What follows belongs to an exercise in optimizing a design on an open flow for small area and a short achievable clock period; a production flow would make more cautious choices.
At most, simulation tests tie the RTL to the original design; equivalence was not proved.
Not every run is shown, and edits may drop behaviour that the tests do not exercise.
No functional check of the RTL was part of runs 5 to 10.
Power figures rest on the tool's default switching activity, not on a simulated workload. The flow treats the clock pin as an ideal source, which a real chip does not have.

Fig. 1: run 1, PDN straps and rails
Pins as bars on the die edge. Tap cells in gray.
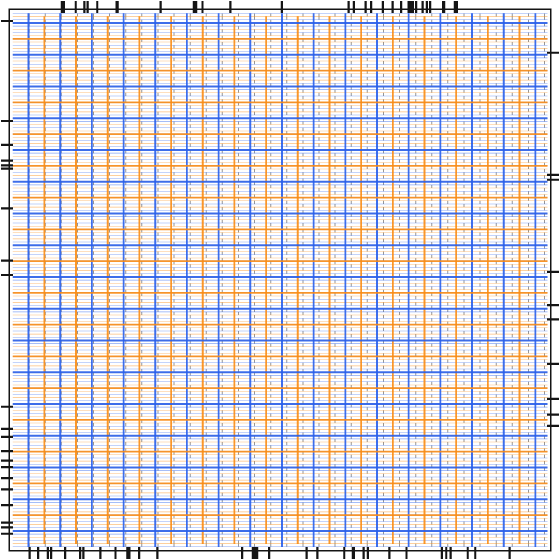
Fig. 2: run 1, cells colored by class
Fill, decap, tap and diode cells in gray.
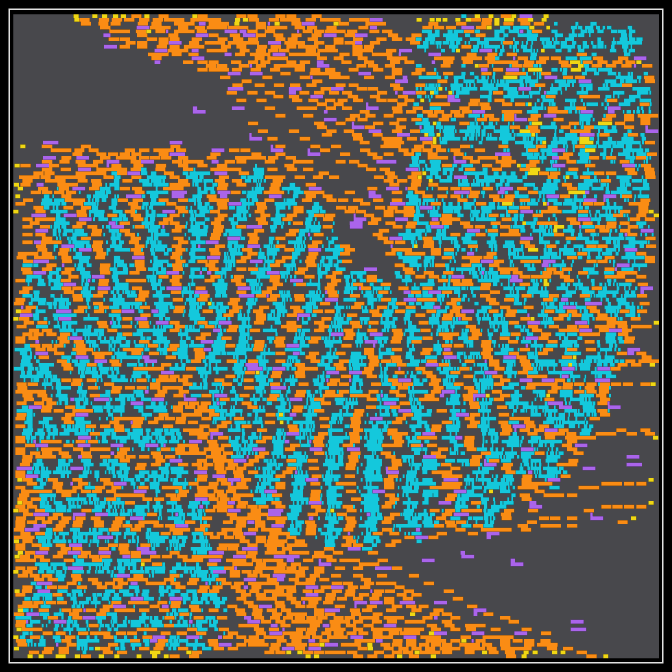
Fig. 3: run 1, clock distribution
Scale bar: 100 um.
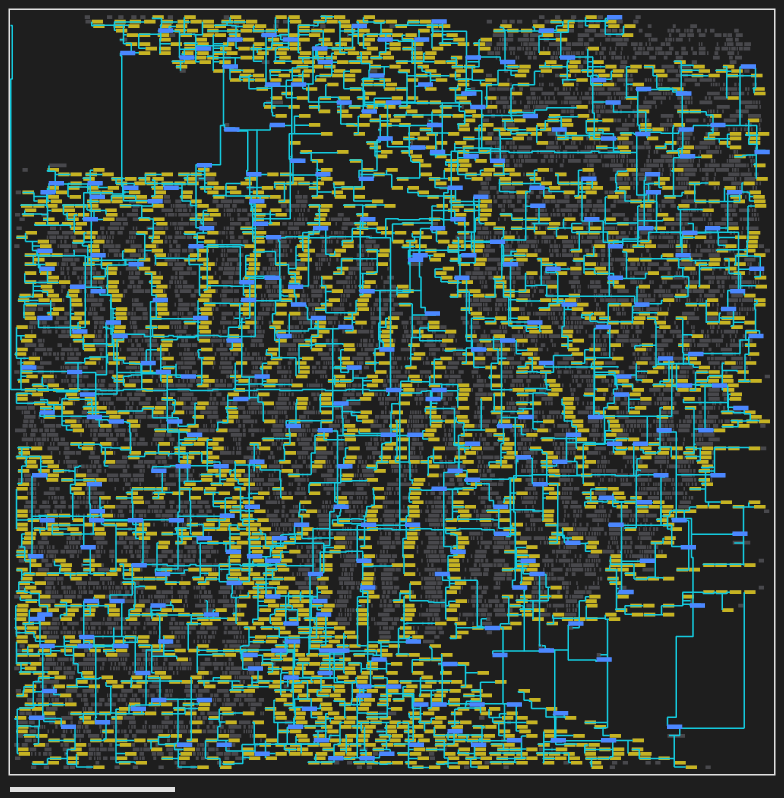
Fig. 4: run 1, wiring by layer
Two of the layers only.
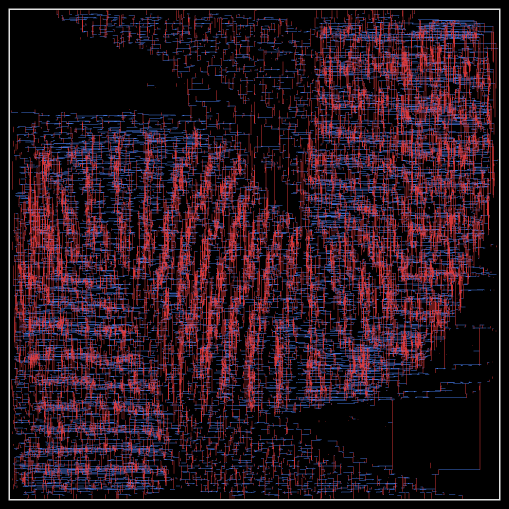
===== flow/run.sh =====
#!/bin/bash
# synth_recipe.tcl (not shown) runs the flow's synth.tcl, then flattens the netlist and writes it again
# the make line also repeats each setting of config.mk as NAME=value (left out here)
make -C /OpenROAD-flow-scripts/flow DESIGN_CONFIG=/design/flow/config.mk WORK_HOME=/design/flow/orfs CLKGATE_MAP_FILE= SYNTH_SCRIPT=/design/flow/synth_recipe.tcl finish

===== flow/constraint.sdc =====
create_clock -name core_clock -period 18.0 [get_ports {clock}]
set_input_delay 3.6000 -clock core_clock [delete_from_list [all_inputs] [get_ports {clock}]]
set_output_delay 3.6000 -clock core_clock [all_outputs]
set_load 0.01 [all_outputs]

===== flow/config.mk =====
export PLATFORM = sky130hd
export DESIGN_NAME = pipelinediv
export DESIGN_NICKNAME = pipelinediv
export VERILOG_FILES = /design/flow/design.v
export SDC_FILE = /design/flow/constraint.sdc
export NUM_CORES = 4
export LEC_CHECK = 0
export CAP_MARGIN = 20
export CORE_MARGIN = 2
export CORE_UTILIZATION = 45
export PLACE_DENSITY = 0.6
export SLEW_MARGIN = 20

===== flow/design.v =====
module fulladder (a,b, cin, s, cout);
input bit a, b, cin;
output bit s, cout;
always_comb
begin
	s=a^b^cin;
	cout=(a&b)|((a^b)&cin);
end
endmodule
module nbitfulladder #(parameter N= 8) (a,b, s, cout);
input bit [N-1:0] a,b;
output bit  [N-1:0] s;
output bit cout;
wire [N-1:0] w;
genvar i;
generate
	for(i=0;i<N;i++)
	begin:adder
		if(i==0)
			fulladder m( a[i],b[i],1'b0, s[i],w[i]);
		else if(i==N-1)
			fulladder m(a[i],b[i],w[i-1],s[i], cout);
		else
			fulladder m(a[i],b[i],w[i-1],s[i],w[i]);
	end
endgenerate
endmodule
module twoscomplement #(parameter N =8)(input bit [N-1:0]in,output bit [N-1:0]out);
assign out = (~(in))+1;
endmodule
module mux2_1 #(parameter N=8)(input bit [N-1:0] in_0, input bit [N-1:0] in_1, input bit sel, output bit [N-1:0] out);
assign out = sel?in_1:in_0;
endmodule
module nbitshifter #(parameter BITSHIFT = 15, parameter BITIN =8 , parameter BITOUT=23) (input bit [BITIN-1:0]in, output bit [BITOUT-1:0]out);
assign out = in<<BITSHIFT;
endmodule
module pipelinediv #(parameter DIVIDENDLEN =32, parameter DIVISORLEN=16)(clock,dividend,divisor,quotient,remainder);
localparam DATAPATHLEN = DIVIDENDLEN + DIVISORLEN -1;
localparam REGLEN = DIVISORLEN+DATAPATHLEN+DIVIDENDLEN;
input clock;
input [DIVIDENDLEN-1:0]dividend;
input [DIVISORLEN-1:0]divisor;
output [DIVIDENDLEN-1:0]quotient;
output [DIVISORLEN-1:0]remainder;
wire [DIVIDENDLEN-1:0] q = {DIVIDENDLEN{1'b0}};
reg [REGLEN*(DIVIDENDLEN+1)-1:0] register;
wire [DIVIDENDLEN*DIVIDENDLEN-1:0] w1;   
wire [DATAPATHLEN*DIVIDENDLEN-1:0] w2;   
wire [DIVISORLEN*DIVIDENDLEN-1:0] w3;    
genvar i;
generate
	for (i=0;i<=(DIVIDENDLEN)-1;i=i+1)
	begin:divider
		dividerslice #(((DIVIDENDLEN-1)-i),DIVIDENDLEN,DIVISORLEN) d(register[i*REGLEN+DIVISORLEN +: DATAPATHLEN],register[i*REGLEN +: DIVISORLEN],register[i*REGLEN+DATAPATHLEN+DIVISORLEN +: DIVIDENDLEN],w1[i*DIVIDENDLEN +: DIVIDENDLEN],w2[i*DATAPATHLEN +: DATAPATHLEN],w3[i*DIVISORLEN +: DIVISORLEN]);
	end
	for (i=0;i<=(DIVIDENDLEN);i=i+1)
	begin:stage
		if (i==0)
		begin:first
			always @(posedge clock)
				register[0 +: REGLEN] <= {q,dividend,divisor};
		end
		else
		begin:next
			always @(posedge clock)
				register[i*REGLEN +: REGLEN] <= {w1[(i-1)*DIVIDENDLEN +: DIVIDENDLEN],w2[(i-1)*DATAPATHLEN +: DATAPATHLEN],w3[(i-1)*DIVISORLEN +: DIVISORLEN]};
		end
	end
endgenerate
assign quotient=register[DIVIDENDLEN*REGLEN+DIVISORLEN+DATAPATHLEN +: DIVIDENDLEN];
assign remainder=register[DIVIDENDLEN*REGLEN+DIVISORLEN +: DIVISORLEN];
endmodule
module dividerslice #(parameter SHIFT=5 ,parameter DIVIDENDLEN=16, parameter DIVISORLEN = 8)(din,divin,qin,qout,dout,divout);
localparam DATAPATHLEN = DIVIDENDLEN + DIVISORLEN -1;
input[DATAPATHLEN-1:0]din;
input[DIVISORLEN-1:0]divin;
input[DIVIDENDLEN-1:0]qin;
output [DIVIDENDLEN-1:0] qout;
output [DATAPATHLEN-1:0] dout;
output[DIVISORLEN-1:0] divout;
wire [DATAPATHLEN-1:0] w1;
wire [DATAPATHLEN-1:0] w2;
wire [DATAPATHLEN-1:0] w3;
wire qbit;
nbitshifter #(SHIFT ,DIVISORLEN,DATAPATHLEN) s0(divin,w1);
twoscomplement#(DATAPATHLEN) t0(w1,w2);
nbitfulladder #(DATAPATHLEN) a0(din,w2,w3,qbit);
mux2_1 #(DATAPATHLEN) m0(din,w3,qbit,dout);
generate
	if (SHIFT == DIVIDENDLEN-1)
	begin:top
		if (SHIFT == 0)
			assign qout = qbit;
		else
			assign qout = {qbit, {SHIFT{1'b0}}};
	end
	else
	begin:rest
		if (SHIFT == 0)
			assign qout = {qin[DIVIDENDLEN-1:SHIFT+1], qbit};
		else
			assign qout = {qin[DIVIDENDLEN-1:SHIFT+1], qbit, {SHIFT{1'b0}}};
	end
endgenerate
assign divout = divin;
endmodule

==> run_results.csv, run 1 <==
group,metric,value,unit
floorplanning,rows,168,
power,powerClk,5.75,mW
worst_hold_path,hold_path_class,"reg -> reg",
drt,drt_first_iter_violations,2254,
setup_path,endpoint_kind,"flop",
sta,rsz0062_at_grt,"yes",
floorplanning,core-area,209400,um^2
sta,max_freq,56.83,MHz
grt,antenna_found_initial,1,
placement,place_congestion,0.7911,
power,comb_cell_power,3.36,mW
placement,dp_hpwl,119300,um
sta,fin_ws,404.0,ps
placement,dp_slack,-792.1,ps
cts,postCtsSetupRepairBufs,3,
finish,top_regs,"register x2545",
power,p_switching,4.674,mW
placement,place_area,98620,um^2
drt,antenna_left,0,
synthesis,synth_ff_type,"dfxtp_1",
synthesis,yosysMostFrequentCell,"dfxtp_1",
power,p_leak,47.66,nW
setup_path,startpoint,"register[2375]",
grt,grt-ovfl-total,0,
synthesis,synth_edf_count,0,
job,drv_cap,0,
cts,cts_resized,74,
sta,period_share,97.76,%
sta,worst_slew_pin_slew,1048,ps
drt,drc,0,
placement,dp_cells,10590,
sta,finalSetupViolations,0,
setup_path,cp_max_fo,13,
finish,largest_register,"register",
synthesis,synth_top_area_share,53.83,%
power,pwr-share-seq,45.1,%
sta,relSlewSlack,29.12,%
cts,cts_buffer_depth,4,
power,clkPwrFrac,34.6,%
sta,whs,276.5,ps
synthesis,syn_inst,7904,
setup_path,r2r-end,"register[2529]",
synthesis,synthDistinctLibCells,46,
cts,clkLatencyLatePin,930,ps
cts,clkTransAtPathRegs,60,ps
cts,ctsHoldBuffers,0,
synthesis,synthTopCellsByCount,"dfxtp_1 (2,545), inv_1 (1,064), fa_1 (930)",
outcome,status,"timing/DRC/antenna clean",
setup_path,cpMaxStageDelayCell,"fa_1",
grt,grtUsageTotal,15.54,%
synthesis,synth_area_leader_cell,"dfxtp_1",
finish,final_cell_count_no_fill,11090,
floorplanning,fp.dieH,462.6,um
setup_path,arrival,18380,ps
sta,fin_skew,57.56,ps
cts,cts.htree.levels,5,
worst_hold_path,hold_end,"register[698]",
power,power_leader,"sequential cells",
setup_path,regToRegSetupSlack,400,ps
synthesis,synth_warnings,2,
setup_path,cp_slowest_stage_delay,440,ps
power,switching_share,28.18,%
power,p_total,16.59,mW
finish,final_common_cell,"dfxtp_1",
synthesis,ys_seq_area_share,53.83,%
power,powerSeq,7.48,mW
finish,syn_to_final_growth,14.70,%
setup_path,r2r_cells,45,
finish,fillerInstances,18250,
sta,hold_violations,0,
synthesis,syn_avg_cell_area,11.98,um^2
synthesis,syn_area,94660,um^2
sta,final_max_slew_viol_count,0,
-- Fig. 1 (at the start) --
legend:
  orange:
    net: VDD
  blue:
    net: VSS
met1 rails: 169
met4 straps: 33

-- Fig. 2 (at the start) --
legend:
  cyan:
    class: combinational and other logic
    cells: 5,099
  yellow:
    class: remaining buffers and delay cells
    cells: 152
  orange:
    class: sequential cells
    cells: 2,545
  purple:
    class: clock drivers and dummy loads
    cells: 489

-- Fig. 3 (at the start) --
legend:
  cyan:
    item: clock wires
    length: 29.2 mm
  blue:
    item: clock drivers
    count: 285
  yellow:
    item: flip-flops
    count: 2,545
flops lie: spread over the die
routed clock nets: 286

-- Fig. 4 (at the start) --
legend:
  red:
    layer: metal 2
    wire_length: 82.4 mm
  blue:
    layer: metal 1
    wire_length: 66.9 mm

run 1: final cells by class:
class	instances	area, um^2	area share [%]
sequential	2545	50960	46.94
antenna	1	2.502	0.002305
inverter	1082	4064	3.743
multi-input combinational	4017	38970	35.90
tap	2805	3510	3.233
clock inverter	99	1330	1.225
clock buffer	390	8100	7.461
timing repair buffer	152	1632	1.503
run 1: layer usage:
metal	global-route usage, %	up-vias	part of all wire [%]
met1	18.59	25210	42
met2	27.66	764	51
met4	6.165	0	3.6
li1	-	25320	-
met3	2.696	409	3.5
met5	0	-	0
run 1: logic make-up after synthesis:
kind of cell             after synthesis  share of synthesized area [%]
AO/OA/AOI/OAI                        562                          3.124
flip-flops                          2545                          53.83
XOR/XNOR                             400                          3.701
multiplexers                         457                          4.913
buffers and inverters               1342                          5.336
AND/OR/NAND/NOR                     1542                          7.766
adder cells (fa/ha/maj)             1056                          21.33
run 1: critical path, delay by kind of cell (launching register included):
kind	cells	cell delay, ps
buf+inv	3	460
flops	1	400
mux	1	290
fa+ha+maj	41	16300
Fig. 5: run 1, critical path on the layout
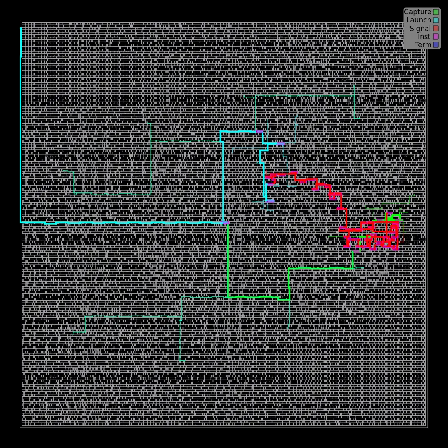

==> run 2: a larger rewrite; changed files in full <==
removed: flow/run.sh
==> flow/design.v <==
module fulladder (a,b, cin, s, cout);
input bit a, b, cin;
output bit s, cout;
always_comb
begin
	s=a^b^cin;
	cout=(a&b)|((a^b)&cin);
end
endmodule
module nbitfulladder #(parameter N= 8) (a,b, s, cout);
input bit [N-1:0] a,b;
output bit  [N-1:0] s;
output bit cout;
wire [N-1:0] w;
genvar i;
generate
	for(i=0;i<N;i++)
	begin:adder
		if(i==0)
			fulladder m( a[i],b[i],1'b0, s[i],w[i]);
		else if(i==N-1)
			fulladder m(a[i],b[i],w[i-1],s[i], cout);
		else
			fulladder m(a[i],b[i],w[i-1],s[i],w[i]);
	end
endgenerate
endmodule
module twoscomplement #(parameter N =8)(input bit [N-1:0]in,output bit [N-1:0]out);
assign out = (~(in))+1;
endmodule
module mux2_1 #(parameter N=8)(input bit [N-1:0] in_0, input bit [N-1:0] in_1, input bit sel, output bit [N-1:0] out);
assign out = sel?in_1:in_0;
endmodule
module nbitshifter #(parameter BITSHIFT = 15, parameter BITIN =8 , parameter BITOUT=23) (input bit [BITIN-1:0]in, output bit [BITOUT-1:0]out);
assign out = in<<BITSHIFT;
endmodule
module pipelinediv (clock, dividend, divisor, quotient, remainder);
input clock;
input [31:0] dividend;
input [15:0] divisor;
output [31:0] quotient;
output [15:0] remainder;
reg [31:0] x0;
reg [15:0] d0;
always @(posedge clock) begin x0 <= dividend; d0 <= divisor; end
wire [0:0] g1s0_s = x0[31];
wire [17:0] g1s0_df = {17'd0, g1s0_s} - {2'd0, d0};
wire g1s0_q = ~g1s0_df[17];
wire [0:0] g1s0_r = g1s0_q ? g1s0_df[0:0] : g1s0_s[0:0];
wire [31:0] g1s0_x = {x0[30:0], g1s0_q};
reg [31:0] x1;
reg [15:0] d1;
reg [0:0] r1;
always @(posedge clock) begin x1 <= g1s0_x; d1 <= d0; r1 <= g1s0_r; end
wire [1:0] g2s0_s = {r1, x1[31]};
wire [17:0] g2s0_df = {16'd0, g2s0_s} - {2'd0, d1};
wire g2s0_q = ~g2s0_df[17];
wire [1:0] g2s0_r = g2s0_q ? g2s0_df[1:0] : g2s0_s[1:0];
wire [31:0] g2s0_x = {x1[30:0], g2s0_q};
reg [31:0] x2;
reg [15:0] d2;
reg [1:0] r2;
always @(posedge clock) begin x2 <= g2s0_x; d2 <= d1; r2 <= g2s0_r; end
wire [2:0] g3s0_s = {r2, x2[31]};
wire [17:0] g3s0_df = {15'd0, g3s0_s} - {2'd0, d2};
wire g3s0_q = ~g3s0_df[17];
wire [2:0] g3s0_r = g3s0_q ? g3s0_df[2:0] : g3s0_s[2:0];
wire [31:0] g3s0_x = {x2[30:0], g3s0_q};
reg [31:0] x3;
reg [15:0] d3;
reg [2:0] r3;
always @(posedge clock) begin x3 <= g3s0_x; d3 <= d2; r3 <= g3s0_r; end
wire [3:0] g4s0_s = {r3, x3[31]};
wire [17:0] g4s0_df = {14'd0, g4s0_s} - {2'd0, d3};
wire g4s0_q = ~g4s0_df[17];
wire [3:0] g4s0_r = g4s0_q ? g4s0_df[3:0] : g4s0_s[3:0];
wire [31:0] g4s0_x = {x3[30:0], g4s0_q};
reg [31:0] x4;
reg [15:0] d4;
reg [3:0] r4;
always @(posedge clock) begin x4 <= g4s0_x; d4 <= d3; r4 <= g4s0_r; end
wire [4:0] g5s0_s = {r4, x4[31]};
wire [17:0] g5s0_df = {13'd0, g5s0_s} - {2'd0, d4};
wire g5s0_q = ~g5s0_df[17];
wire [4:0] g5s0_r = g5s0_q ? g5s0_df[4:0] : g5s0_s[4:0];
wire [31:0] g5s0_x = {x4[30:0], g5s0_q};
reg [31:0] x5;
reg [15:0] d5;
reg [4:0] r5;
always @(posedge clock) begin x5 <= g5s0_x; d5 <= d4; r5 <= g5s0_r; end
wire [5:0] g6s0_s = {r5, x5[31]};
wire [17:0] g6s0_df = {12'd0, g6s0_s} - {2'd0, d5};
wire g6s0_q = ~g6s0_df[17];
wire [5:0] g6s0_r = g6s0_q ? g6s0_df[5:0] : g6s0_s[5:0];
wire [31:0] g6s0_x = {x5[30:0], g6s0_q};
reg [31:0] x6;
reg [15:0] d6;
reg [5:0] r6;
always @(posedge clock) begin x6 <= g6s0_x; d6 <= d5; r6 <= g6s0_r; end
wire [6:0] g7s0_s = {r6, x6[31]};
wire [17:0] g7s0_df = {11'd0, g7s0_s} - {2'd0, d6};
wire g7s0_q = ~g7s0_df[17];
wire [6:0] g7s0_r = g7s0_q ? g7s0_df[6:0] : g7s0_s[6:0];
wire [31:0] g7s0_x = {x6[30:0], g7s0_q};
reg [31:0] x7;
reg [15:0] d7;
reg [6:0] r7;
always @(posedge clock) begin x7 <= g7s0_x; d7 <= d6; r7 <= g7s0_r; end
wire [7:0] g8s0_s = {r7, x7[31]};
wire [17:0] g8s0_df = {10'd0, g8s0_s} - {2'd0, d7};
wire g8s0_q = ~g8s0_df[17];
wire [7:0] g8s0_r = g8s0_q ? g8s0_df[7:0] : g8s0_s[7:0];
wire [31:0] g8s0_x = {x7[30:0], g8s0_q};
reg [31:0] x8;
reg [15:0] d8;
reg [7:0] r8;
always @(posedge clock) begin x8 <= g8s0_x; d8 <= d7; r8 <= g8s0_r; end
wire [8:0] g9s0_s = {r8, x8[31]};
wire [17:0] g9s0_df = {9'd0, g9s0_s} - {2'd0, d8};
wire g9s0_q = ~g9s0_df[17];
wire [8:0] g9s0_r = g9s0_q ? g9s0_df[8:0] : g9s0_s[8:0];
wire [31:0] g9s0_x = {x8[30:0], g9s0_q};
reg [31:0] x9;
reg [15:0] d9;
reg [8:0] r9;
always @(posedge clock) begin x9 <= g9s0_x; d9 <= d8; r9 <= g9s0_r; end
wire [9:0] g10s0_s = {r9, x9[31]};
wire [17:0] g10s0_df = {8'd0, g10s0_s} - {2'd0, d9};
wire g10s0_q = ~g10s0_df[17];
wire [9:0] g10s0_r = g10s0_q ? g10s0_df[9:0] : g10s0_s[9:0];
wire [31:0] g10s0_x = {x9[30:0], g10s0_q};
reg [31:0] x10;
reg [15:0] d10;
reg [9:0] r10;
always @(posedge clock) begin x10 <= g10s0_x; d10 <= d9; r10 <= g10s0_r; end
wire [10:0] g11s0_s = {r10, x10[31]};
wire [17:0] g11s0_df = {7'd0, g11s0_s} - {2'd0, d10};
wire g11s0_q = ~g11s0_df[17];
wire [10:0] g11s0_r = g11s0_q ? g11s0_df[10:0] : g11s0_s[10:0];
wire [31:0] g11s0_x = {x10[30:0], g11s0_q};
reg [31:0] x11;
reg [15:0] d11;
reg [10:0] r11;
always @(posedge clock) begin x11 <= g11s0_x; d11 <= d10; r11 <= g11s0_r; end
wire [11:0] g12s0_s = {r11, x11[31]};
wire [17:0] g12s0_df = {6'd0, g12s0_s} - {2'd0, d11};
wire g12s0_q = ~g12s0_df[17];
wire [11:0] g12s0_r = g12s0_q ? g12s0_df[11:0] : g12s0_s[11:0];
wire [31:0] g12s0_x = {x11[30:0], g12s0_q};
reg [31:0] x12;
reg [15:0] d12;
reg [11:0] r12;
always @(posedge clock) begin x12 <= g12s0_x; d12 <= d11; r12 <= g12s0_r; end
wire [12:0] g13s0_s = {r12, x12[31]};
wire [17:0] g13s0_df = {5'd0, g13s0_s} - {2'd0, d12};
wire g13s0_q = ~g13s0_df[17];
wire [12:0] g13s0_r = g13s0_q ? g13s0_df[12:0] : g13s0_s[12:0];
wire [31:0] g13s0_x = {x12[30:0], g13s0_q};
reg [31:0] x13;
reg [15:0] d13;
reg [12:0] r13;
always @(posedge clock) begin x13 <= g13s0_x; d13 <= d12; r13 <= g13s0_r; end
wire [13:0] g14s0_s = {r13, x13[31]};
wire [17:0] g14s0_df = {4'd0, g14s0_s} - {2'd0, d13};
wire g14s0_q = ~g14s0_df[17];
wire [13:0] g14s0_r = g14s0_q ? g14s0_df[13:0] : g14s0_s[13:0];
wire [31:0] g14s0_x = {x13[30:0], g14s0_q};
reg [31:0] x14;
reg [15:0] d14;
reg [13:0] r14;
always @(posedge clock) begin x14 <= g14s0_x; d14 <= d13; r14 <= g14s0_r; end
wire [14:0] g15s0_s = {r14, x14[31]};
wire [17:0] g15s0_df = {3'd0, g15s0_s} - {2'd0, d14};
wire g15s0_q = ~g15s0_df[17];
wire [14:0] g15s0_r = g15s0_q ? g15s0_df[14:0] : g15s0_s[14:0];
wire [31:0] g15s0_x = {x14[30:0], g15s0_q};
reg [31:0] x15;
reg [15:0] d15;
reg [14:0] r15;
always @(posedge clock) begin x15 <= g15s0_x; d15 <= d14; r15 <= g15s0_r; end
wire [15:0] g16s0_s = {r15, x15[31]};
wire [17:0] g16s0_df = {2'd0, g16s0_s} - {2'd0, d15};
wire g16s0_q = ~g16s0_df[17];
wire [15:0] g16s0_r = g16s0_q ? g16s0_df[15:0] : g16s0_s[15:0];
wire [31:0] g16s0_x = {x15[30:0], g16s0_q};
reg [31:0] x16;
reg [15:0] d16;
reg [15:0] r16;
always @(posedge clock) begin x16 <= g16s0_x; d16 <= d15; r16 <= g16s0_r; end
wire [16:0] g17s0_s = {r16, x16[31]};
wire [17:0] g17s0_df = {1'd0, g17s0_s} - {2'd0, d16};
wire g17s0_q = ~g17s0_df[17];
wire [15:0] g17s0_r = g17s0_q ? g17s0_df[15:0] : g17s0_s[15:0];
wire [31:0] g17s0_x = {x16[30:0], g17s0_q};
reg [31:0] x17;
reg [15:0] d17;
reg [15:0] r17;
always @(posedge clock) begin x17 <= g17s0_x; d17 <= d16; r17 <= g17s0_r; end
wire [16:0] g18s0_s = {r17, x17[31]};
wire [17:0] g18s0_df = {1'd0, g18s0_s} - {2'd0, d17};
wire g18s0_q = ~g18s0_df[17];
wire [15:0] g18s0_r = g18s0_q ? g18s0_df[15:0] : g18s0_s[15:0];
wire [31:0] g18s0_x = {x17[30:0], g18s0_q};
reg [31:0] x18;
reg [15:0] d18;
reg [15:0] r18;
always @(posedge clock) begin x18 <= g18s0_x; d18 <= d17; r18 <= g18s0_r; end
wire [16:0] g19s0_s = {r18, x18[31]};
wire [17:0] g19s0_df = {1'd0, g19s0_s} - {2'd0, d18};
wire g19s0_q = ~g19s0_df[17];
wire [15:0] g19s0_r = g19s0_q ? g19s0_df[15:0] : g19s0_s[15:0];
wire [31:0] g19s0_x = {x18[30:0], g19s0_q};
reg [31:0] x19;
reg [15:0] d19;
reg [15:0] r19;
always @(posedge clock) begin x19 <= g19s0_x; d19 <= d18; r19 <= g19s0_r; end
wire [16:0] g20s0_s = {r19, x19[31]};
wire [17:0] g20s0_df = {1'd0, g20s0_s} - {2'd0, d19};
wire g20s0_q = ~g20s0_df[17];
wire [15:0] g20s0_r = g20s0_q ? g20s0_df[15:0] : g20s0_s[15:0];
wire [31:0] g20s0_x = {x19[30:0], g20s0_q};
reg [31:0] x20;
reg [15:0] d20;
reg [15:0] r20;
always @(posedge clock) begin x20 <= g20s0_x; d20 <= d19; r20 <= g20s0_r; end
wire [16:0] g21s0_s = {r20, x20[31]};
wire [17:0] g21s0_df = {1'd0, g21s0_s} - {2'd0, d20};
wire g21s0_q = ~g21s0_df[17];
wire [15:0] g21s0_r = g21s0_q ? g21s0_df[15:0] : g21s0_s[15:0];
wire [31:0] g21s0_x = {x20[30:0], g21s0_q};
reg [31:0] x21;
reg [15:0] d21;
reg [15:0] r21;
always @(posedge clock) begin x21 <= g21s0_x; d21 <= d20; r21 <= g21s0_r; end
wire [16:0] g22s0_s = {r21, x21[31]};
wire [17:0] g22s0_df = {1'd0, g22s0_s} - {2'd0, d21};
wire g22s0_q = ~g22s0_df[17];
wire [15:0] g22s0_r = g22s0_q ? g22s0_df[15:0] : g22s0_s[15:0];
wire [31:0] g22s0_x = {x21[30:0], g22s0_q};
reg [31:0] x22;
reg [15:0] d22;
reg [15:0] r22;
always @(posedge clock) begin x22 <= g22s0_x; d22 <= d21; r22 <= g22s0_r; end
wire [16:0] g23s0_s = {r22, x22[31]};
wire [17:0] g23s0_df = {1'd0, g23s0_s} - {2'd0, d22};
wire g23s0_q = ~g23s0_df[17];
wire [15:0] g23s0_r = g23s0_q ? g23s0_df[15:0] : g23s0_s[15:0];
wire [31:0] g23s0_x = {x22[30:0], g23s0_q};
reg [31:0] x23;
reg [15:0] d23;
reg [15:0] r23;
always @(posedge clock) begin x23 <= g23s0_x; d23 <= d22; r23 <= g23s0_r; end
wire [16:0] g24s0_s = {r23, x23[31]};
wire [17:0] g24s0_df = {1'd0, g24s0_s} - {2'd0, d23};
wire g24s0_q = ~g24s0_df[17];
wire [15:0] g24s0_r = g24s0_q ? g24s0_df[15:0] : g24s0_s[15:0];
wire [31:0] g24s0_x = {x23[30:0], g24s0_q};
reg [31:0] x24;
reg [15:0] d24;
reg [15:0] r24;
always @(posedge clock) begin x24 <= g24s0_x; d24 <= d23; r24 <= g24s0_r; end
wire [16:0] g25s0_s = {r24, x24[31]};
wire [17:0] g25s0_df = {1'd0, g25s0_s} - {2'd0, d24};
wire g25s0_q = ~g25s0_df[17];
wire [15:0] g25s0_r = g25s0_q ? g25s0_df[15:0] : g25s0_s[15:0];
wire [31:0] g25s0_x = {x24[30:0], g25s0_q};
reg [31:0] x25;
reg [15:0] d25;
reg [15:0] r25;
always @(posedge clock) begin x25 <= g25s0_x; d25 <= d24; r25 <= g25s0_r; end
wire [16:0] g26s0_s = {r25, x25[31]};
wire [17:0] g26s0_df = {1'd0, g26s0_s} - {2'd0, d25};
wire g26s0_q = ~g26s0_df[17];
wire [15:0] g26s0_r = g26s0_q ? g26s0_df[15:0] : g26s0_s[15:0];
wire [31:0] g26s0_x = {x25[30:0], g26s0_q};
reg [31:0] x26;
reg [15:0] d26;
reg [15:0] r26;
always @(posedge clock) begin x26 <= g26s0_x; d26 <= d25; r26 <= g26s0_r; end
wire [16:0] g27s0_s = {r26, x26[31]};
wire [17:0] g27s0_df = {1'd0, g27s0_s} - {2'd0, d26};
wire g27s0_q = ~g27s0_df[17];
wire [15:0] g27s0_r = g27s0_q ? g27s0_df[15:0] : g27s0_s[15:0];
wire [31:0] g27s0_x = {x26[30:0], g27s0_q};
reg [31:0] x27;
reg [15:0] d27;
reg [15:0] r27;
always @(posedge clock) begin x27 <= g27s0_x; d27 <= d26; r27 <= g27s0_r; end
wire [16:0] g28s0_s = {r27, x27[31]};
wire [17:0] g28s0_df = {1'd0, g28s0_s} - {2'd0, d27};
wire g28s0_q = ~g28s0_df[17];
wire [15:0] g28s0_r = g28s0_q ? g28s0_df[15:0] : g28s0_s[15:0];
wire [31:0] g28s0_x = {x27[30:0], g28s0_q};
reg [31:0] x28;
reg [15:0] d28;
reg [15:0] r28;
always @(posedge clock) begin x28 <= g28s0_x; d28 <= d27; r28 <= g28s0_r; end
wire [16:0] g29s0_s = {r28, x28[31]};
wire [17:0] g29s0_df = {1'd0, g29s0_s} - {2'd0, d28};
wire g29s0_q = ~g29s0_df[17];
wire [15:0] g29s0_r = g29s0_q ? g29s0_df[15:0] : g29s0_s[15:0];
wire [31:0] g29s0_x = {x28[30:0], g29s0_q};
reg [31:0] x29;
reg [15:0] d29;
reg [15:0] r29;
always @(posedge clock) begin x29 <= g29s0_x; d29 <= d28; r29 <= g29s0_r; end
wire [16:0] g30s0_s = {r29, x29[31]};
wire [17:0] g30s0_df = {1'd0, g30s0_s} - {2'd0, d29};
wire g30s0_q = ~g30s0_df[17];
wire [15:0] g30s0_r = g30s0_q ? g30s0_df[15:0] : g30s0_s[15:0];
wire [31:0] g30s0_x = {x29[30:0], g30s0_q};
reg [31:0] x30;
reg [15:0] d30;
reg [15:0] r30;
always @(posedge clock) begin x30 <= g30s0_x; d30 <= d29; r30 <= g30s0_r; end
wire [16:0] g31s0_s = {r30, x30[31]};
wire [17:0] g31s0_df = {1'd0, g31s0_s} - {2'd0, d30};
wire g31s0_q = ~g31s0_df[17];
wire [15:0] g31s0_r = g31s0_q ? g31s0_df[15:0] : g31s0_s[15:0];
wire [31:0] g31s0_x = {x30[30:0], g31s0_q};
reg [31:0] x31;
reg [15:0] d31;
reg [15:0] r31;
always @(posedge clock) begin x31 <= g31s0_x; d31 <= d30; r31 <= g31s0_r; end
wire [16:0] g32s0_s = {r31, x31[31]};
wire [17:0] g32s0_df = {1'd0, g32s0_s} - {2'd0, d31};
wire g32s0_q = ~g32s0_df[17];
wire [15:0] g32s0_r = g32s0_q ? g32s0_df[15:0] : g32s0_s[15:0];
wire [31:0] g32s0_x = {x31[30:0], g32s0_q};
reg [31:0] x32;
reg [15:0] r32;
wire nz32 = |d31;
always @(posedge clock) begin x32 <= g32s0_x & {32{nz32}}; r32 <= g32s0_r; end
assign quotient = x32;
assign remainder = r32;
endmodule
==> flow/flow/run.sh <==
#!/bin/bash
# Standard ORFS layout (standard.sh), with plain buffers on the ports
# instead of the delay buffers buffer_ports picks by default.
set -euo pipefail
bash standard.sh "BUFFER_PORTS_ARGS=-buffer_cell sky130_fd_sc_hd__buf_2" finish > make_finish.log 2>&1
==> flow/standard.sh <==
#!/bin/bash
# synth_recipe.tcl (not shown) runs the flow's synth.tcl, then flattens the netlist and writes it again
# the make line also repeats each setting of config.mk as NAME=value (left out here)
make -C /OpenROAD-flow-scripts/flow DESIGN_CONFIG=/design/flow/config.mk WORK_HOME=/design/flow/orfs CLKGATE_MAP_FILE= SYNTH_SCRIPT=/design/flow/synth_recipe.tcl "${@:-finish}"
==> flow/config.mk <==
export PLATFORM = sky130hd
export DESIGN_NAME = pipelinediv
export DESIGN_NICKNAME = pipelinediv
export VERILOG_FILES = /design/flow/design.v
export SDC_FILE = /design/flow/constraint.sdc
export NUM_CORES = 4
export LEC_CHECK = 0
export CAP_MARGIN = 20
export CORE_MARGIN = 2
export CORE_UTILIZATION = 60
export PLACE_DENSITY = 0.7
export SLEW_MARGIN = 20
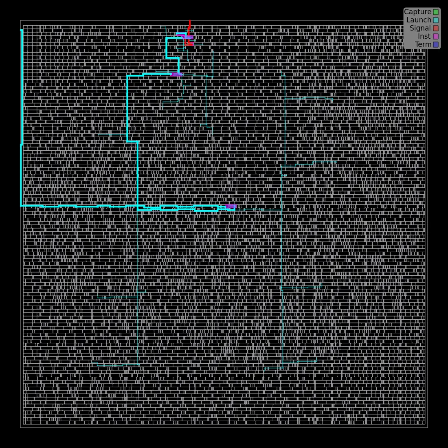
Fig. 6. Critical path on the layout (run 2).
final design utilization: 68.90%
Setup Total Neg Slack: 0 ps
final instance count without filler cells: 7,153

==> run 2 against run 1 <==
Compared with the run above: worst setup slack better by 13000 ps; die area is 50% lower; clock-buffer cell count shrank 149; clock skew down 13 ps; power shrank 22%; register-to-register slack improved by 14000 ps; fmax rose to 3.7 times the previous value; critical path type is now reg -> out; largest cell class unchanged.
==> run_results.csv, run 2 <==
group,metric,value,unit
power,p_total,12.99,mW
finish,syn_to_final_growth,13.72,%
synthesis,yosysMostFrequentCell,"dfxtp_1",
sta,fin_ws,13200,ps
cts,cts_resized,0,
outcome,status,"timing/DRC/antenna clean",
synthesis,synthDistinctLibCells,86,
synthesis,synthTopCellsByCount,"dfxtp_1 (1,960), inv_1 (521), ha_1 (390)",
worst_hold_path,hold_path_class,"reg -> reg",
setup_path,cp_slowest_stage_delay,310,ps
setup_path,arrival,1200,ps
setup_path,startpoint,"x32[20]",
grt,grtUsageTotal,19.01,%
sta,relSlewSlack,33.93,%
sta,whs,306.3,ps
worst_hold_path,hold_end,"x20[7]",
sta,hold_violations,0,
cts,clkTransAtPathRegs,60,ps
placement,place_area,64890,um^2
finish,final_common_cell,"dfxtp_1",
drt,wl_met2,52130,um
cts,cts.htree.levels,4,
setup_path,cpMaxStageDelayCell,"dfxtp_1",
sta,max_freq,208.2,MHz
job,drv_cap,0,
setup_path,endpoint_kind,"output port",
grt,grt-ovfl-total,0,
placement,place_congestion,0.8406,
power,comb_cell_power,3.61,mW
floorplanning,fp.dieH,327.7,um
synthesis,synth_area_leader_cell,"dfxtp_1",
power,powerSeq,5.34,mW
drt,m1WireLength,43130,um
synthesis,syn_inst,5394,
placement,dp_hpwl,70010,um
sta,finalSetupViolations,0,
grt,grt_util_met3,3.255,%
power,switching_share,29.94,%
setup_path,r2r_cells,9,
sta,worst_slew_pin_slew,991.1,ps
power,clkPwrFrac,31.1,%
synthesis,synth_ff_type,"dfxtp_1",
floorplanning,rows,118,
setup_path,cp_max_fo,1,
drt,antenna_left,0,
power,powerClk,4.04,mW
setup_path,critPathBufInv,1,
grt,use_met1,21.69,%
cts,clkLatencyLatePin,780,ps
cts,postCtsSetupRepairBufs,0,
synthesis,synth_edf_count,0,
setup_path,regToRegSetupSlack,14680,ps
synthesis,synth_warnings,1,
sta,rsz0062_at_grt,"no",
drt,drt_first_iter_violations,1564,
drt,dr.max_layer_used,"met4",
grt,antenna_found_initial,0,
cts,ctsHoldBuffers,0,
synthesis,syn_area,62890,um^2
sta,fin_skew,44.74,ps
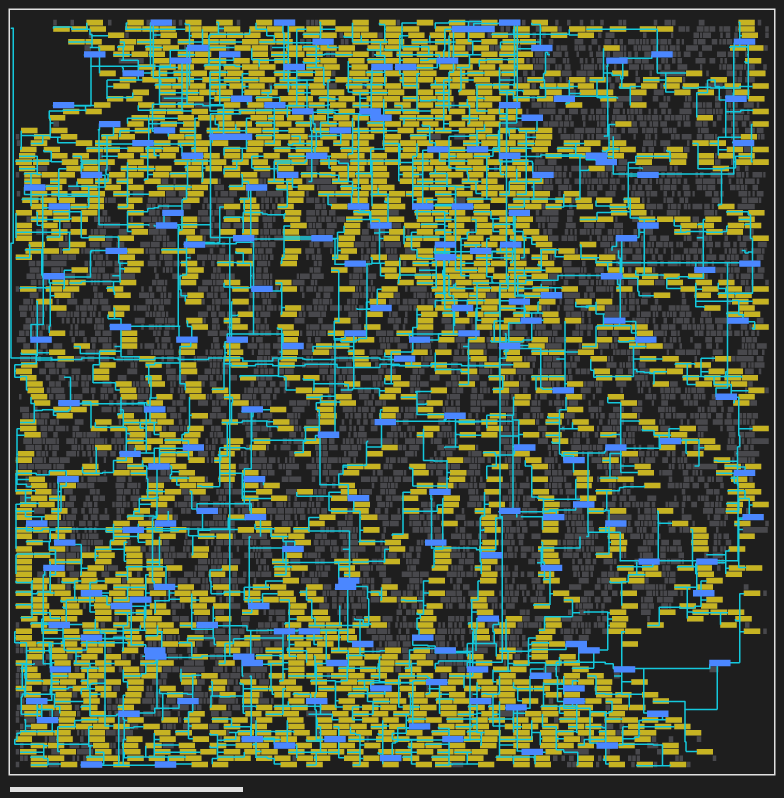
Fig. 7. Clock distribution (run 2).
Scale bar: 100 um.
legend:
  blue:
    item: clock drivers
    count: 180
  yellow:
    item: flip-flops
    count: 1,960
  cyan:
    item: clock wires
    length: 19,200 um
flops lie: spread over the die

## run 2: cell count changes after synthesis, moves of 94 or more
| cell | delta |
|---|---|
| fa_1 | -899 |
| dfxtp_1 | -585 |
| inv_1 | -543 |
| nand2_1 | -484 |
| o21ai_0 | -385 |
| mux2i_1 | -355 |
| a21oi_1 | +319 |
| ha_1 | +264 |
| nor4_1 | -257 |
| xor2_1 | -185 |
| clkbuf_1 | -177 |
| mux2_1 | +146 |
| nor3_1 | -94 |
## run 2: logic make-up (layout without fill, tap and decap cells)
group | count (synthesis) | in the layout | share of synthesized area, %
buffers and inverters | 594 | 973 | 3.657
muxes | 225 | 225 | 3.995
and+or+nand+nor | 915 | 915 | 7.121
adders and majority gates | 421 | 421 | 8.747
DFF | 1960 | 1960 | 62.40
AOI/OAI and AO/OA | 1064 | 1064 | 11.09
xor gates and xnor gates | 215 | 215 | 2.994
## run 2: area by class of cell
class	instances	area, um^2
sequential	1960	39240
fill	7453	32280
multi-input combinational	2840	21420
clock buffer	241	5095
inverter	529	1986
tap	1380	1727
clock inverter	95	1480
timing repair buffer	108	574.3
--- run 3 (diff from run 2) ---
==> flow/run.sh (new file) <==
#!/bin/bash
# synth_recipe.tcl (not shown) runs the flow's synth.tcl, then flattens the netlist and writes it again
# the make line also repeats each setting of config.mk as NAME=value (left out here)
make -C /OpenROAD-flow-scripts/flow DESIGN_CONFIG=/design/flow/config.mk WORK_HOME=/design/flow/orfs CLKGATE_MAP_FILE= SYNTH_SCRIPT=/design/flow/synth_recipe.tcl finish
--- a/flow/config.mk
+++ b/flow/config.mk
@@ -7,6 +7,6 @@
 export LEC_CHECK = 0
 export CAP_MARGIN = 20
 export CORE_MARGIN = 2
-export CORE_UTILIZATION = 60
-export PLACE_DENSITY = 0.7
+export CORE_UTILIZATION = 45
+export PLACE_DENSITY = 0.6
 export SLEW_MARGIN = 20
removed: flow/flow/run.sh
removed: flow/standard.sh
==> run 3 against run 2 <==
Compared with the run above: global-route usage shrank 5.1 points; critical path depth is the same; clock-buffer cell count grew 12; worst setup slack lost 450 ps; register-to-register slack lost 30 ps; combinational power is essentially flat; design area grew 1.4%; sequential share of layout area shrank 0.73 points; final cell count grew 7.0%; first-iteration DRC count shrank 15%; sequential power is essentially flat; critical path type unchanged.
==> run_results.csv, run 3 <==
group,metric,value,unit
outcome,status,"timing/DRC/antenna clean",
cts,clkLatencyLatePin,810,ps
synthesis,synthDistinctLibCells,86,
synthesis,synth_area_leader_cell,"dfxtp_1",
synthesis,synth_edf_count,0,
grt,grt-ovfl-total,0,
synthesis,synth_warnings,1,
sta,finalSetupViolations,0,
drt,m1WireLength,43650,um
synthesis,synthSimpleGateAreaFrac,7.121,%
setup_path,startpoint,"x32[0]",
floorplanning,core-area,139200,um^2
finish,nNonClkInverters,529,
finish,seq_area,39240,um^2
finish,seq_share,54.13,%
grt,use_met1,16.14,%
synthesis,synthMuxAreaShare,3.995,%
finish,antenna_cells,1,
finish,final_common_cell,"dfxtp_1",
sta,max_freq,190.5,MHz
setup_path,cpMaxStageDelayCell,"clkdlybuf4s50_1",
placement,dp_slack,13570,ps
finish,buf_share,1.471,%
setup_path,regToRegSetupSlack,14650,ps
sta,tns,0,ps
power,pwr-share-seq,41.2,%
drt,antenna_left,0,
synthesis,synth_compound_area_share,11.09,%
grt,antenna_found_initial,0,
placement,place_area,66010,um^2
setup_path,cp_max_fo,1,
setup_path,cp_slowest_stage_delay,540,ps
sta,period_share,29.17,%
power,powerSeq,5.32,mW
synthesis,yosys.area_share.adder,8.747,%
setup_path,r2r_cells,9,
synthesis,ys_seq_area_share,62.40,%
cts,cts.htree.levels,4,
synthesis,synth_top_family_by_area,"compound AO/OA/AOI/OAI gates",
job,drv_cap,0,
power,power_leader,"sequential cells",
drt,dr.max_layer_used,"met4",
power,p_switching,3.875,mW
power,clkPwrFrac,30.5,%
placement,place_congestion,0.8291,
grt,grt_util_met3,3.173,%
power,powerClk,3.94,mW
finish,largest_cell_class,"sequential cells",
power,switching_share,30.02,%
finish,fin_util,52.08,%
cts,ctsHoldBuffers,0,
synthesis,synth_xor_area_share,2.994,%
setup_path,cp.depth,1,
sta,whs,278.9,ps
run 3: cell count changes in the layout (fill, tap and decap cells not counted), moves of 2 or more:
| cell | previous run | this run |
|---|---|---|
| bufinv_16 | 28 | 17 |
| buf_2 | 96 | 0 |
| inv_6 | 7 | 5 |
| clkbuf_16 | 181 | 188 |
| clkbuf_1 | 26 | 35 |
| clkinv_16 | 6 | 10 |
| clkbuf_8 | 34 | 30 |
| clkinv_2 | 34 | 36 |
| clkdlybuf4s50_1 | 0 | 96 |
| clkinv_8 | 2 | 0 |
run 3: how the worst min path moves through the flow:
| stage | startpoint | to | cells after the start |
|---|---|---|---|
| after detailed placement | x9[24] | x10[25] | 0 |
| after floorplan | x9[9] | x10[10] | 0 |
| after CTS | x15[8] | x16[9] | 0 |
| after global placement | x12[10] | x13[11] | 0 |
| final | x15[8] | x16[9] | 0 |
| after global routing | x14[4] | x15[5] | 0 |
run 3: logic make-up after synthesis:
| kind of cell | count (synthesis) |
|---|---|
| flops | 1960 |
| buf+inv | 594 |
| mux | 225 |
| simple gates | 915 |
| xor+xnor | 215 |
| fa+ha+maj | 421 |
| compound gates | 1064 |
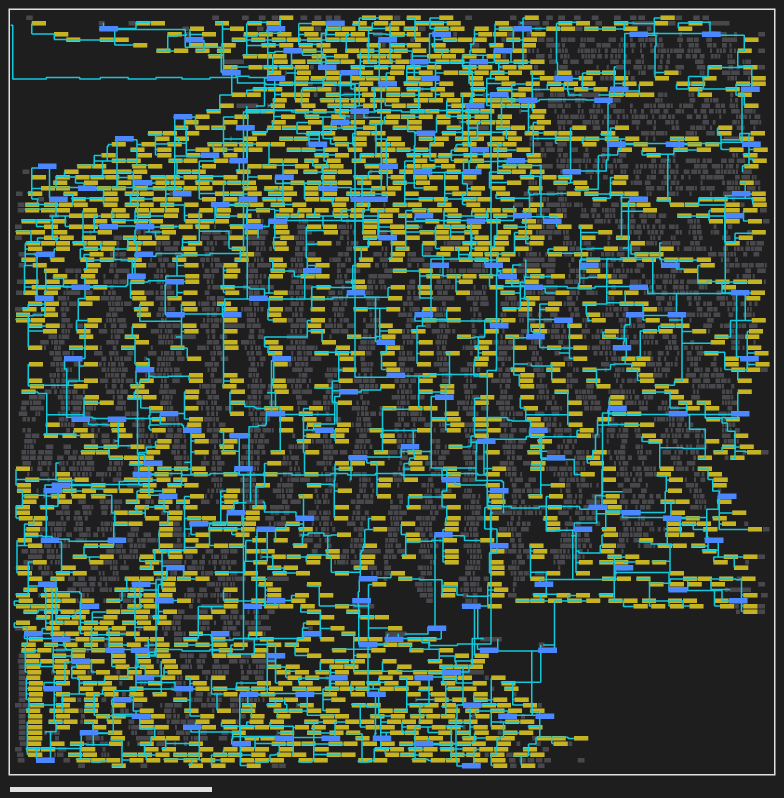
Fig. 8. Clock distribution (run 3).
Scale bar: 100 um.
legend:
  cyan:
    item: clock wires
    length: 20.4 mm
  yellow:
    item: flip-flops
    count: 1,960
  blue:
    item: clock drivers
    count: 188
routed clock nets: 189

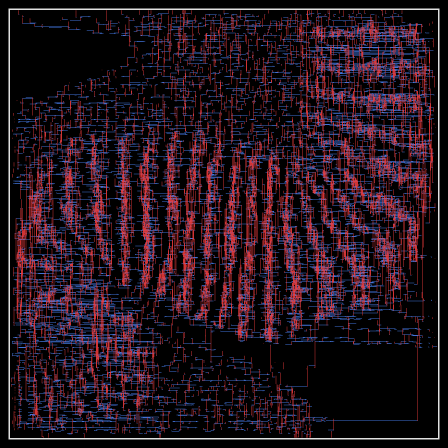
Fig. 9. Wiring by layer (run 3).
Two of the layers only.
legend:
  red:
    layer: metal 2
    wire_length: 47.7 mm
  blue:
    layer: metal 1
    wire_length: 43.7 mm

--- run 4 (changed files replaced; the others as in run 3) ---
==> flow/design.v <==
module fulladder (a,b, cin, s, cout);
input bit a, b, cin;
output bit s, cout;
always_comb
begin
	s=a^b^cin;
	cout=(a&b)|((a^b)&cin);
end
endmodule
module nbitfulladder #(parameter N= 8) (a,b, s, cout);
input bit [N-1:0] a,b;
output bit  [N-1:0] s;
output bit cout;
wire [N-1:0] w;
genvar i;
generate
	for(i=0;i<N;i++)
	begin:adder
		if(i==0)
			fulladder m( a[i],b[i],1'b0, s[i],w[i]);
		else if(i==N-1)
			fulladder m(a[i],b[i],w[i-1],s[i], cout);
		else
			fulladder m(a[i],b[i],w[i-1],s[i],w[i]);
	end
endgenerate
endmodule
module twoscomplement #(parameter N =8)(input bit [N-1:0]in,output bit [N-1:0]out);
assign out = (~(in))+1;
endmodule
module mux2_1 #(parameter N=8)(input bit [N-1:0] in_0, input bit [N-1:0] in_1, input bit sel, output bit [N-1:0] out);
assign out = sel?in_1:in_0;
endmodule
module nbitshifter #(parameter BITSHIFT = 15, parameter BITIN =8 , parameter BITOUT=23) (input bit [BITIN-1:0]in, output bit [BITOUT-1:0]out);
assign out = in<<BITSHIFT;
endmodule
module pipelinediv (clock, dividend, divisor, quotient, remainder);
input clock;
input [31:0] dividend;
input [15:0] divisor;
output [31:0] quotient;
output [15:0] remainder;
reg [31:0] x0;
reg [15:0] d0;
always @(posedge clock) begin x0 <= dividend; d0 <= divisor; end
wire [0:0] g1s0_s = x0[31];
wire [17:0] g1s0_df = {17'd0, g1s0_s} - {2'd0, d0};
wire g1s0_q = ~g1s0_df[17];
wire [0:0] g1s0_r = g1s0_q ? g1s0_df[0:0] : g1s0_s[0:0];
wire [31:0] g1s0_x = {x0[30:0], g1s0_q};
wire [1:0] g1s1_s = {g1s0_r, g1s0_x[31]};
wire [17:0] g1s1_df = {16'd0, g1s1_s} - {2'd0, d0};
wire g1s1_q = ~g1s1_df[17];
wire [1:0] g1s1_r = g1s1_q ? g1s1_df[1:0] : g1s1_s[1:0];
wire [31:0] g1s1_x = {g1s0_x[30:0], g1s1_q};
reg [31:0] x1;
reg [15:0] d1;
reg [1:0] r1;
always @(posedge clock) begin x1 <= g1s1_x; d1 <= d0; r1 <= g1s1_r; end
wire [2:0] g2s0_s = {r1, x1[31]};
wire [17:0] g2s0_df = {15'd0, g2s0_s} - {2'd0, d1};
wire g2s0_q = ~g2s0_df[17];
wire [2:0] g2s0_r = g2s0_q ? g2s0_df[2:0] : g2s0_s[2:0];
wire [31:0] g2s0_x = {x1[30:0], g2s0_q};
wire [3:0] g2s1_s = {g2s0_r, g2s0_x[31]};
wire [17:0] g2s1_df = {14'd0, g2s1_s} - {2'd0, d1};
wire g2s1_q = ~g2s1_df[17];
wire [3:0] g2s1_r = g2s1_q ? g2s1_df[3:0] : g2s1_s[3:0];
wire [31:0] g2s1_x = {g2s0_x[30:0], g2s1_q};
reg [31:0] x2;
reg [15:0] d2;
reg [3:0] r2;
always @(posedge clock) begin x2 <= g2s1_x; d2 <= d1; r2 <= g2s1_r; end
wire [4:0] g3s0_s = {r2, x2[31]};
wire [17:0] g3s0_df = {13'd0, g3s0_s} - {2'd0, d2};
wire g3s0_q = ~g3s0_df[17];
wire [4:0] g3s0_r = g3s0_q ? g3s0_df[4:0] : g3s0_s[4:0];
wire [31:0] g3s0_x = {x2[30:0], g3s0_q};
wire [5:0] g3s1_s = {g3s0_r, g3s0_x[31]};
wire [17:0] g3s1_df = {12'd0, g3s1_s} - {2'd0, d2};
wire g3s1_q = ~g3s1_df[17];
wire [5:0] g3s1_r = g3s1_q ? g3s1_df[5:0] : g3s1_s[5:0];
wire [31:0] g3s1_x = {g3s0_x[30:0], g3s1_q};
reg [31:0] x3;
reg [15:0] d3;
reg [5:0] r3;
always @(posedge clock) begin x3 <= g3s1_x; d3 <= d2; r3 <= g3s1_r; end
wire [6:0] g4s0_s = {r3, x3[31]};
wire [17:0] g4s0_df = {11'd0, g4s0_s} - {2'd0, d3};
wire g4s0_q = ~g4s0_df[17];
wire [6:0] g4s0_r = g4s0_q ? g4s0_df[6:0] : g4s0_s[6:0];
wire [31:0] g4s0_x = {x3[30:0], g4s0_q};
wire [7:0] g4s1_s = {g4s0_r, g4s0_x[31]};
wire [17:0] g4s1_df = {10'd0, g4s1_s} - {2'd0, d3};
wire g4s1_q = ~g4s1_df[17];
wire [7:0] g4s1_r = g4s1_q ? g4s1_df[7:0] : g4s1_s[7:0];
wire [31:0] g4s1_x = {g4s0_x[30:0], g4s1_q};
reg [31:0] x4;
reg [15:0] d4;
reg [7:0] r4;
always @(posedge clock) begin x4 <= g4s1_x; d4 <= d3; r4 <= g4s1_r; end
wire [8:0] g5s0_s = {r4, x4[31]};
wire [17:0] g5s0_df = {9'd0, g5s0_s} - {2'd0, d4};
wire g5s0_q = ~g5s0_df[17];
wire [8:0] g5s0_r = g5s0_q ? g5s0_df[8:0] : g5s0_s[8:0];
wire [31:0] g5s0_x = {x4[30:0], g5s0_q};
wire [9:0] g5s1_s = {g5s0_r, g5s0_x[31]};
wire [17:0] g5s1_df = {8'd0, g5s1_s} - {2'd0, d4};
wire g5s1_q = ~g5s1_df[17];
wire [9:0] g5s1_r = g5s1_q ? g5s1_df[9:0] : g5s1_s[9:0];
wire [31:0] g5s1_x = {g5s0_x[30:0], g5s1_q};
reg [31:0] x5;
reg [15:0] d5;
reg [9:0] r5;
always @(posedge clock) begin x5 <= g5s1_x; d5 <= d4; r5 <= g5s1_r; end
wire [10:0] g6s0_s = {r5, x5[31]};
wire [17:0] g6s0_df = {7'd0, g6s0_s} - {2'd0, d5};
wire g6s0_q = ~g6s0_df[17];
wire [10:0] g6s0_r = g6s0_q ? g6s0_df[10:0] : g6s0_s[10:0];
wire [31:0] g6s0_x = {x5[30:0], g6s0_q};
wire [11:0] g6s1_s = {g6s0_r, g6s0_x[31]};
wire [17:0] g6s1_df = {6'd0, g6s1_s} - {2'd0, d5};
wire g6s1_q = ~g6s1_df[17];
wire [11:0] g6s1_r = g6s1_q ? g6s1_df[11:0] : g6s1_s[11:0];
wire [31:0] g6s1_x = {g6s0_x[30:0], g6s1_q};
reg [31:0] x6;
reg [15:0] d6;
reg [11:0] r6;
always @(posedge clock) begin x6 <= g6s1_x; d6 <= d5; r6 <= g6s1_r; end
wire [12:0] g7s0_s = {r6, x6[31]};
wire [17:0] g7s0_df = {5'd0, g7s0_s} - {2'd0, d6};
wire g7s0_q = ~g7s0_df[17];
wire [12:0] g7s0_r = g7s0_q ? g7s0_df[12:0] : g7s0_s[12:0];
wire [31:0] g7s0_x = {x6[30:0], g7s0_q};
wire [13:0] g7s1_s = {g7s0_r, g7s0_x[31]};
wire [17:0] g7s1_df = {4'd0, g7s1_s} - {2'd0, d6};
wire g7s1_q = ~g7s1_df[17];
wire [13:0] g7s1_r = g7s1_q ? g7s1_df[13:0] : g7s1_s[13:0];
wire [31:0] g7s1_x = {g7s0_x[30:0], g7s1_q};
reg [31:0] x7;
reg [15:0] d7;
reg [13:0] r7;
always @(posedge clock) begin x7 <= g7s1_x; d7 <= d6; r7 <= g7s1_r; end
wire [14:0] g8s0_s = {r7, x7[31]};
wire [17:0] g8s0_df = {3'd0, g8s0_s} - {2'd0, d7};
wire g8s0_q = ~g8s0_df[17];
wire [14:0] g8s0_r = g8s0_q ? g8s0_df[14:0] : g8s0_s[14:0];
wire [31:0] g8s0_x = {x7[30:0], g8s0_q};
wire [15:0] g8s1_s = {g8s0_r, g8s0_x[31]};
wire [17:0] g8s1_df = {2'd0, g8s1_s} - {2'd0, d7};
wire g8s1_q = ~g8s1_df[17];
wire [15:0] g8s1_r = g8s1_q ? g8s1_df[15:0] : g8s1_s[15:0];
wire [31:0] g8s1_x = {g8s0_x[30:0], g8s1_q};
reg [31:0] x8;
reg [15:0] d8;
reg [15:0] r8;
always @(posedge clock) begin x8 <= g8s1_x; d8 <= d7; r8 <= g8s1_r; end
wire [16:0] g9s0_s = {r8, x8[31]};
wire [17:0] g9s0_df = {1'd0, g9s0_s} - {2'd0, d8};
wire g9s0_q = ~g9s0_df[17];
wire [15:0] g9s0_r = g9s0_q ? g9s0_df[15:0] : g9s0_s[15:0];
wire [31:0] g9s0_x = {x8[30:0], g9s0_q};
wire [16:0] g9s1_s = {g9s0_r, g9s0_x[31]};
wire [17:0] g9s1_df = {1'd0, g9s1_s} - {2'd0, d8};
wire g9s1_q = ~g9s1_df[17];
wire [15:0] g9s1_r = g9s1_q ? g9s1_df[15:0] : g9s1_s[15:0];
wire [31:0] g9s1_x = {g9s0_x[30:0], g9s1_q};
reg [31:0] x9;
reg [15:0] d9;
reg [15:0] r9;
always @(posedge clock) begin x9 <= g9s1_x; d9 <= d8; r9 <= g9s1_r; end
wire [16:0] g10s0_s = {r9, x9[31]};
wire [17:0] g10s0_df = {1'd0, g10s0_s} - {2'd0, d9};
wire g10s0_q = ~g10s0_df[17];
wire [15:0] g10s0_r = g10s0_q ? g10s0_df[15:0] : g10s0_s[15:0];
wire [31:0] g10s0_x = {x9[30:0], g10s0_q};
wire [16:0] g10s1_s = {g10s0_r, g10s0_x[31]};
wire [17:0] g10s1_df = {1'd0, g10s1_s} - {2'd0, d9};
wire g10s1_q = ~g10s1_df[17];
wire [15:0] g10s1_r = g10s1_q ? g10s1_df[15:0] : g10s1_s[15:0];
wire [31:0] g10s1_x = {g10s0_x[30:0], g10s1_q};
reg [31:0] x10;
reg [15:0] d10;
reg [15:0] r10;
always @(posedge clock) begin x10 <= g10s1_x; d10 <= d9; r10 <= g10s1_r; end
wire [16:0] g11s0_s = {r10, x10[31]};
wire [17:0] g11s0_df = {1'd0, g11s0_s} - {2'd0, d10};
wire g11s0_q = ~g11s0_df[17];
wire [15:0] g11s0_r = g11s0_q ? g11s0_df[15:0] : g11s0_s[15:0];
wire [31:0] g11s0_x = {x10[30:0], g11s0_q};
wire [16:0] g11s1_s = {g11s0_r, g11s0_x[31]};
wire [17:0] g11s1_df = {1'd0, g11s1_s} - {2'd0, d10};
wire g11s1_q = ~g11s1_df[17];
wire [15:0] g11s1_r = g11s1_q ? g11s1_df[15:0] : g11s1_s[15:0];
wire [31:0] g11s1_x = {g11s0_x[30:0], g11s1_q};
reg [31:0] x11;
reg [15:0] d11;
reg [15:0] r11;
always @(posedge clock) begin x11 <= g11s1_x; d11 <= d10; r11 <= g11s1_r; end
wire [16:0] g12s0_s = {r11, x11[31]};
wire [17:0] g12s0_df = {1'd0, g12s0_s} - {2'd0, d11};
wire g12s0_q = ~g12s0_df[17];
wire [15:0] g12s0_r = g12s0_q ? g12s0_df[15:0] : g12s0_s[15:0];
wire [31:0] g12s0_x = {x11[30:0], g12s0_q};
wire [16:0] g12s1_s = {g12s0_r, g12s0_x[31]};
wire [17:0] g12s1_df = {1'd0, g12s1_s} - {2'd0, d11};
wire g12s1_q = ~g12s1_df[17];
wire [15:0] g12s1_r = g12s1_q ? g12s1_df[15:0] : g12s1_s[15:0];
wire [31:0] g12s1_x = {g12s0_x[30:0], g12s1_q};
reg [31:0] x12;
reg [15:0] d12;
reg [15:0] r12;
always @(posedge clock) begin x12 <= g12s1_x; d12 <= d11; r12 <= g12s1_r; end
wire [16:0] g13s0_s = {r12, x12[31]};
wire [17:0] g13s0_df = {1'd0, g13s0_s} - {2'd0, d12};
wire g13s0_q = ~g13s0_df[17];
wire [15:0] g13s0_r = g13s0_q ? g13s0_df[15:0] : g13s0_s[15:0];
wire [31:0] g13s0_x = {x12[30:0], g13s0_q};
wire [16:0] g13s1_s = {g13s0_r, g13s0_x[31]};
wire [17:0] g13s1_df = {1'd0, g13s1_s} - {2'd0, d12};
wire g13s1_q = ~g13s1_df[17];
wire [15:0] g13s1_r = g13s1_q ? g13s1_df[15:0] : g13s1_s[15:0];
wire [31:0] g13s1_x = {g13s0_x[30:0], g13s1_q};
reg [31:0] x13;
reg [15:0] d13;
reg [15:0] r13;
always @(posedge clock) begin x13 <= g13s1_x; d13 <= d12; r13 <= g13s1_r; end
wire [16:0] g14s0_s = {r13, x13[31]};
wire [17:0] g14s0_df = {1'd0, g14s0_s} - {2'd0, d13};
wire g14s0_q = ~g14s0_df[17];
wire [15:0] g14s0_r = g14s0_q ? g14s0_df[15:0] : g14s0_s[15:0];
wire [31:0] g14s0_x = {x13[30:0], g14s0_q};
wire [16:0] g14s1_s = {g14s0_r, g14s0_x[31]};
wire [17:0] g14s1_df = {1'd0, g14s1_s} - {2'd0, d13};
wire g14s1_q = ~g14s1_df[17];
wire [15:0] g14s1_r = g14s1_q ? g14s1_df[15:0] : g14s1_s[15:0];
wire [31:0] g14s1_x = {g14s0_x[30:0], g14s1_q};
reg [31:0] x14;
reg [15:0] d14;
reg [15:0] r14;
always @(posedge clock) begin x14 <= g14s1_x; d14 <= d13; r14 <= g14s1_r; end
wire [16:0] g15s0_s = {r14, x14[31]};
wire [17:0] g15s0_df = {1'd0, g15s0_s} - {2'd0, d14};
wire g15s0_q = ~g15s0_df[17];
wire [15:0] g15s0_r = g15s0_q ? g15s0_df[15:0] : g15s0_s[15:0];
wire [31:0] g15s0_x = {x14[30:0], g15s0_q};
wire [16:0] g15s1_s = {g15s0_r, g15s0_x[31]};
wire [17:0] g15s1_df = {1'd0, g15s1_s} - {2'd0, d14};
wire g15s1_q = ~g15s1_df[17];
wire [15:0] g15s1_r = g15s1_q ? g15s1_df[15:0] : g15s1_s[15:0];
wire [31:0] g15s1_x = {g15s0_x[30:0], g15s1_q};
reg [31:0] x15;
reg [15:0] d15;
reg [15:0] r15;
always @(posedge clock) begin x15 <= g15s1_x; d15 <= d14; r15 <= g15s1_r; end
wire [16:0] g16s0_s = {r15, x15[31]};
wire [17:0] g16s0_df = {1'd0, g16s0_s} - {2'd0, d15};
wire g16s0_q = ~g16s0_df[17];
wire [15:0] g16s0_r = g16s0_q ? g16s0_df[15:0] : g16s0_s[15:0];
wire [31:0] g16s0_x = {x15[30:0], g16s0_q};
wire [16:0] g16s1_s = {g16s0_r, g16s0_x[31]};
wire [17:0] g16s1_df = {1'd0, g16s1_s} - {2'd0, d15};
wire g16s1_q = ~g16s1_df[17];
wire [15:0] g16s1_r = g16s1_q ? g16s1_df[15:0] : g16s1_s[15:0];
wire [31:0] g16s1_x = {g16s0_x[30:0], g16s1_q};
reg [31:0] x16;
reg [15:0] r16;
wire nz16 = |d15;
always @(posedge clock) begin x16 <= g16s1_x & {32{nz16}}; r16 <= g16s1_r; end
reg [31:0] x17;
reg [15:0] r17;
always @(posedge clock) begin x17 <= x16; r17 <= r16; end
reg [31:0] x18;
reg [15:0] r18;
always @(posedge clock) begin x18 <= x17; r18 <= r17; end
reg [31:0] x19;
reg [15:0] r19;
always @(posedge clock) begin x19 <= x18; r19 <= r18; end
reg [31:0] x20;
reg [15:0] r20;
always @(posedge clock) begin x20 <= x19; r20 <= r19; end
reg [31:0] x21;
reg [15:0] r21;
always @(posedge clock) begin x21 <= x20; r21 <= r20; end
reg [31:0] x22;
reg [15:0] r22;
always @(posedge clock) begin x22 <= x21; r22 <= r21; end
reg [31:0] x23;
reg [15:0] r23;
always @(posedge clock) begin x23 <= x22; r23 <= r22; end
reg [31:0] x24;
reg [15:0] r24;
always @(posedge clock) begin x24 <= x23; r24 <= r23; end
reg [31:0] x25;
reg [15:0] r25;
always @(posedge clock) begin x25 <= x24; r25 <= r24; end
reg [31:0] x26;
reg [15:0] r26;
always @(posedge clock) begin x26 <= x25; r26 <= r25; end
reg [31:0] x27;
reg [15:0] r27;
always @(posedge clock) begin x27 <= x26; r27 <= r26; end
reg [31:0] x28;
reg [15:0] r28;
always @(posedge clock) begin x28 <= x27; r28 <= r27; end
reg [31:0] x29;
reg [15:0] r29;
always @(posedge clock) begin x29 <= x28; r29 <= r28; end
reg [31:0] x30;
reg [15:0] r30;
always @(posedge clock) begin x30 <= x29; r30 <= r29; end
reg [31:0] x31;
reg [15:0] r31;
always @(posedge clock) begin x31 <= x30; r31 <= r30; end
reg [31:0] x32;
reg [15:0] r32;
always @(posedge clock) begin x32 <= x31; r32 <= r31; end
assign quotient = x32;
assign remainder = r32;
endmodule
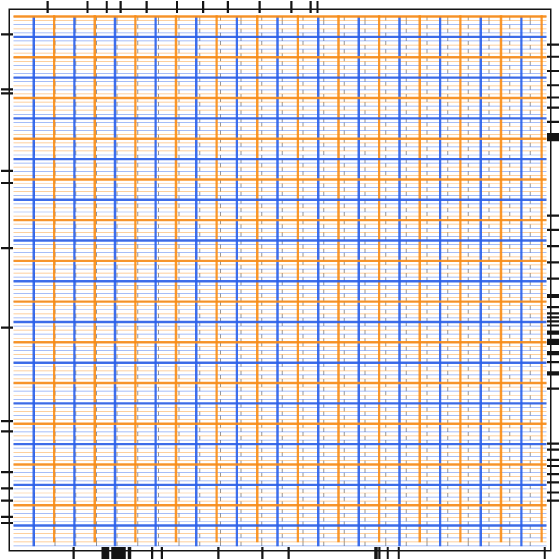
Fig. 10. PDN straps and rails (run 4).
Pins as bars on the die edge. Tap cells in gray.
legend:
  orange:
    net: VDD
  blue:
    net: VSS
met5 straps: 26
signal pins: 97

==> run 4 against run 3 <==
Compared with the run above: worst setup slack got worse by 810 ps; first-iteration DRC count is 0.15% lower; core utilization is 0.49 points higher; sequential share of layout area shrank 0.65 points; largest cell class unchanged; synthesized area fell by 9.0%; combinational power up 52%; still clean on timing, DRC and antenna; wire length decreased by 9.1%; clock-buffer cell count decreased by 28; design area decreased by 8.7%.
==> run_results.csv, run 4 <==
group,metric,value,unit
worst_hold_path,hold_path_class,"reg -> reg",
sta,finalSetupViolations,0,
cts,clkTransAtPathRegs,60,ps
setup_path,regToRegSetupSlack,11940,ps
synthesis,synthDistinctLibCells,100,
sta,final_max_slew_viol_count,0,
setup_path,r2r-end,"r8[5]",
power,p_switching,4.527,mW
synthesis,synth_warnings,1,
floorplanning,core-area,125900,um^2
finish,multi_input_cells,2534,
synthesis,synth_top_area_share,61.82,%
placement,dp_cells,6372,
synthesis,syn_inst,4651,
sta,max_freq,165.1,MHz
drt,viasPerCell,4.744,
worst_hold_path,hold_end,"x7[18]",
sta,worst_slew_pin_slew,1088,ps
finish,seq_area,35390,um^2
cts,cts_buffer_depth,3,
drt,drt_first_iter_violations,1326,
floorplanning,rows,130,
finish,seq_share,53.48,%
cts,tritoncts,"done",
finish,clock_buffers,225,
power,p_leak,28.46,nW
finish,fillerInstances,10800,
power,powerDensity,217.4,nW/um^2
synthesis,yosysMostFrequentCell,"dfxtp_1",
power,p_total,14.39,mW
job,drv_cap,0,
finish,buf_share,1.588,%
floorplanning,well_tap_count,1650,
finish,design.seq.count,1768,
setup_path,cp_max_fo,16,
finish,largest_cell_class,"sequential cells",
cts,cts_resized,0,
floorplanning,fp.dieH,360.7,um
cts,clkLatencyLatePin,790,ps
cts,postCtsSetupRepairBufs,0,
synthesis,synth_edf_count,0,
synthesis,synthTopCellsByCount,"dfxtp_1 (1,768), ha_1 (390), inv_1 (311)",
sta,fin_skew,44.25,ps
drt,antenna_left,0,
sta,rsz0062_at_grt,"no",
finish,final_cell_count_no_fill,6678,
finish,antenna_cells,0,
synthesis,syn_area,57250,um^2
power,powerClk,3.66,mW
synthesis,synth_area_leader_cell,"dfxtp_1",
cts,numClockSinks,1768,
cts,ctsHoldBuffers,0,
finish,multi_input_area,20470,um^2
grt,grt-ovfl-total,0,
sta,period_share,33.65,%
setup_path,arrival,6710,ps
worst_hold_path,min_path_cells,0,
power,comb_cell_power,5.53,mW
power,clkPwrFrac,25.5,%
cts,cts.htree.levels,4,
setup_path,cp_slowest_stage_delay,550,ps
finish,buffers,108,
grt,antenna_found_initial,1,
sta,fin_ws,11940,ps
drt,drc,0,
sta,relSlewSlack,26.97,%
sta,hold_violations,0,
sta,tns,0,ps
synthesis,ys_seq_area_share,61.82,%
finish,multi_input_area_share,30.94,%
placement,place_congestion,0.8314,
outcome,status,"timing/DRC/antenna clean",
power,pwr-share-seq,36.1,%
power,powerSeq,5.19,mW
synthesis,syn_avg_cell_area,12.31,um^2
finish,syn_to_final_growth,15.59,%
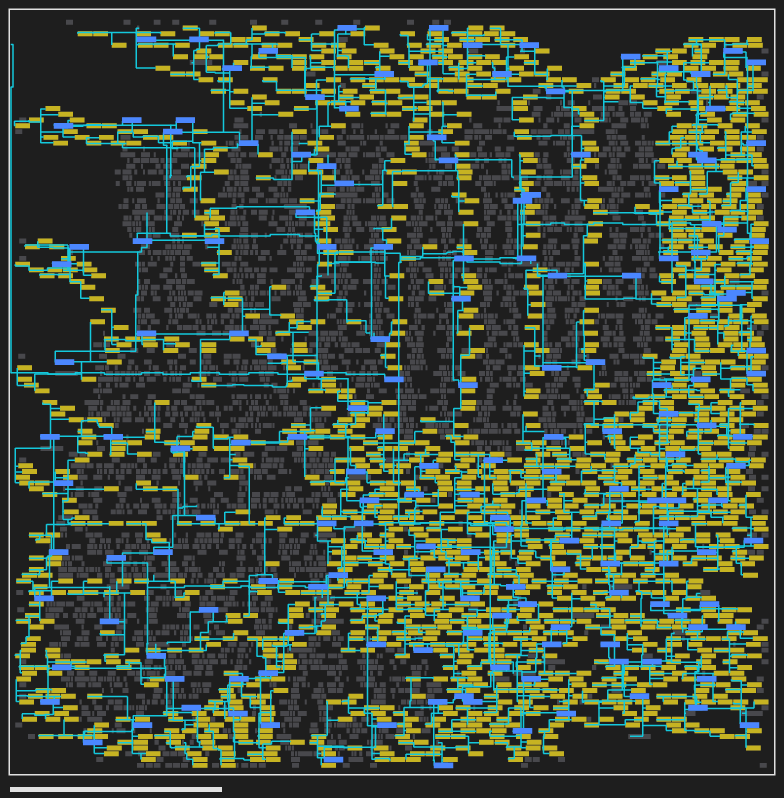
Fig. 11. Clock distribution (run 4).
Scale bar: 100 um.
legend:
  blue:
    item: clock drivers
    count: 171
  cyan:
    item: clock wires
    length: 18,500 um
  yellow:
    item: flip-flops
    count: 1,768
routed clock nets: 172
flops lie: spread over the die

## run 4: worst max path at each step
stage / startpoint / end / slack [ps] / cells past startpoint
detailed placement: d7[0] / r8[2] / 12020 / 20
floorplan: d11[1] / r12[11] / 12980 / 21
global placement: d7[0] / r8[2] / 12040 / 20
finish: d7[0] / r8[5] / 11940 / 20
global route: d7[0] / r8[7] / 11630 / 20
CTS: d7[0] / r8[5] / 11990 / 20
## run 4: kinds of logic after synthesis
family          Yosys count  synth area share (%)
simple gates            741                 6.495
compound gates          787                 9.316
mux                     331                 6.458
buf+inv                 349                 2.421
fa+ha+maj               421                 9.607
flops                  1768                 61.82
xor+xnor                254                 3.886
## run 4: metal layers
layer	part of all wire, %	vias up	track usage (%)
met3	3.9	159	2.952
met4	2.5	0	5.128
met2	46	462	22.72
li1	-	16530	-
met1	48	14530	17.70
met5	0	-	0
## run 4: worst max-delay path, delay by kind of cell, from the launching register on
family                     cells  cell delay (ps)
AOI/OAI and AO/OA              9             2890
adders and majority gates      3              940
buffers and inverters          2              260
DFF                            1              360
muxes                          2              720
and+or+nand+nor                4              760
==> run 5: too many edits to list; what changed since run 4 <==
flow/design.v: 320 -> 1274 lines; modules unchanged: 5
  pipelinediv: edited, 284 -> 1238 lines
==> flow/flow/run.sh (new file) <==
#!/bin/bash
# Standard ORFS layout (standard.sh), with plain buffers on the ports
# instead of the delay buffers buffer_ports picks by default.
set -euo pipefail
bash standard.sh "BUFFER_PORTS_ARGS=-buffer_cell sky130_fd_sc_hd__buf_2" finish > make_finish.log 2>&1
==> flow/standard.sh (new file) <==
#!/bin/bash
# synth_recipe.tcl (not shown) runs the flow's synth.tcl, then flattens the netlist and writes it again
# the make line also repeats each setting of config.mk as NAME=value (left out here)
make -C /OpenROAD-flow-scripts/flow DESIGN_CONFIG=/design/flow/config.mk WORK_HOME=/design/flow/orfs CLKGATE_MAP_FILE= SYNTH_SCRIPT=/design/flow/synth_recipe.tcl "${@:-finish}"
--- a/flow/config.mk
+++ b/flow/config.mk
@@ -8,5 +8,6 @@
 export CAP_MARGIN = 20
 export CORE_MARGIN = 2
-export CORE_UTILIZATION = 45
-export PLACE_DENSITY = 0.6
+export CORE_UTILIZATION = 60
+export CTS_BUF_LIST = sky130_fd_sc_hd__clkbuf_8 sky130_fd_sc_hd__clkbuf_4
+export PLACE_DENSITY = 0.7
 export SLEW_MARGIN = 20
removed: flow/run.sh
==> run 5 against run 4 <==
Compared with the run above: power is 19% lower; highest routed layer unchanged; hold slack improved by 1.2 ps; via count decreased by 7.2%; still clean; synthesized cell count decreased by 5.6%; synthesized area increased by 3.6%; largest cell class unchanged.
==> run_results.csv, run 5 <==
group,metric,value,unit
outcome,status,"timing/DRC/antenna clean",
power,p_leak,31.58,nW
worst_hold_path,hold_end,"x16[23]",
placement,place_area,61210,um^2
synthesis,synth_top_area_share,66.15,%
drt,drc,0,
synthesis,synth_warnings,1,
sta,period_share,27.37,%
power,p_switching,3.241,mW
finish,antenna_cells,3,
power,switching_share,27.81,%
grt,grt-ovfl-total,0,
cts,postCtsSetupRepairBufs,0,
synthesis,synthDistinctLibCells,62,
cts,ctsHoldBuffers,0,
sta,relSlewSlack,32.24,%
synthesis,synth_area_leader_cell,"dfxtp_1",
synthesis,ys_seq_area_share,66.15,%
finish,seq_area,39240,um^2
sta,hold_violations,0,
power,powerDensity,172.6,nW/um^2
finish,multi_input_area_share,26.72,%
setup_path,cp_top_family,"flip-flops",
synthesis,syn_avg_cell_area,13.51,um^2
placement,dp_hpwl,57430,um
power,p_total,11.65,mW
synthesis,synth_edf_count,0,
synthesis,synth_ff_type,"dfxtp_1",
cts,tritoncts,"done",
synthesis,syn_area,59310,um^2
setup_path,cpMaxStageDelayCell,"dfxtp_1",
drt,wl_met2,42070,um
worst_hold_path,hold_path_class,"reg -> reg",
setup_path,cp-endpoint,"quotient[24]",
grt,antenna_found_initial,2,
sta,tns,0,ps
floorplanning,core-area,98130,um^2
sta,fin_skew,47.43,ps
drt,viasPerCell,4.700,
sta,max_freq,203.0,MHz
cts,cts_resized,0,
drt,wl_met3,2567,um
drt,m1WireLength,35040,um
sta,rsz0062_at_grt,"no",
worst_hold_path,hold_path.startpoint,"x15[22]",
grt,busiest_layer,"met2",
cts,clkTransAtPathRegs,60,ps
finish,fillerInstances,6965,
sta,whs,283.5,ps
cts,cts_buffer_depth,4,
setup_path,cp_slowest_stage_delay,310,ps
setup_path,r2r-end,"r13[9]",
finish,final_common_cell,"dfxtp_1",
setup_path,cp_max_fo,1,
## run 5: changes by cell type after synthesis, moves of 52 or more
cell,change
mux2i_1,+277
mux2_2,-269
dfxtp_1,+192
xnor2_1,-173
fa_1,+168
inv_1,+160
nor2_1,-146
a21oi_1,-99
xor2_1,+80
nor2b_1,-60
nor3_1,-56
o21a_1,-52
## run 5: kinds of logic after synthesis
group | synth area share (%)
flops | 66.15
simple gates | 3.190
compound gates | 5.158
fa+ha+maj | 14.18
xor+xnor | 2.377
buf+inv | 3.445
mux | 5.491
## run 5: worst register-to-register path: cells and delay by family (launching register included)
family,cells,cell delay [ps]
adder cells (fa/ha/maj),3,970
AND/OR/NAND/NOR,4,1250
AO/OA/AOI/OAI,3,460
buffers and inverters,2,420
flip-flops,1,330
## run 5: power groups by stage
stage / combinational (mW) / clock [mW] / sequential [mW]
2_1_floorplan: 2.25 / 0 / 5.24
3_3_place_gp: 2.71 / 0 / 5.29
3_5_place_dp: 2.79 / 0 / 5.30
4_1_cts: 2.81 / 3.82 / 5.21
5_1_grt: 3.21 / 4.01 / 5.26
6_report: 2.77 / 3.69 / 5.19
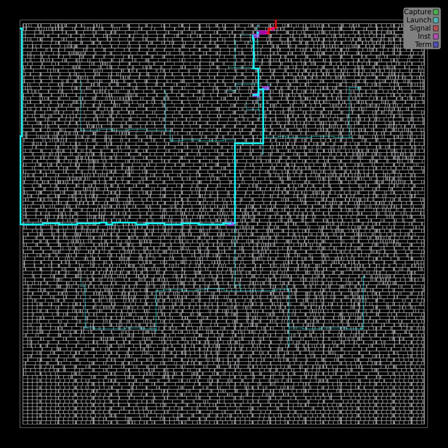
Fig. 12. Critical path on the layout (run 5).
final design utilization: 68.78%
minimum clock period: 4926 ps
final instance count without filler cells: 6,254
post-route setup slack: 13,070 ps

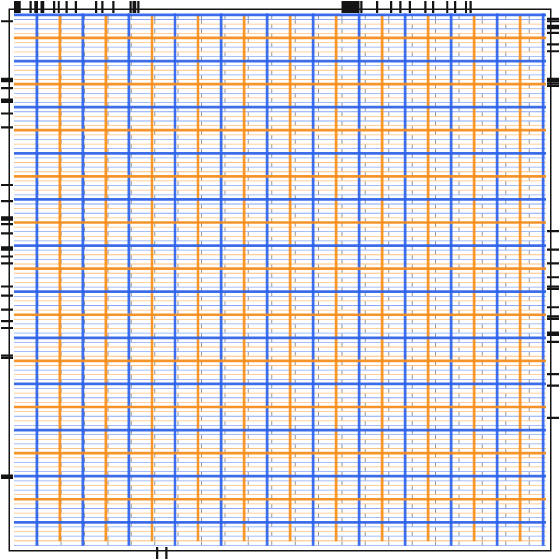
Fig. 13. PDN straps and rails (run 5).
Pins as bars on the die edge. Tap cells in gray.
legend:
  orange:
    net: VDD
  blue:
    net: VSS
met1 rails: 116
tap cells: 1,287

Fig. 14: run 5, wiring by layer
Two of the layers only.
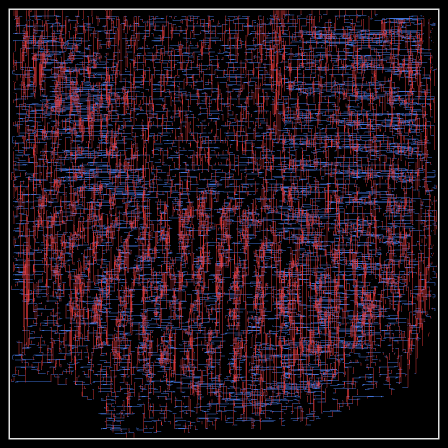

==> run 6: too many edits to list; what changed since run 5 <==
flow/design.v: 1274 -> 1274 lines; modules unchanged: 5
  pipelinediv: edited, 1238 -> 1238 lines
==> flow/flow/run.sh (replaced) <==
#!/bin/bash
set -euo pipefail
bash standard.sh "BUFFER_PORTS_ARGS=-buffer_cell sky130_fd_sc_hd__buf_2" "CTS_ARGS=-sink_clustering_enable -repair_clock_nets -dont_use_dummy_load -buf_list sky130_fd_sc_hd__clkbuf_16 -sink_clustering_size 30 -sink_clustering_max_diameter 80" finish > make_finish.log 2>&1
--- a/flow/config.mk
+++ b/flow/config.mk
@@ -9,5 +9,4 @@
 export CORE_MARGIN = 2
 export CORE_UTILIZATION = 60
-export CTS_BUF_LIST = sky130_fd_sc_hd__clkbuf_8 sky130_fd_sc_hd__clkbuf_4
 export PLACE_DENSITY = 0.7
 export SLEW_MARGIN = 20
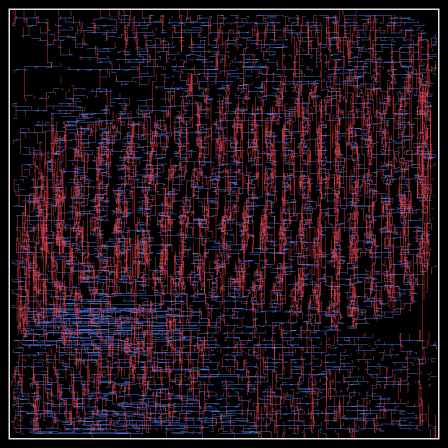
Fig. 15. Wiring by layer (run 6).
Two of the layers only.
legend:
  blue:
    layer: metal 1
    wire_length: 30.8 mm
  red:
    layer: metal 2
    wire_length: 38.1 mm

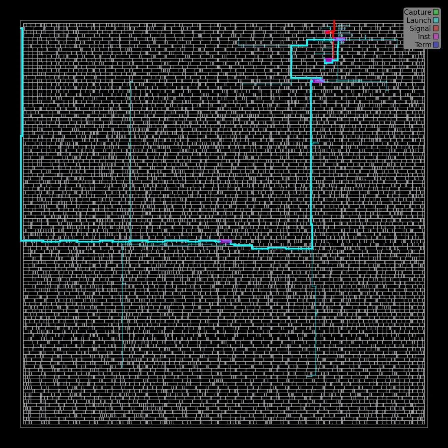
Fig. 16. Critical path on the layout (run 6).
final instance count without filler cells: 5,583
post-route setup slack: 13,260 ps

==> run 6 against run 5 <==
Compared with the run above: critical path depth is the same; critical path type unchanged; still clean; power down 14%; sequential power up 3%; final cell count fell by 11%; combinational power decreased by 2%.
==> run_results.csv, run 6 <==
group,metric,value,unit
drt,viasPerCell,4.853,
setup_path,critPathBufInv,1,
sta,final_max_slew_viol_count,0,
sta,max_freq,211.0,MHz
synthesis,synth_warnings,1,
synthesis,ys_seq_area_share,66.38,%
sta,relSlewSlack,35.87,%
cts,postCtsSetupRepairBufs,0,
cts,ctsHoldBuffers,0,
cts,tritoncts,"done",
finish,syn_to_final_growth,6.532,%
synthesis,yosys.area_share.adder,14.23,%
sta,hold_violations,0,
power,p_leak,27.61,nW
synthesis,synthMuxAreaShare,6.388,%
power,clkPwrFrac,19.5,%
setup_path,r2r-end,"r15[1]",
worst_hold_path,hold_path_class,"reg -> reg",
grt,grt-ovfl-total,0,
floorplanning,core-area,97990,um^2
finish,fillerInstances,7289,
finish,antenna_cells,0,
synthesis,synth_top_area_share,66.38,%
floorplanning,fp.dieH,317.9,um
power,comb_cell_power,2.72,mW
placement,place_congestion,0.7433,
finish,final_common_cell,"dfxtp_1",
synthesis,synthDistinctLibCells,60,
outcome,status,"timing/DRC/antenna clean",
placement,dp_hpwl,52710,um
grt,grtUsageTotal,14.76,%
power,pwr-share-seq,53.3,%
grt,antenna_found_initial,1,
sta,whs,302.8,ps
sta,period_share,26.33,%
placement,dp_cells,5506,
synthesis,synth_area_leader_cell,"dfxtp_1",
drt,antenna_left,0,
synthesis,synth_compound_area_share,5.211,%
sta,worst_slew_pin_slew,961.3,ps
finish,seq_area,39240,um^2
setup_path,endpoint_kind,"output port",
-- run 6: changes by cell type in the layout (fill, tap and decap cells not counted), sizes merged, moves of 31 or more --
cell | previous run | this run
nand2 | 147 | 70
and2 | 34 | 3
mux2 | 3 | 250
inv | 485 | 344
clkbuf | 470 | 77
xnor2 | 5 | 87
nor2b | 3 | 50
xor2 | 156 | 72
mux2i | 322 | 96
o21ai | 132 | 91
-- run 6: per-layer routing --
metal / track usage, % / up-vias / part of all wire [%]
met2: 27.48 / 214 / 52
met4: 4.952 / 0 / 2.3
li1: - / 13950 / -
met1: 17.13 / 12840 / 42
met3: 2.439 / 94 / 3.2
met5: 0 / - / 0
-- run 6: worst max-delay path by stage --
stage,start,endpoint,depth (start not counted)
after floorplan,x32[0],quotient[0],0
after global placement,r32[12],remainder[12],1
after detailed placement,x32[30],quotient[30],1
after CTS,x32[10],quotient[10],1
after global routing,x32[10],quotient[10],1
final,x32[10],quotient[10],1
-- run 6: final cells by class --
type                       instances  area share [%]
tap                             1287           2.557
timing repair buffer             103          0.8464
multi-input combinational       1812           29.18
clock buffer                      77           3.060
inverter                         344           2.050
sequential                      1960           62.31
--- run 7 (diff from run 6) ---
==> flow/flow/run.sh (replaced) <==
#!/bin/bash
set -euo pipefail
bash standard.sh "BUFFER_PORTS_ARGS=-buffer_cell sky130_fd_sc_hd__buf_2" "CTS_ARGS=-sink_clustering_enable -repair_clock_nets -dont_use_dummy_load -buf_list sky130_fd_sc_hd__clkbuf_8 -sink_clustering_size 20 -sink_clustering_max_diameter 60" finish > make_finish.log 2>&1
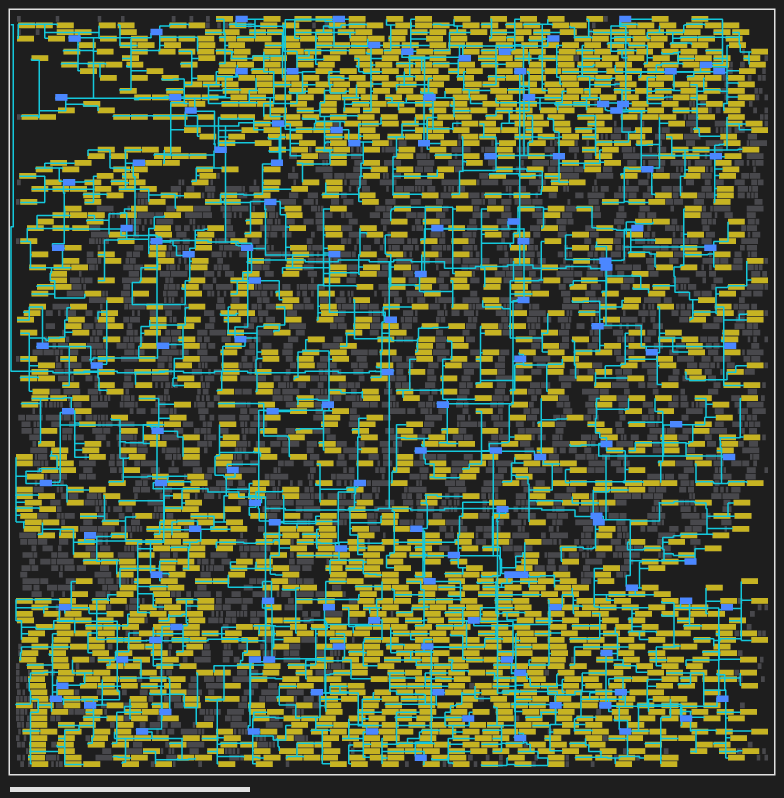
Fig. 17. Clock distribution (run 7).
Scale bar: 100 um.
legend:
  cyan:
    item: clock wires
    length: 17,700 um
  blue:
    item: clock drivers
    count: 130
  yellow:
    item: flip-flops
    count: 1,960
flops lie: spread over the die
routed clock nets: 131

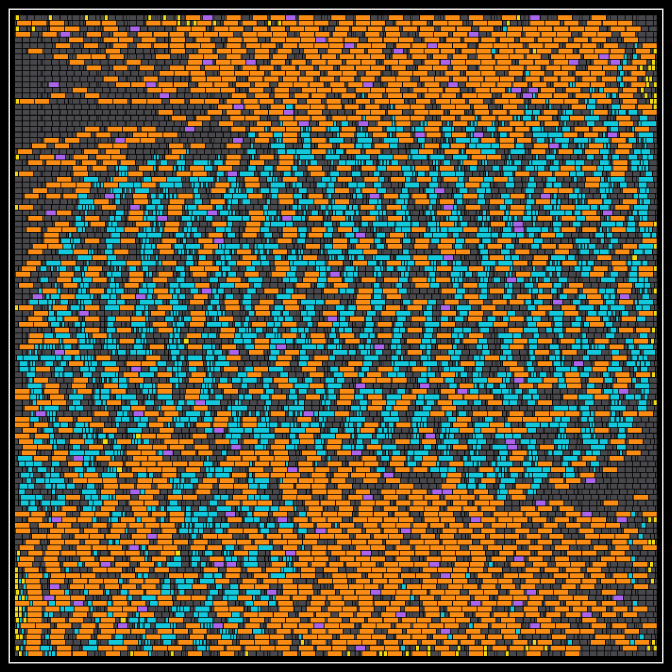
Fig. 18. Cells colored by class (run 7).
Fill, decap, tap and diode cells in gray.
legend:
  cyan:
    class: combinational and other logic
    cells: 2,156
  purple:
    class: clock drivers
    cells: 130
  yellow:
    class: remaining buffers and delay cells
    cells: 103
  orange:
    class: sequential cells
    cells: 1,960

==> run 7 against run 6 <==
Compared with the run above: sequential power barely moved; combinational power barely moved; fmax fell by 2.8%; die area did not move; wire length rose by 0.25%; synthesized cell count did not move; critical endpoint is now quotient[16]; largest cell class unchanged.
==> run_results.csv, run 7 <==
group,metric,value,unit
setup_path,endpoint_kind,"output port",
job,drv_cap,0,
cts,clkTransAtPathRegs,110,ps
setup_path,cp_top_family,"flip-flops",
worst_hold_path,hold_end,"x5[20]",
synthesis,synthDistinctLibCells,60,
synthesis,synth_top_area_share,66.38,%
setup_path,cp_slowest_stage_delay,330,ps
sta,period_share,27.10,%
sta,fin_skew,71.15,ps
grt,use_met1,16.97,%
synthesis,synth_ff_type,"dfxtp_1",
cts,clkLatencyLatePin,820,ps
synthesis,synthTopCellsByCount,"dfxtp_1 (1,960), ha_1 (354), inv_1 (344)",
worst_hold_path,min_path_cells,0,
synthesis,syn_inst,4148,
setup_path,arrival,1280,ps
floorplanning,fp.dieH,317.9,um
sta,final_max_slew_viol_count,0,
drt,drt_first_iter_violations,931,
synthesis,synth_edf_count,0,
power,powerDensity,157.2,nW/um^2
setup_path,cp_max_fo,1,
sta,worst_slew_pin_slew,952.0,ps
finish,fin_util,64.14,%
synthesis,synth_compound_area_share,5.211,%
synthesis,yosys.area_share.adder,14.23,%
drt,viasPerCell,4.859,
cts,ctsHoldBuffers,0,
grt,grt_util_met3,3.484,%
setup_path,r2r_cells,13,
placement,place_area,61040,um^2
drt,drc,0,
grt,grtUsageTotal,14.94,%
sta,fin_crit,4877,ps
placement,dp_hpwl,52710,um
synthesis,syn_area,59110,um^2
synthesis,synth_xor_area_share,2.356,%
synthesis,synth_top_family_by_area,"adder cells",
grt,met2_usage,27.32,%
finish,syn_to_final_growth,6.316,%
synthesis,synth_area_leader_cell,"dfxtp_1",
cts,postCtsSetupRepairBufs,0,
synthesis,synthMuxAreaShare,6.388,%
sta,relSlewSlack,36.49,%
outcome,status,"timing/DRC/antenna clean",
sta,hold_violations,0,
grt,busiest_layer,"met2",
placement,place_congestion,0.7433,
cts,cts_resized,0,
setup_path,cp.depth,1,
sta,rsz0062_at_grt,"no",
drt,antenna_left,0,
floorplanning,rows,115,
worst_hold_path,hold_path.startpoint,"x4[19]",
setup_path,critPathBufInv,1,
run 7: cell counts after synthesis:
Identical to the previous run, type by type.
run 7: layout make-up:
type | count | area, um^2
sequential | 1960 | 39240
multi-input combinational | 1812 | 18380
timing repair buffer | 103 | 533.0
clock buffer | 130 | 1789
inverter | 344 | 1291
antenna | 4 | 10.01
tap | 1287 | 1610
fill | 7306 | 35140
run 7: worst max path at each step:
stage / endpoint / startpoint
2_1_floorplan: quotient[0] / x32[0]
3_3_place_gp: remainder[12] / r32[12]
3_5_place_dp: quotient[30] / x32[30]
4_1_cts: quotient[16] / x32[16]
5_1_grt: quotient[16] / x32[16]
6_report: quotient[16] / x32[16]
run 7: logic make-up (layout without fill, tap and decap cells):
kind of cell	count (synthesis)	in the layout
adder cells (fa/ha/maj)	553	553
AND/OR/NAND/NOR	326	326
multiplexers	346	346
XOR/XNOR	159	159
other	0	4
buffers and inverters	376	577
AO/OA/AOI/OAI	428	428
flip-flops	1960	1960
run 7: report_power, final:
group          internal [mW]  switching, mW
registers               5.03          0.296
logic                   1.42           1.30
clock network          0.652           1.18
run 7: routing by layer:
metal	vias up	part of all wire (%)
met5	-	0
met4	0	2.8
met3	160	3.6
met2	274	52
met1	12940	42
li1	14030	-
--- run 8: outline of the changes from run 7 ---
flow/design.v: 1274 -> 1314 lines; modules unchanged: 5
  pipelinediv: edited, 1238 -> 1278 lines
==> flow/flow/run.sh (replaced) <==
#!/bin/bash
set -euo pipefail
bash standard.sh "BUFFER_PORTS_ARGS=-buffer_cell sky130_fd_sc_hd__buf_2" "CTS_ARGS=-sink_clustering_enable -repair_clock_nets -dont_use_dummy_load -buf_list sky130_fd_sc_hd__clkbuf_16 -sink_clustering_size 30 -sink_clustering_max_diameter 80" finish > make_finish.log 2>&1
--- a/flow/config.mk
+++ b/flow/config.mk
@@ -8,5 +8,5 @@
 export CAP_MARGIN = 20
 export CORE_MARGIN = 2
-export CORE_UTILIZATION = 60
-export PLACE_DENSITY = 0.7
+export CORE_UTILIZATION = 70
+export PLACE_DENSITY = 0.8
 export SLEW_MARGIN = 20
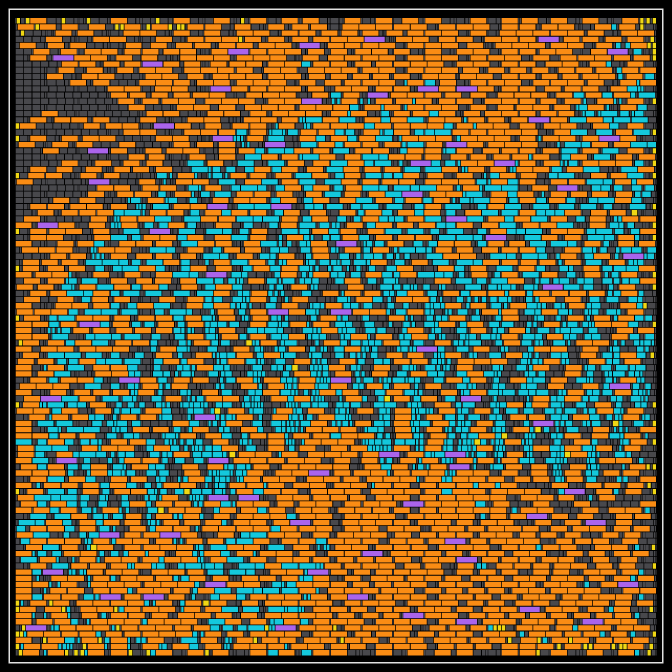
Fig. 19. Cells colored by class (run 8).
Fill, decap, tap and diode cells in gray.
legend:
  orange:
    class: sequential cells
    cells: 1,960
  yellow:
    class: remaining buffers and delay cells
    cells: 111
  purple:
    class: clock drivers
    cells: 76
  cyan:
    class: combinational and other logic
    cells: 1,823

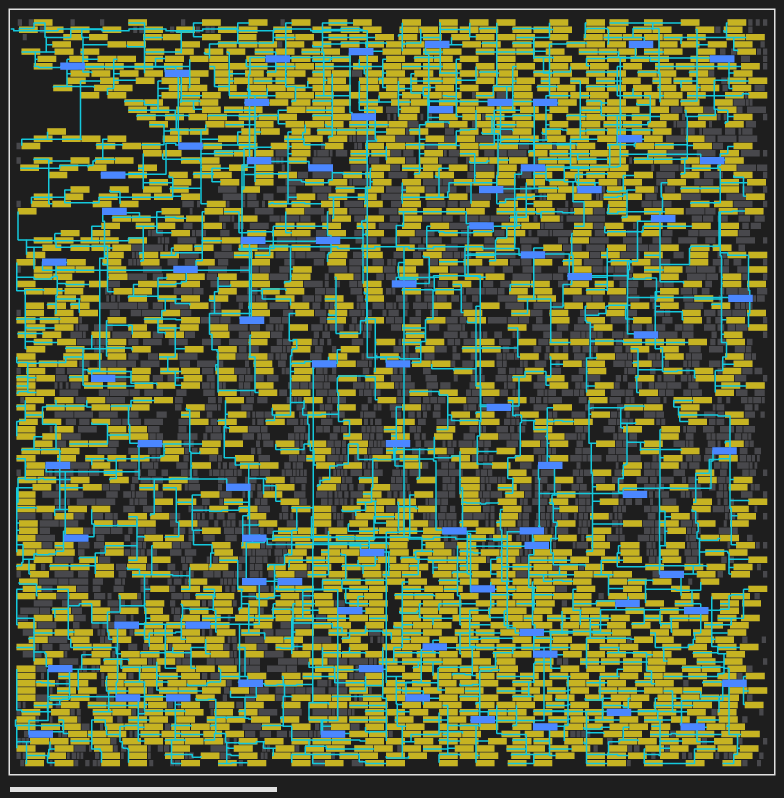
Fig. 20. Clock distribution (run 8).
Scale bar: 100 um.
legend:
  blue:
    item: clock drivers
    count: 76
  cyan:
    item: clock wires
    length: 15,900 um
  yellow:
    item: flip-flops
    count: 1,960
routed clock nets: 77

==> run 8 against run 7 <==
Compared with the run above: synthesized cell count shrank 7.9%; register-to-register slack lost 1700 ps; critical path depth grew 14; worst setup slack lost 410 ps; hold slack gained 18 ps; design area shrank 5.4%; sequential power grew 0.9%; power shrank 0.13%; global-route usage grew 4.2 points; sequential share of layout area grew 3.6 points; first-iteration DRC count shrank 1.1%; die area shrank 19%; critical path type is now reg -> reg; critical endpoint is now r22[7]; largest cell class unchanged; largest power group unchanged; highest routed layer unchanged.
==> run_results.csv, run 8 <==
group,metric,value,unit
outcome,status,"timing/DRC/antenna clean",
sta,whs,287.1,ps
finish,antenna_cells,0,
drt,m1WireLength,29500,um
finish,fillerInstances,4896,
grt,grt-ovfl-total,0,
drt,dr.max_layer_used,"met4",
grt,busiest_layer,"met2",
sta,fin_ws,12710,ps
sta,rsz0062_at_grt,"no",
synthesis,synth_edf_count,0,
power,clkPwrFrac,19.6,%
synthesis,synth_top_area_share,70.37,%
setup_path,arrival,5810,ps
finish,final_common_cell,"dfxtp_1",
cts,tritoncts,"done",
synthesis,syn_avg_cell_area,14.60,um^2
job,drv_cap,0,
power,powerSeq,5.37,mW
placement,dp_slack,12720,ps
cts,clkTransAtPathRegs,100,ps
setup_path,critPathBufInv,2,
drt,viasPerCell,5.120,
power,switching_share,27.82,%
setup_path,r2r-end,"r22[7]",
setup_path,cp_slowest_stage_delay,680,ps
power,p_switching,2.745,mW
grt,grtUsageTotal,19.14,%
cts,cts_buffer_depth,3,
grt,met2_usage,38.01,%
setup_path,r2r_cells,15,
placement,dp_cells,4944,
cts,postCtsSetupRepairBufs,0,
power,comb_power_share,26.0,%
setup_path,cp_max_fo,15,
sta,finalSetupViolations,0,
synthesis,synth_ff_type,"dfxtp_1",
floorplanning,fp.dieH,286.2,um
grt,antenna_found_initial,4,
worst_hold_path,min_path_cells,0,
floorplanning,core-area,78870,um^2
power,comb_cell_power,2.56,mW
grt,use_met1,20.69,%
drt,drt_first_iter_violations,921,
[run 8: worst max path at each step]
stage / slack, ps / from / endpoint
4_1_cts: 12650 / d21[0] / r22[7]
2_1_floorplan: 13400 / d30[0] / r31[12]
6_report: 12710 / d21[0] / r22[7]
5_1_grt: 12420 / x21[31] / r22[7]
3_5_place_dp: 12720 / d31[0] / r32[3]
3_3_place_gp: 12860 / x21[31] / r22[1]
[run 8: logic make-up (layout without fill, tap and decap cells)]
kind of cell               count (synthesis)  after routing  synth area share, %
and+or+nand+nor                          394            394                3.575
adders and majority gates                415            415                11.94
buffers and inverters                    225            375                1.616
DFF                                     1960           1960                70.37
muxes                                    274            274                5.643
AOI/OAI and AO/OA                        429            429                4.928
xor gates and xnor gates                 123            123                1.932
[run 8: cell type report]
cell class,count,area [um^2],share of cell area (%)
flip-flops and latches,1960,39240,66.03
multi-input cells,1635,15650,26.34
well taps,1050,1314,2.211
clock buffers,76,1902,3.200
inverters,188,725.7,1.221
repair buffers,111,593.1,0.9980
--- run 9 (diff from run 8) ---
==> flow/flow/run.sh (replaced) <==
#!/bin/bash
set -euo pipefail
bash standard.sh "BUFFER_PORTS_ARGS=-buffer_cell sky130_fd_sc_hd__buf_2" "CTS_ARGS=-sink_clustering_enable -repair_clock_nets -dont_use_dummy_load -buf_list sky130_fd_sc_hd__clkbuf_16 -sink_clustering_size 30 -sink_clustering_max_diameter 80" "SETUP_SLACK_MARGIN=13.4" finish > make_finish.log 2>&1
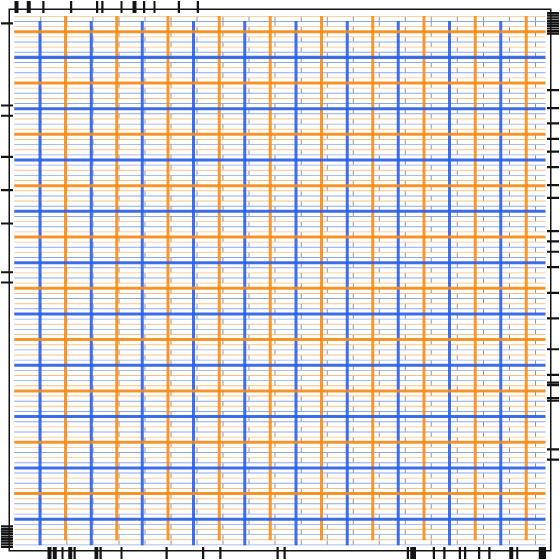
Fig. 21. PDN straps and rails (run 9).
Pins as bars on the die edge. Tap cells in gray.
legend:
  blue:
    net: VSS
  orange:
    net: VDD
rows: 103
signal pins: 97

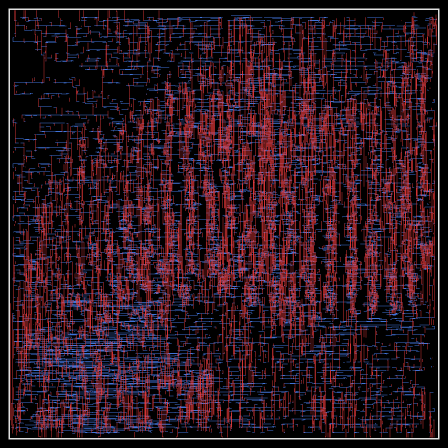
Fig. 22. Wiring by layer (run 9).
Two of the layers only.
legend:
  blue:
    layer: metal 1
    wire_length: 31.0 mm
  red:
    layer: metal 2
    wire_length: 46.7 mm

==> run 9 against run 8 <==
Compared with the run above: still clean on timing, DRC and antenna; clock-buffer cell count is 1 lower; core utilization is 2.5 points higher; global-route usage is 0.54 points higher; sequential share of layout area is 2.0 points lower; fmax is 12% higher; wire length is 8.5% higher; sequential cell count stayed put; non-clock buffer count is 94 higher; hold slack better by 5.2 ps; largest power group unchanged.
==> run_results.csv, run 9 <==
group,metric,value,unit
finish,buffers,205,
setup_path,regToRegSetupSlack,13340,ps
cts,tritoncts,"done",
finish,buf_share,2.414,%
finish,fillerInstances,4498,
placement,place_area,57520,um^2
sta,tns,0,ps
power,comb_power_share,29.9,%
finish,final_cell_count_no_fill,5124,
cts,ctsHoldBuffers,0,
power,p_total,10.43,mW
synthesis,synth_ff_type,"dfxtp_1",
sta,relSlewSlack,25.96,%
drt,drt_first_iter_violations,935,
power,pwr-share-seq,51.6,%
sta,finalSetupViolations,0,
synthesis,synth_area_leader_cell,"dfxtp_1",
floorplanning,fp.dieH,286.2,um
floorplanning,core-area,78870,um^2
sta,whs,292.3,ps
setup_path,cpMaxStageDelayCell,"dfxtp_2",
sta,hold_violations,0,
finish,seq_share,64.01,%
cts,numClockSinks,1960,
sta,fin_ws,13280,ps
sta,worst_slew_pin_slew,1099,ps
sta,final_max_slew_viol_count,0,
sta,fin_crit,4717,ps
grt,antenna_found_initial,2,
finish,design.seq.count,1960,
power,p_leak,25.86,nW
sta,period_share,26.21,%
finish,multi_input_area_share,27.16,%
power,p_switching,2.998,mW
setup_path,cp_slowest_stage_delay,370,ps
grt,grt-ovfl-total,0,
worst_hold_path,hold_path_class,"reg -> reg",
setup_path,critPathBufInv,1,
floorplanning,well_tap_count,1050,
placement,dp_slack,12650,ps
finish,seq_area,39280,um^2
placement,dp_cells,4944,
drt,drc,0,
setup_path,arrival,1120,ps
outcome,status,"timing/DRC/antenna clean",
setup_path,cp_max_fo,1,
synthesis,syn_avg_cell_area,14.60,um^2
floorplanning,rows,103,
synthesis,ys_seq_area_share,70.37,%
synthesis,syn_inst,3820,
setup_path,cp_top_family,"flip-flops",
power,powerDensity,170.0,nW/um^2
finish,clock_buffers,75,
setup_path,startpoint,"x32[12]",
synthesis,synthTopCellsByCount,"dfxtp_1 (1,960), mux2_2 (239), ha_1 (220)",
sta,fin_skew,76.45,ps
cts,postCtsSetupRepairBufs,38,
power,intPower,7.436,mW
finish,nNonClkInverters,188,
finish,multi_input_area,16670,um^2
grt,grtUsageTotal,19.68,%
synthesis,synth_edf_count,0,
==> run 9: cell counts after synthesis <==
No cell type changed its count.
==> run 9: kinds of logic after synthesis <==
| kind of cell | count (synthesis) | share of synthesized area, % |
|---|---|---|
| AO/OA/AOI/OAI | 429 | 4.928 |
| buffers and inverters | 225 | 1.616 |
| XOR/XNOR | 123 | 1.932 |
| AND/OR/NAND/NOR | 394 | 3.575 |
| adder cells (fa/ha/maj) | 415 | 11.94 |
| flip-flops | 1960 | 70.37 |
| multiplexers | 274 | 5.643 |
==> run 9: path summary, 6_finish.rpt <==
kind / end / cells past startpoint
hold / removal: x1[18] / 0
setup / recovery: quotient[12] / 1
setup reg to reg: r23[12] / 16
hold reg to reg: x1[18] / 0
==> run 9: power groups by stage <==
stage	Clock, mW	Sequential (mW)	Combinational, mW
6_report	1.93	5.39	3.12
5_1_grt	2.13	5.46	3.44
4_1_cts	1.98	5.38	2.84
3_5_place_dp	0	5.47	2.54
3_3_place_gp	0	5.45	2.41
2_1_floorplan	0	5.38	2.05
==> run 9: layer usage <==
layer	vias up	track usage [%]	wire length [um]
met2	346	39.01	46690
li1	13150	-	-
met5	-	0	0
met4	0	6.243	2567
met1	12750	21.13	31020
met3	164	3.005	2822
## Run 10: large edit since run 9, in outline
flow/design.v: 1314 -> 1256 lines; modules unchanged: 5
  pipelinediv: edited, 1278 -> 1220 lines
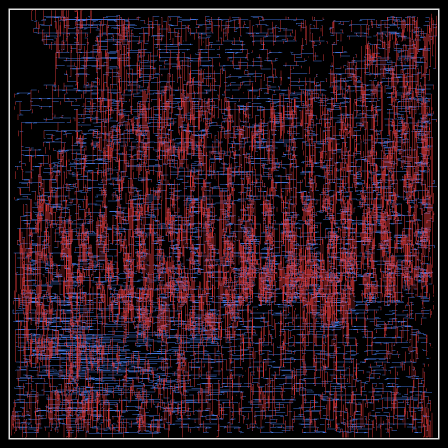
Fig. 23. Wiring by layer (run 10).
Two of the layers only.
legend:
  red:
    layer: metal 2
    wire_length: 47.9 mm
  blue:
    layer: metal 1
    wire_length: 30.6 mm

==> run 10 against run 9 <==
Compared with the run above: non-clock buffer count increased by 31; power is 1.6% higher; still clean on timing, DRC and antenna; clock power hardly changed.
==> run_results.csv, run 10 <==
group,metric,value,unit
outcome,status,"timing/DRC/antenna clean",
cts,clkTransAtPathRegs,100,ps
power,comb_power_share,31.2,%
sta,max_freq,212.2,MHz
setup_path,cp_top_family,"flip-flops",
placement,place_congestion,0.8322,
synthesis,yosys.area_share.adder,11.70,%
worst_hold_path,hold_path_class,"reg -> reg",
power,switching_share,28.20,%
synthesis,synth_compound_area_share,4.312,%
setup_path,endpoint_kind,"output port",
synthesis,syn_area,55590,um^2
floorplanning,rows,103,
placement,dp_cells,4768,
placement,dp_hpwl,52020,um
power,pwr-share-seq,50.6,%
synthesis,synthTopCellsByCount,"dfxtp_1 (1,960), mux2_2 (271), fa_1 (203)",
power,powerDensity,171.5,nW/um^2
cts,cts.htree.levels,3,
job,drv_cap,0,
setup_path,cp.depth,1,
synthesis,synth_xor_area_share,1.780,%
finish,syn_to_final_growth,11.21,%
synthesis,synth_top_area_share,70.58,%
setup_path,arrival,1110,ps
sta,worst_slew_pin_slew,1080,ps
floorplanning,fp.dieH,285.8,um
setup_path,regToRegSetupSlack,13390,ps
synthesis,synth_top_family_by_area,"adder cells",
power,powerClk,1.93,mW
setup_path,startpoint,"x32[9]",
synthesis,synth_edf_count,0,
cts,tritoncts,"done",
power,comb_cell_power,3.31,mW
finish,fin_util,78.51,%
finish,multi_input_area,16820,um^2
synthesis,synthSimpleGateAreaFrac,3.027,%
sta,fin_ws,13290,ps
grt,antenna_found_initial,0,
floorplanning,core-area,78740,um^2
drt,antenna_left,0,
setup_path,cpMaxStageDelayCell,"dfxtp_1",
drt,viasPerCell,5.212,
sta,period_share,26.19,%
power,clkPwrFrac,18.2,%
setup_path,cp_slowest_stage_delay,320,ps
power,p_switching,2.990,mW
drt,drt_first_iter_violations,1005,
setup_path,cp-endpoint,"quotient[9]",
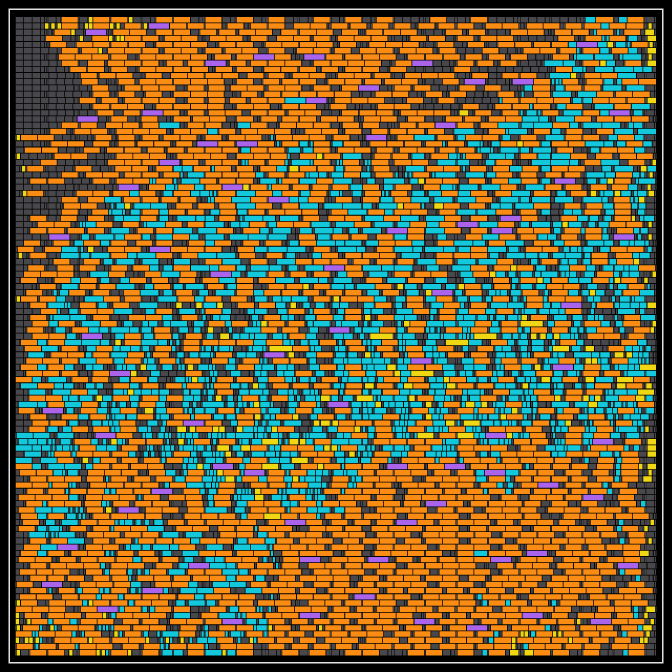
Fig. 24. Cells colored by class (run 10).
Fill, decap, tap and diode cells in gray.
legend:
  purple:
    class: clock drivers
    cells: 75
  orange:
    class: sequential cells
    cells: 1,960
  cyan:
    class: combinational and other logic
    cells: 1,663
  yellow:
    class: remaining buffers and delay cells
    cells: 236

run 10: worst min-delay path by stage:
| stage | endpoint | slack, ps | cells past startpoint |
|---|---|---|---|
| finish | x25[6] | 300 | 0 |
| global route | x29[14] | 310 | 0 |
| CTS | x29[14] | 290 | 0 |
| detailed placement | x10[5] | 310 | 0 |
| global placement | x14[14] | 310 | 0 |
| floorplan | x10[10] | 310 | 0 |
run 10: layout make-up:
type                    count  area share (%)
flip-flops and latches   1960           63.52
multi-input cells        1519           27.20
repair buffers            236           3.240
clock buffers              75           3.036
well taps                1050           2.125
inverters                 144          0.8743
run 10: routing by layer:
metal	global-route usage (%)	vias to the layer above	share of wire (%)
li1	-	12650	-
met1	21.01	12670	36
met2	41.81	425	57
met3	2.408	234	2.6
met4	9.332	0	4.4
met5	0	-	0
run 10: timing repair:
item | CTS | global route
gates cloned | 16 | 0
endpoints found under the hold margin | 0 | 0
setup buffers | 88 | 37
pin swaps | 89 | 61
gates resized for setup | 199 | 162
setup endpoints to repair | 395 | 375

[what the ideal ports hide]
The flow's constraints put no driver on any port. The routed layouts listed below were extracted and timed again, unchanged, in two steps.
Step 1: set_driving_cell puts a clkbuf_16 on clock and a buf_2 on each other input, an assumption about the parent block.
Step 2, shift: input delay + t, output delay - t, t = (earliest + latest rising clock arrival at the registers) / 2. This alone moves slack from input paths to output paths.
Three values: ideal, step 1, step 2; two values: the first two.
| run | t (ns) | setup slack, ns | hold WS [ns] | latest minus earliest clock arrival (ns) |
|---|---|---|---|---|
| run 1 | 0.974 | 0.404 / 0.404 / 0.404 | 0.276 / 0.276 / 0.276 | 0.073 / 0.073 |
| run 2 | 0.827 | 13.196 / 13.129 / 13.956 | 0.306 / 0.306 / 0.306 | 0.052 / 0.052 |
| run 3 | 0.857 | 12.750 / 12.676 / 13.534 | 0.279 / 0.279 / 0.279 | 0.065 / 0.065 |
| run 4 | 0.830 | 11.942 / 11.942 / 11.942 | 0.282 / 0.282 / 0.282 | 0.053 / 0.052 |
| run 5 | 0.962 | 13.074 / 13.005 / 13.967 | 0.284 / 0.284 / 0.284 | 0.079 / 0.080 |
| run 6 | 0.715 | 13.261 / 13.197 / 13.912 | 0.303 / 0.303 / 0.303 | 0.045 / 0.044 |
| run 7 | 0.855 | 13.123 / 13.062 / 13.916 | 0.269 / 0.269 / 0.269 | 0.081 / 0.081 |
| run 8 | 0.694 | 12.710 / 12.710 / 12.710 | 0.287 / 0.287 / 0.287 | 0.083 / 0.082 |
| run 9 | 0.695 | 13.283 / 13.216 / 13.339 | 0.292 / 0.292 / 0.292 | 0.079 / 0.079 |
| run 10 | 0.710 | 13.286 / 13.221 / 13.390 | 0.299 / 0.299 / 0.299 | 0.069 / 0.069 |
After both steps every run listed still meets setup and hold.
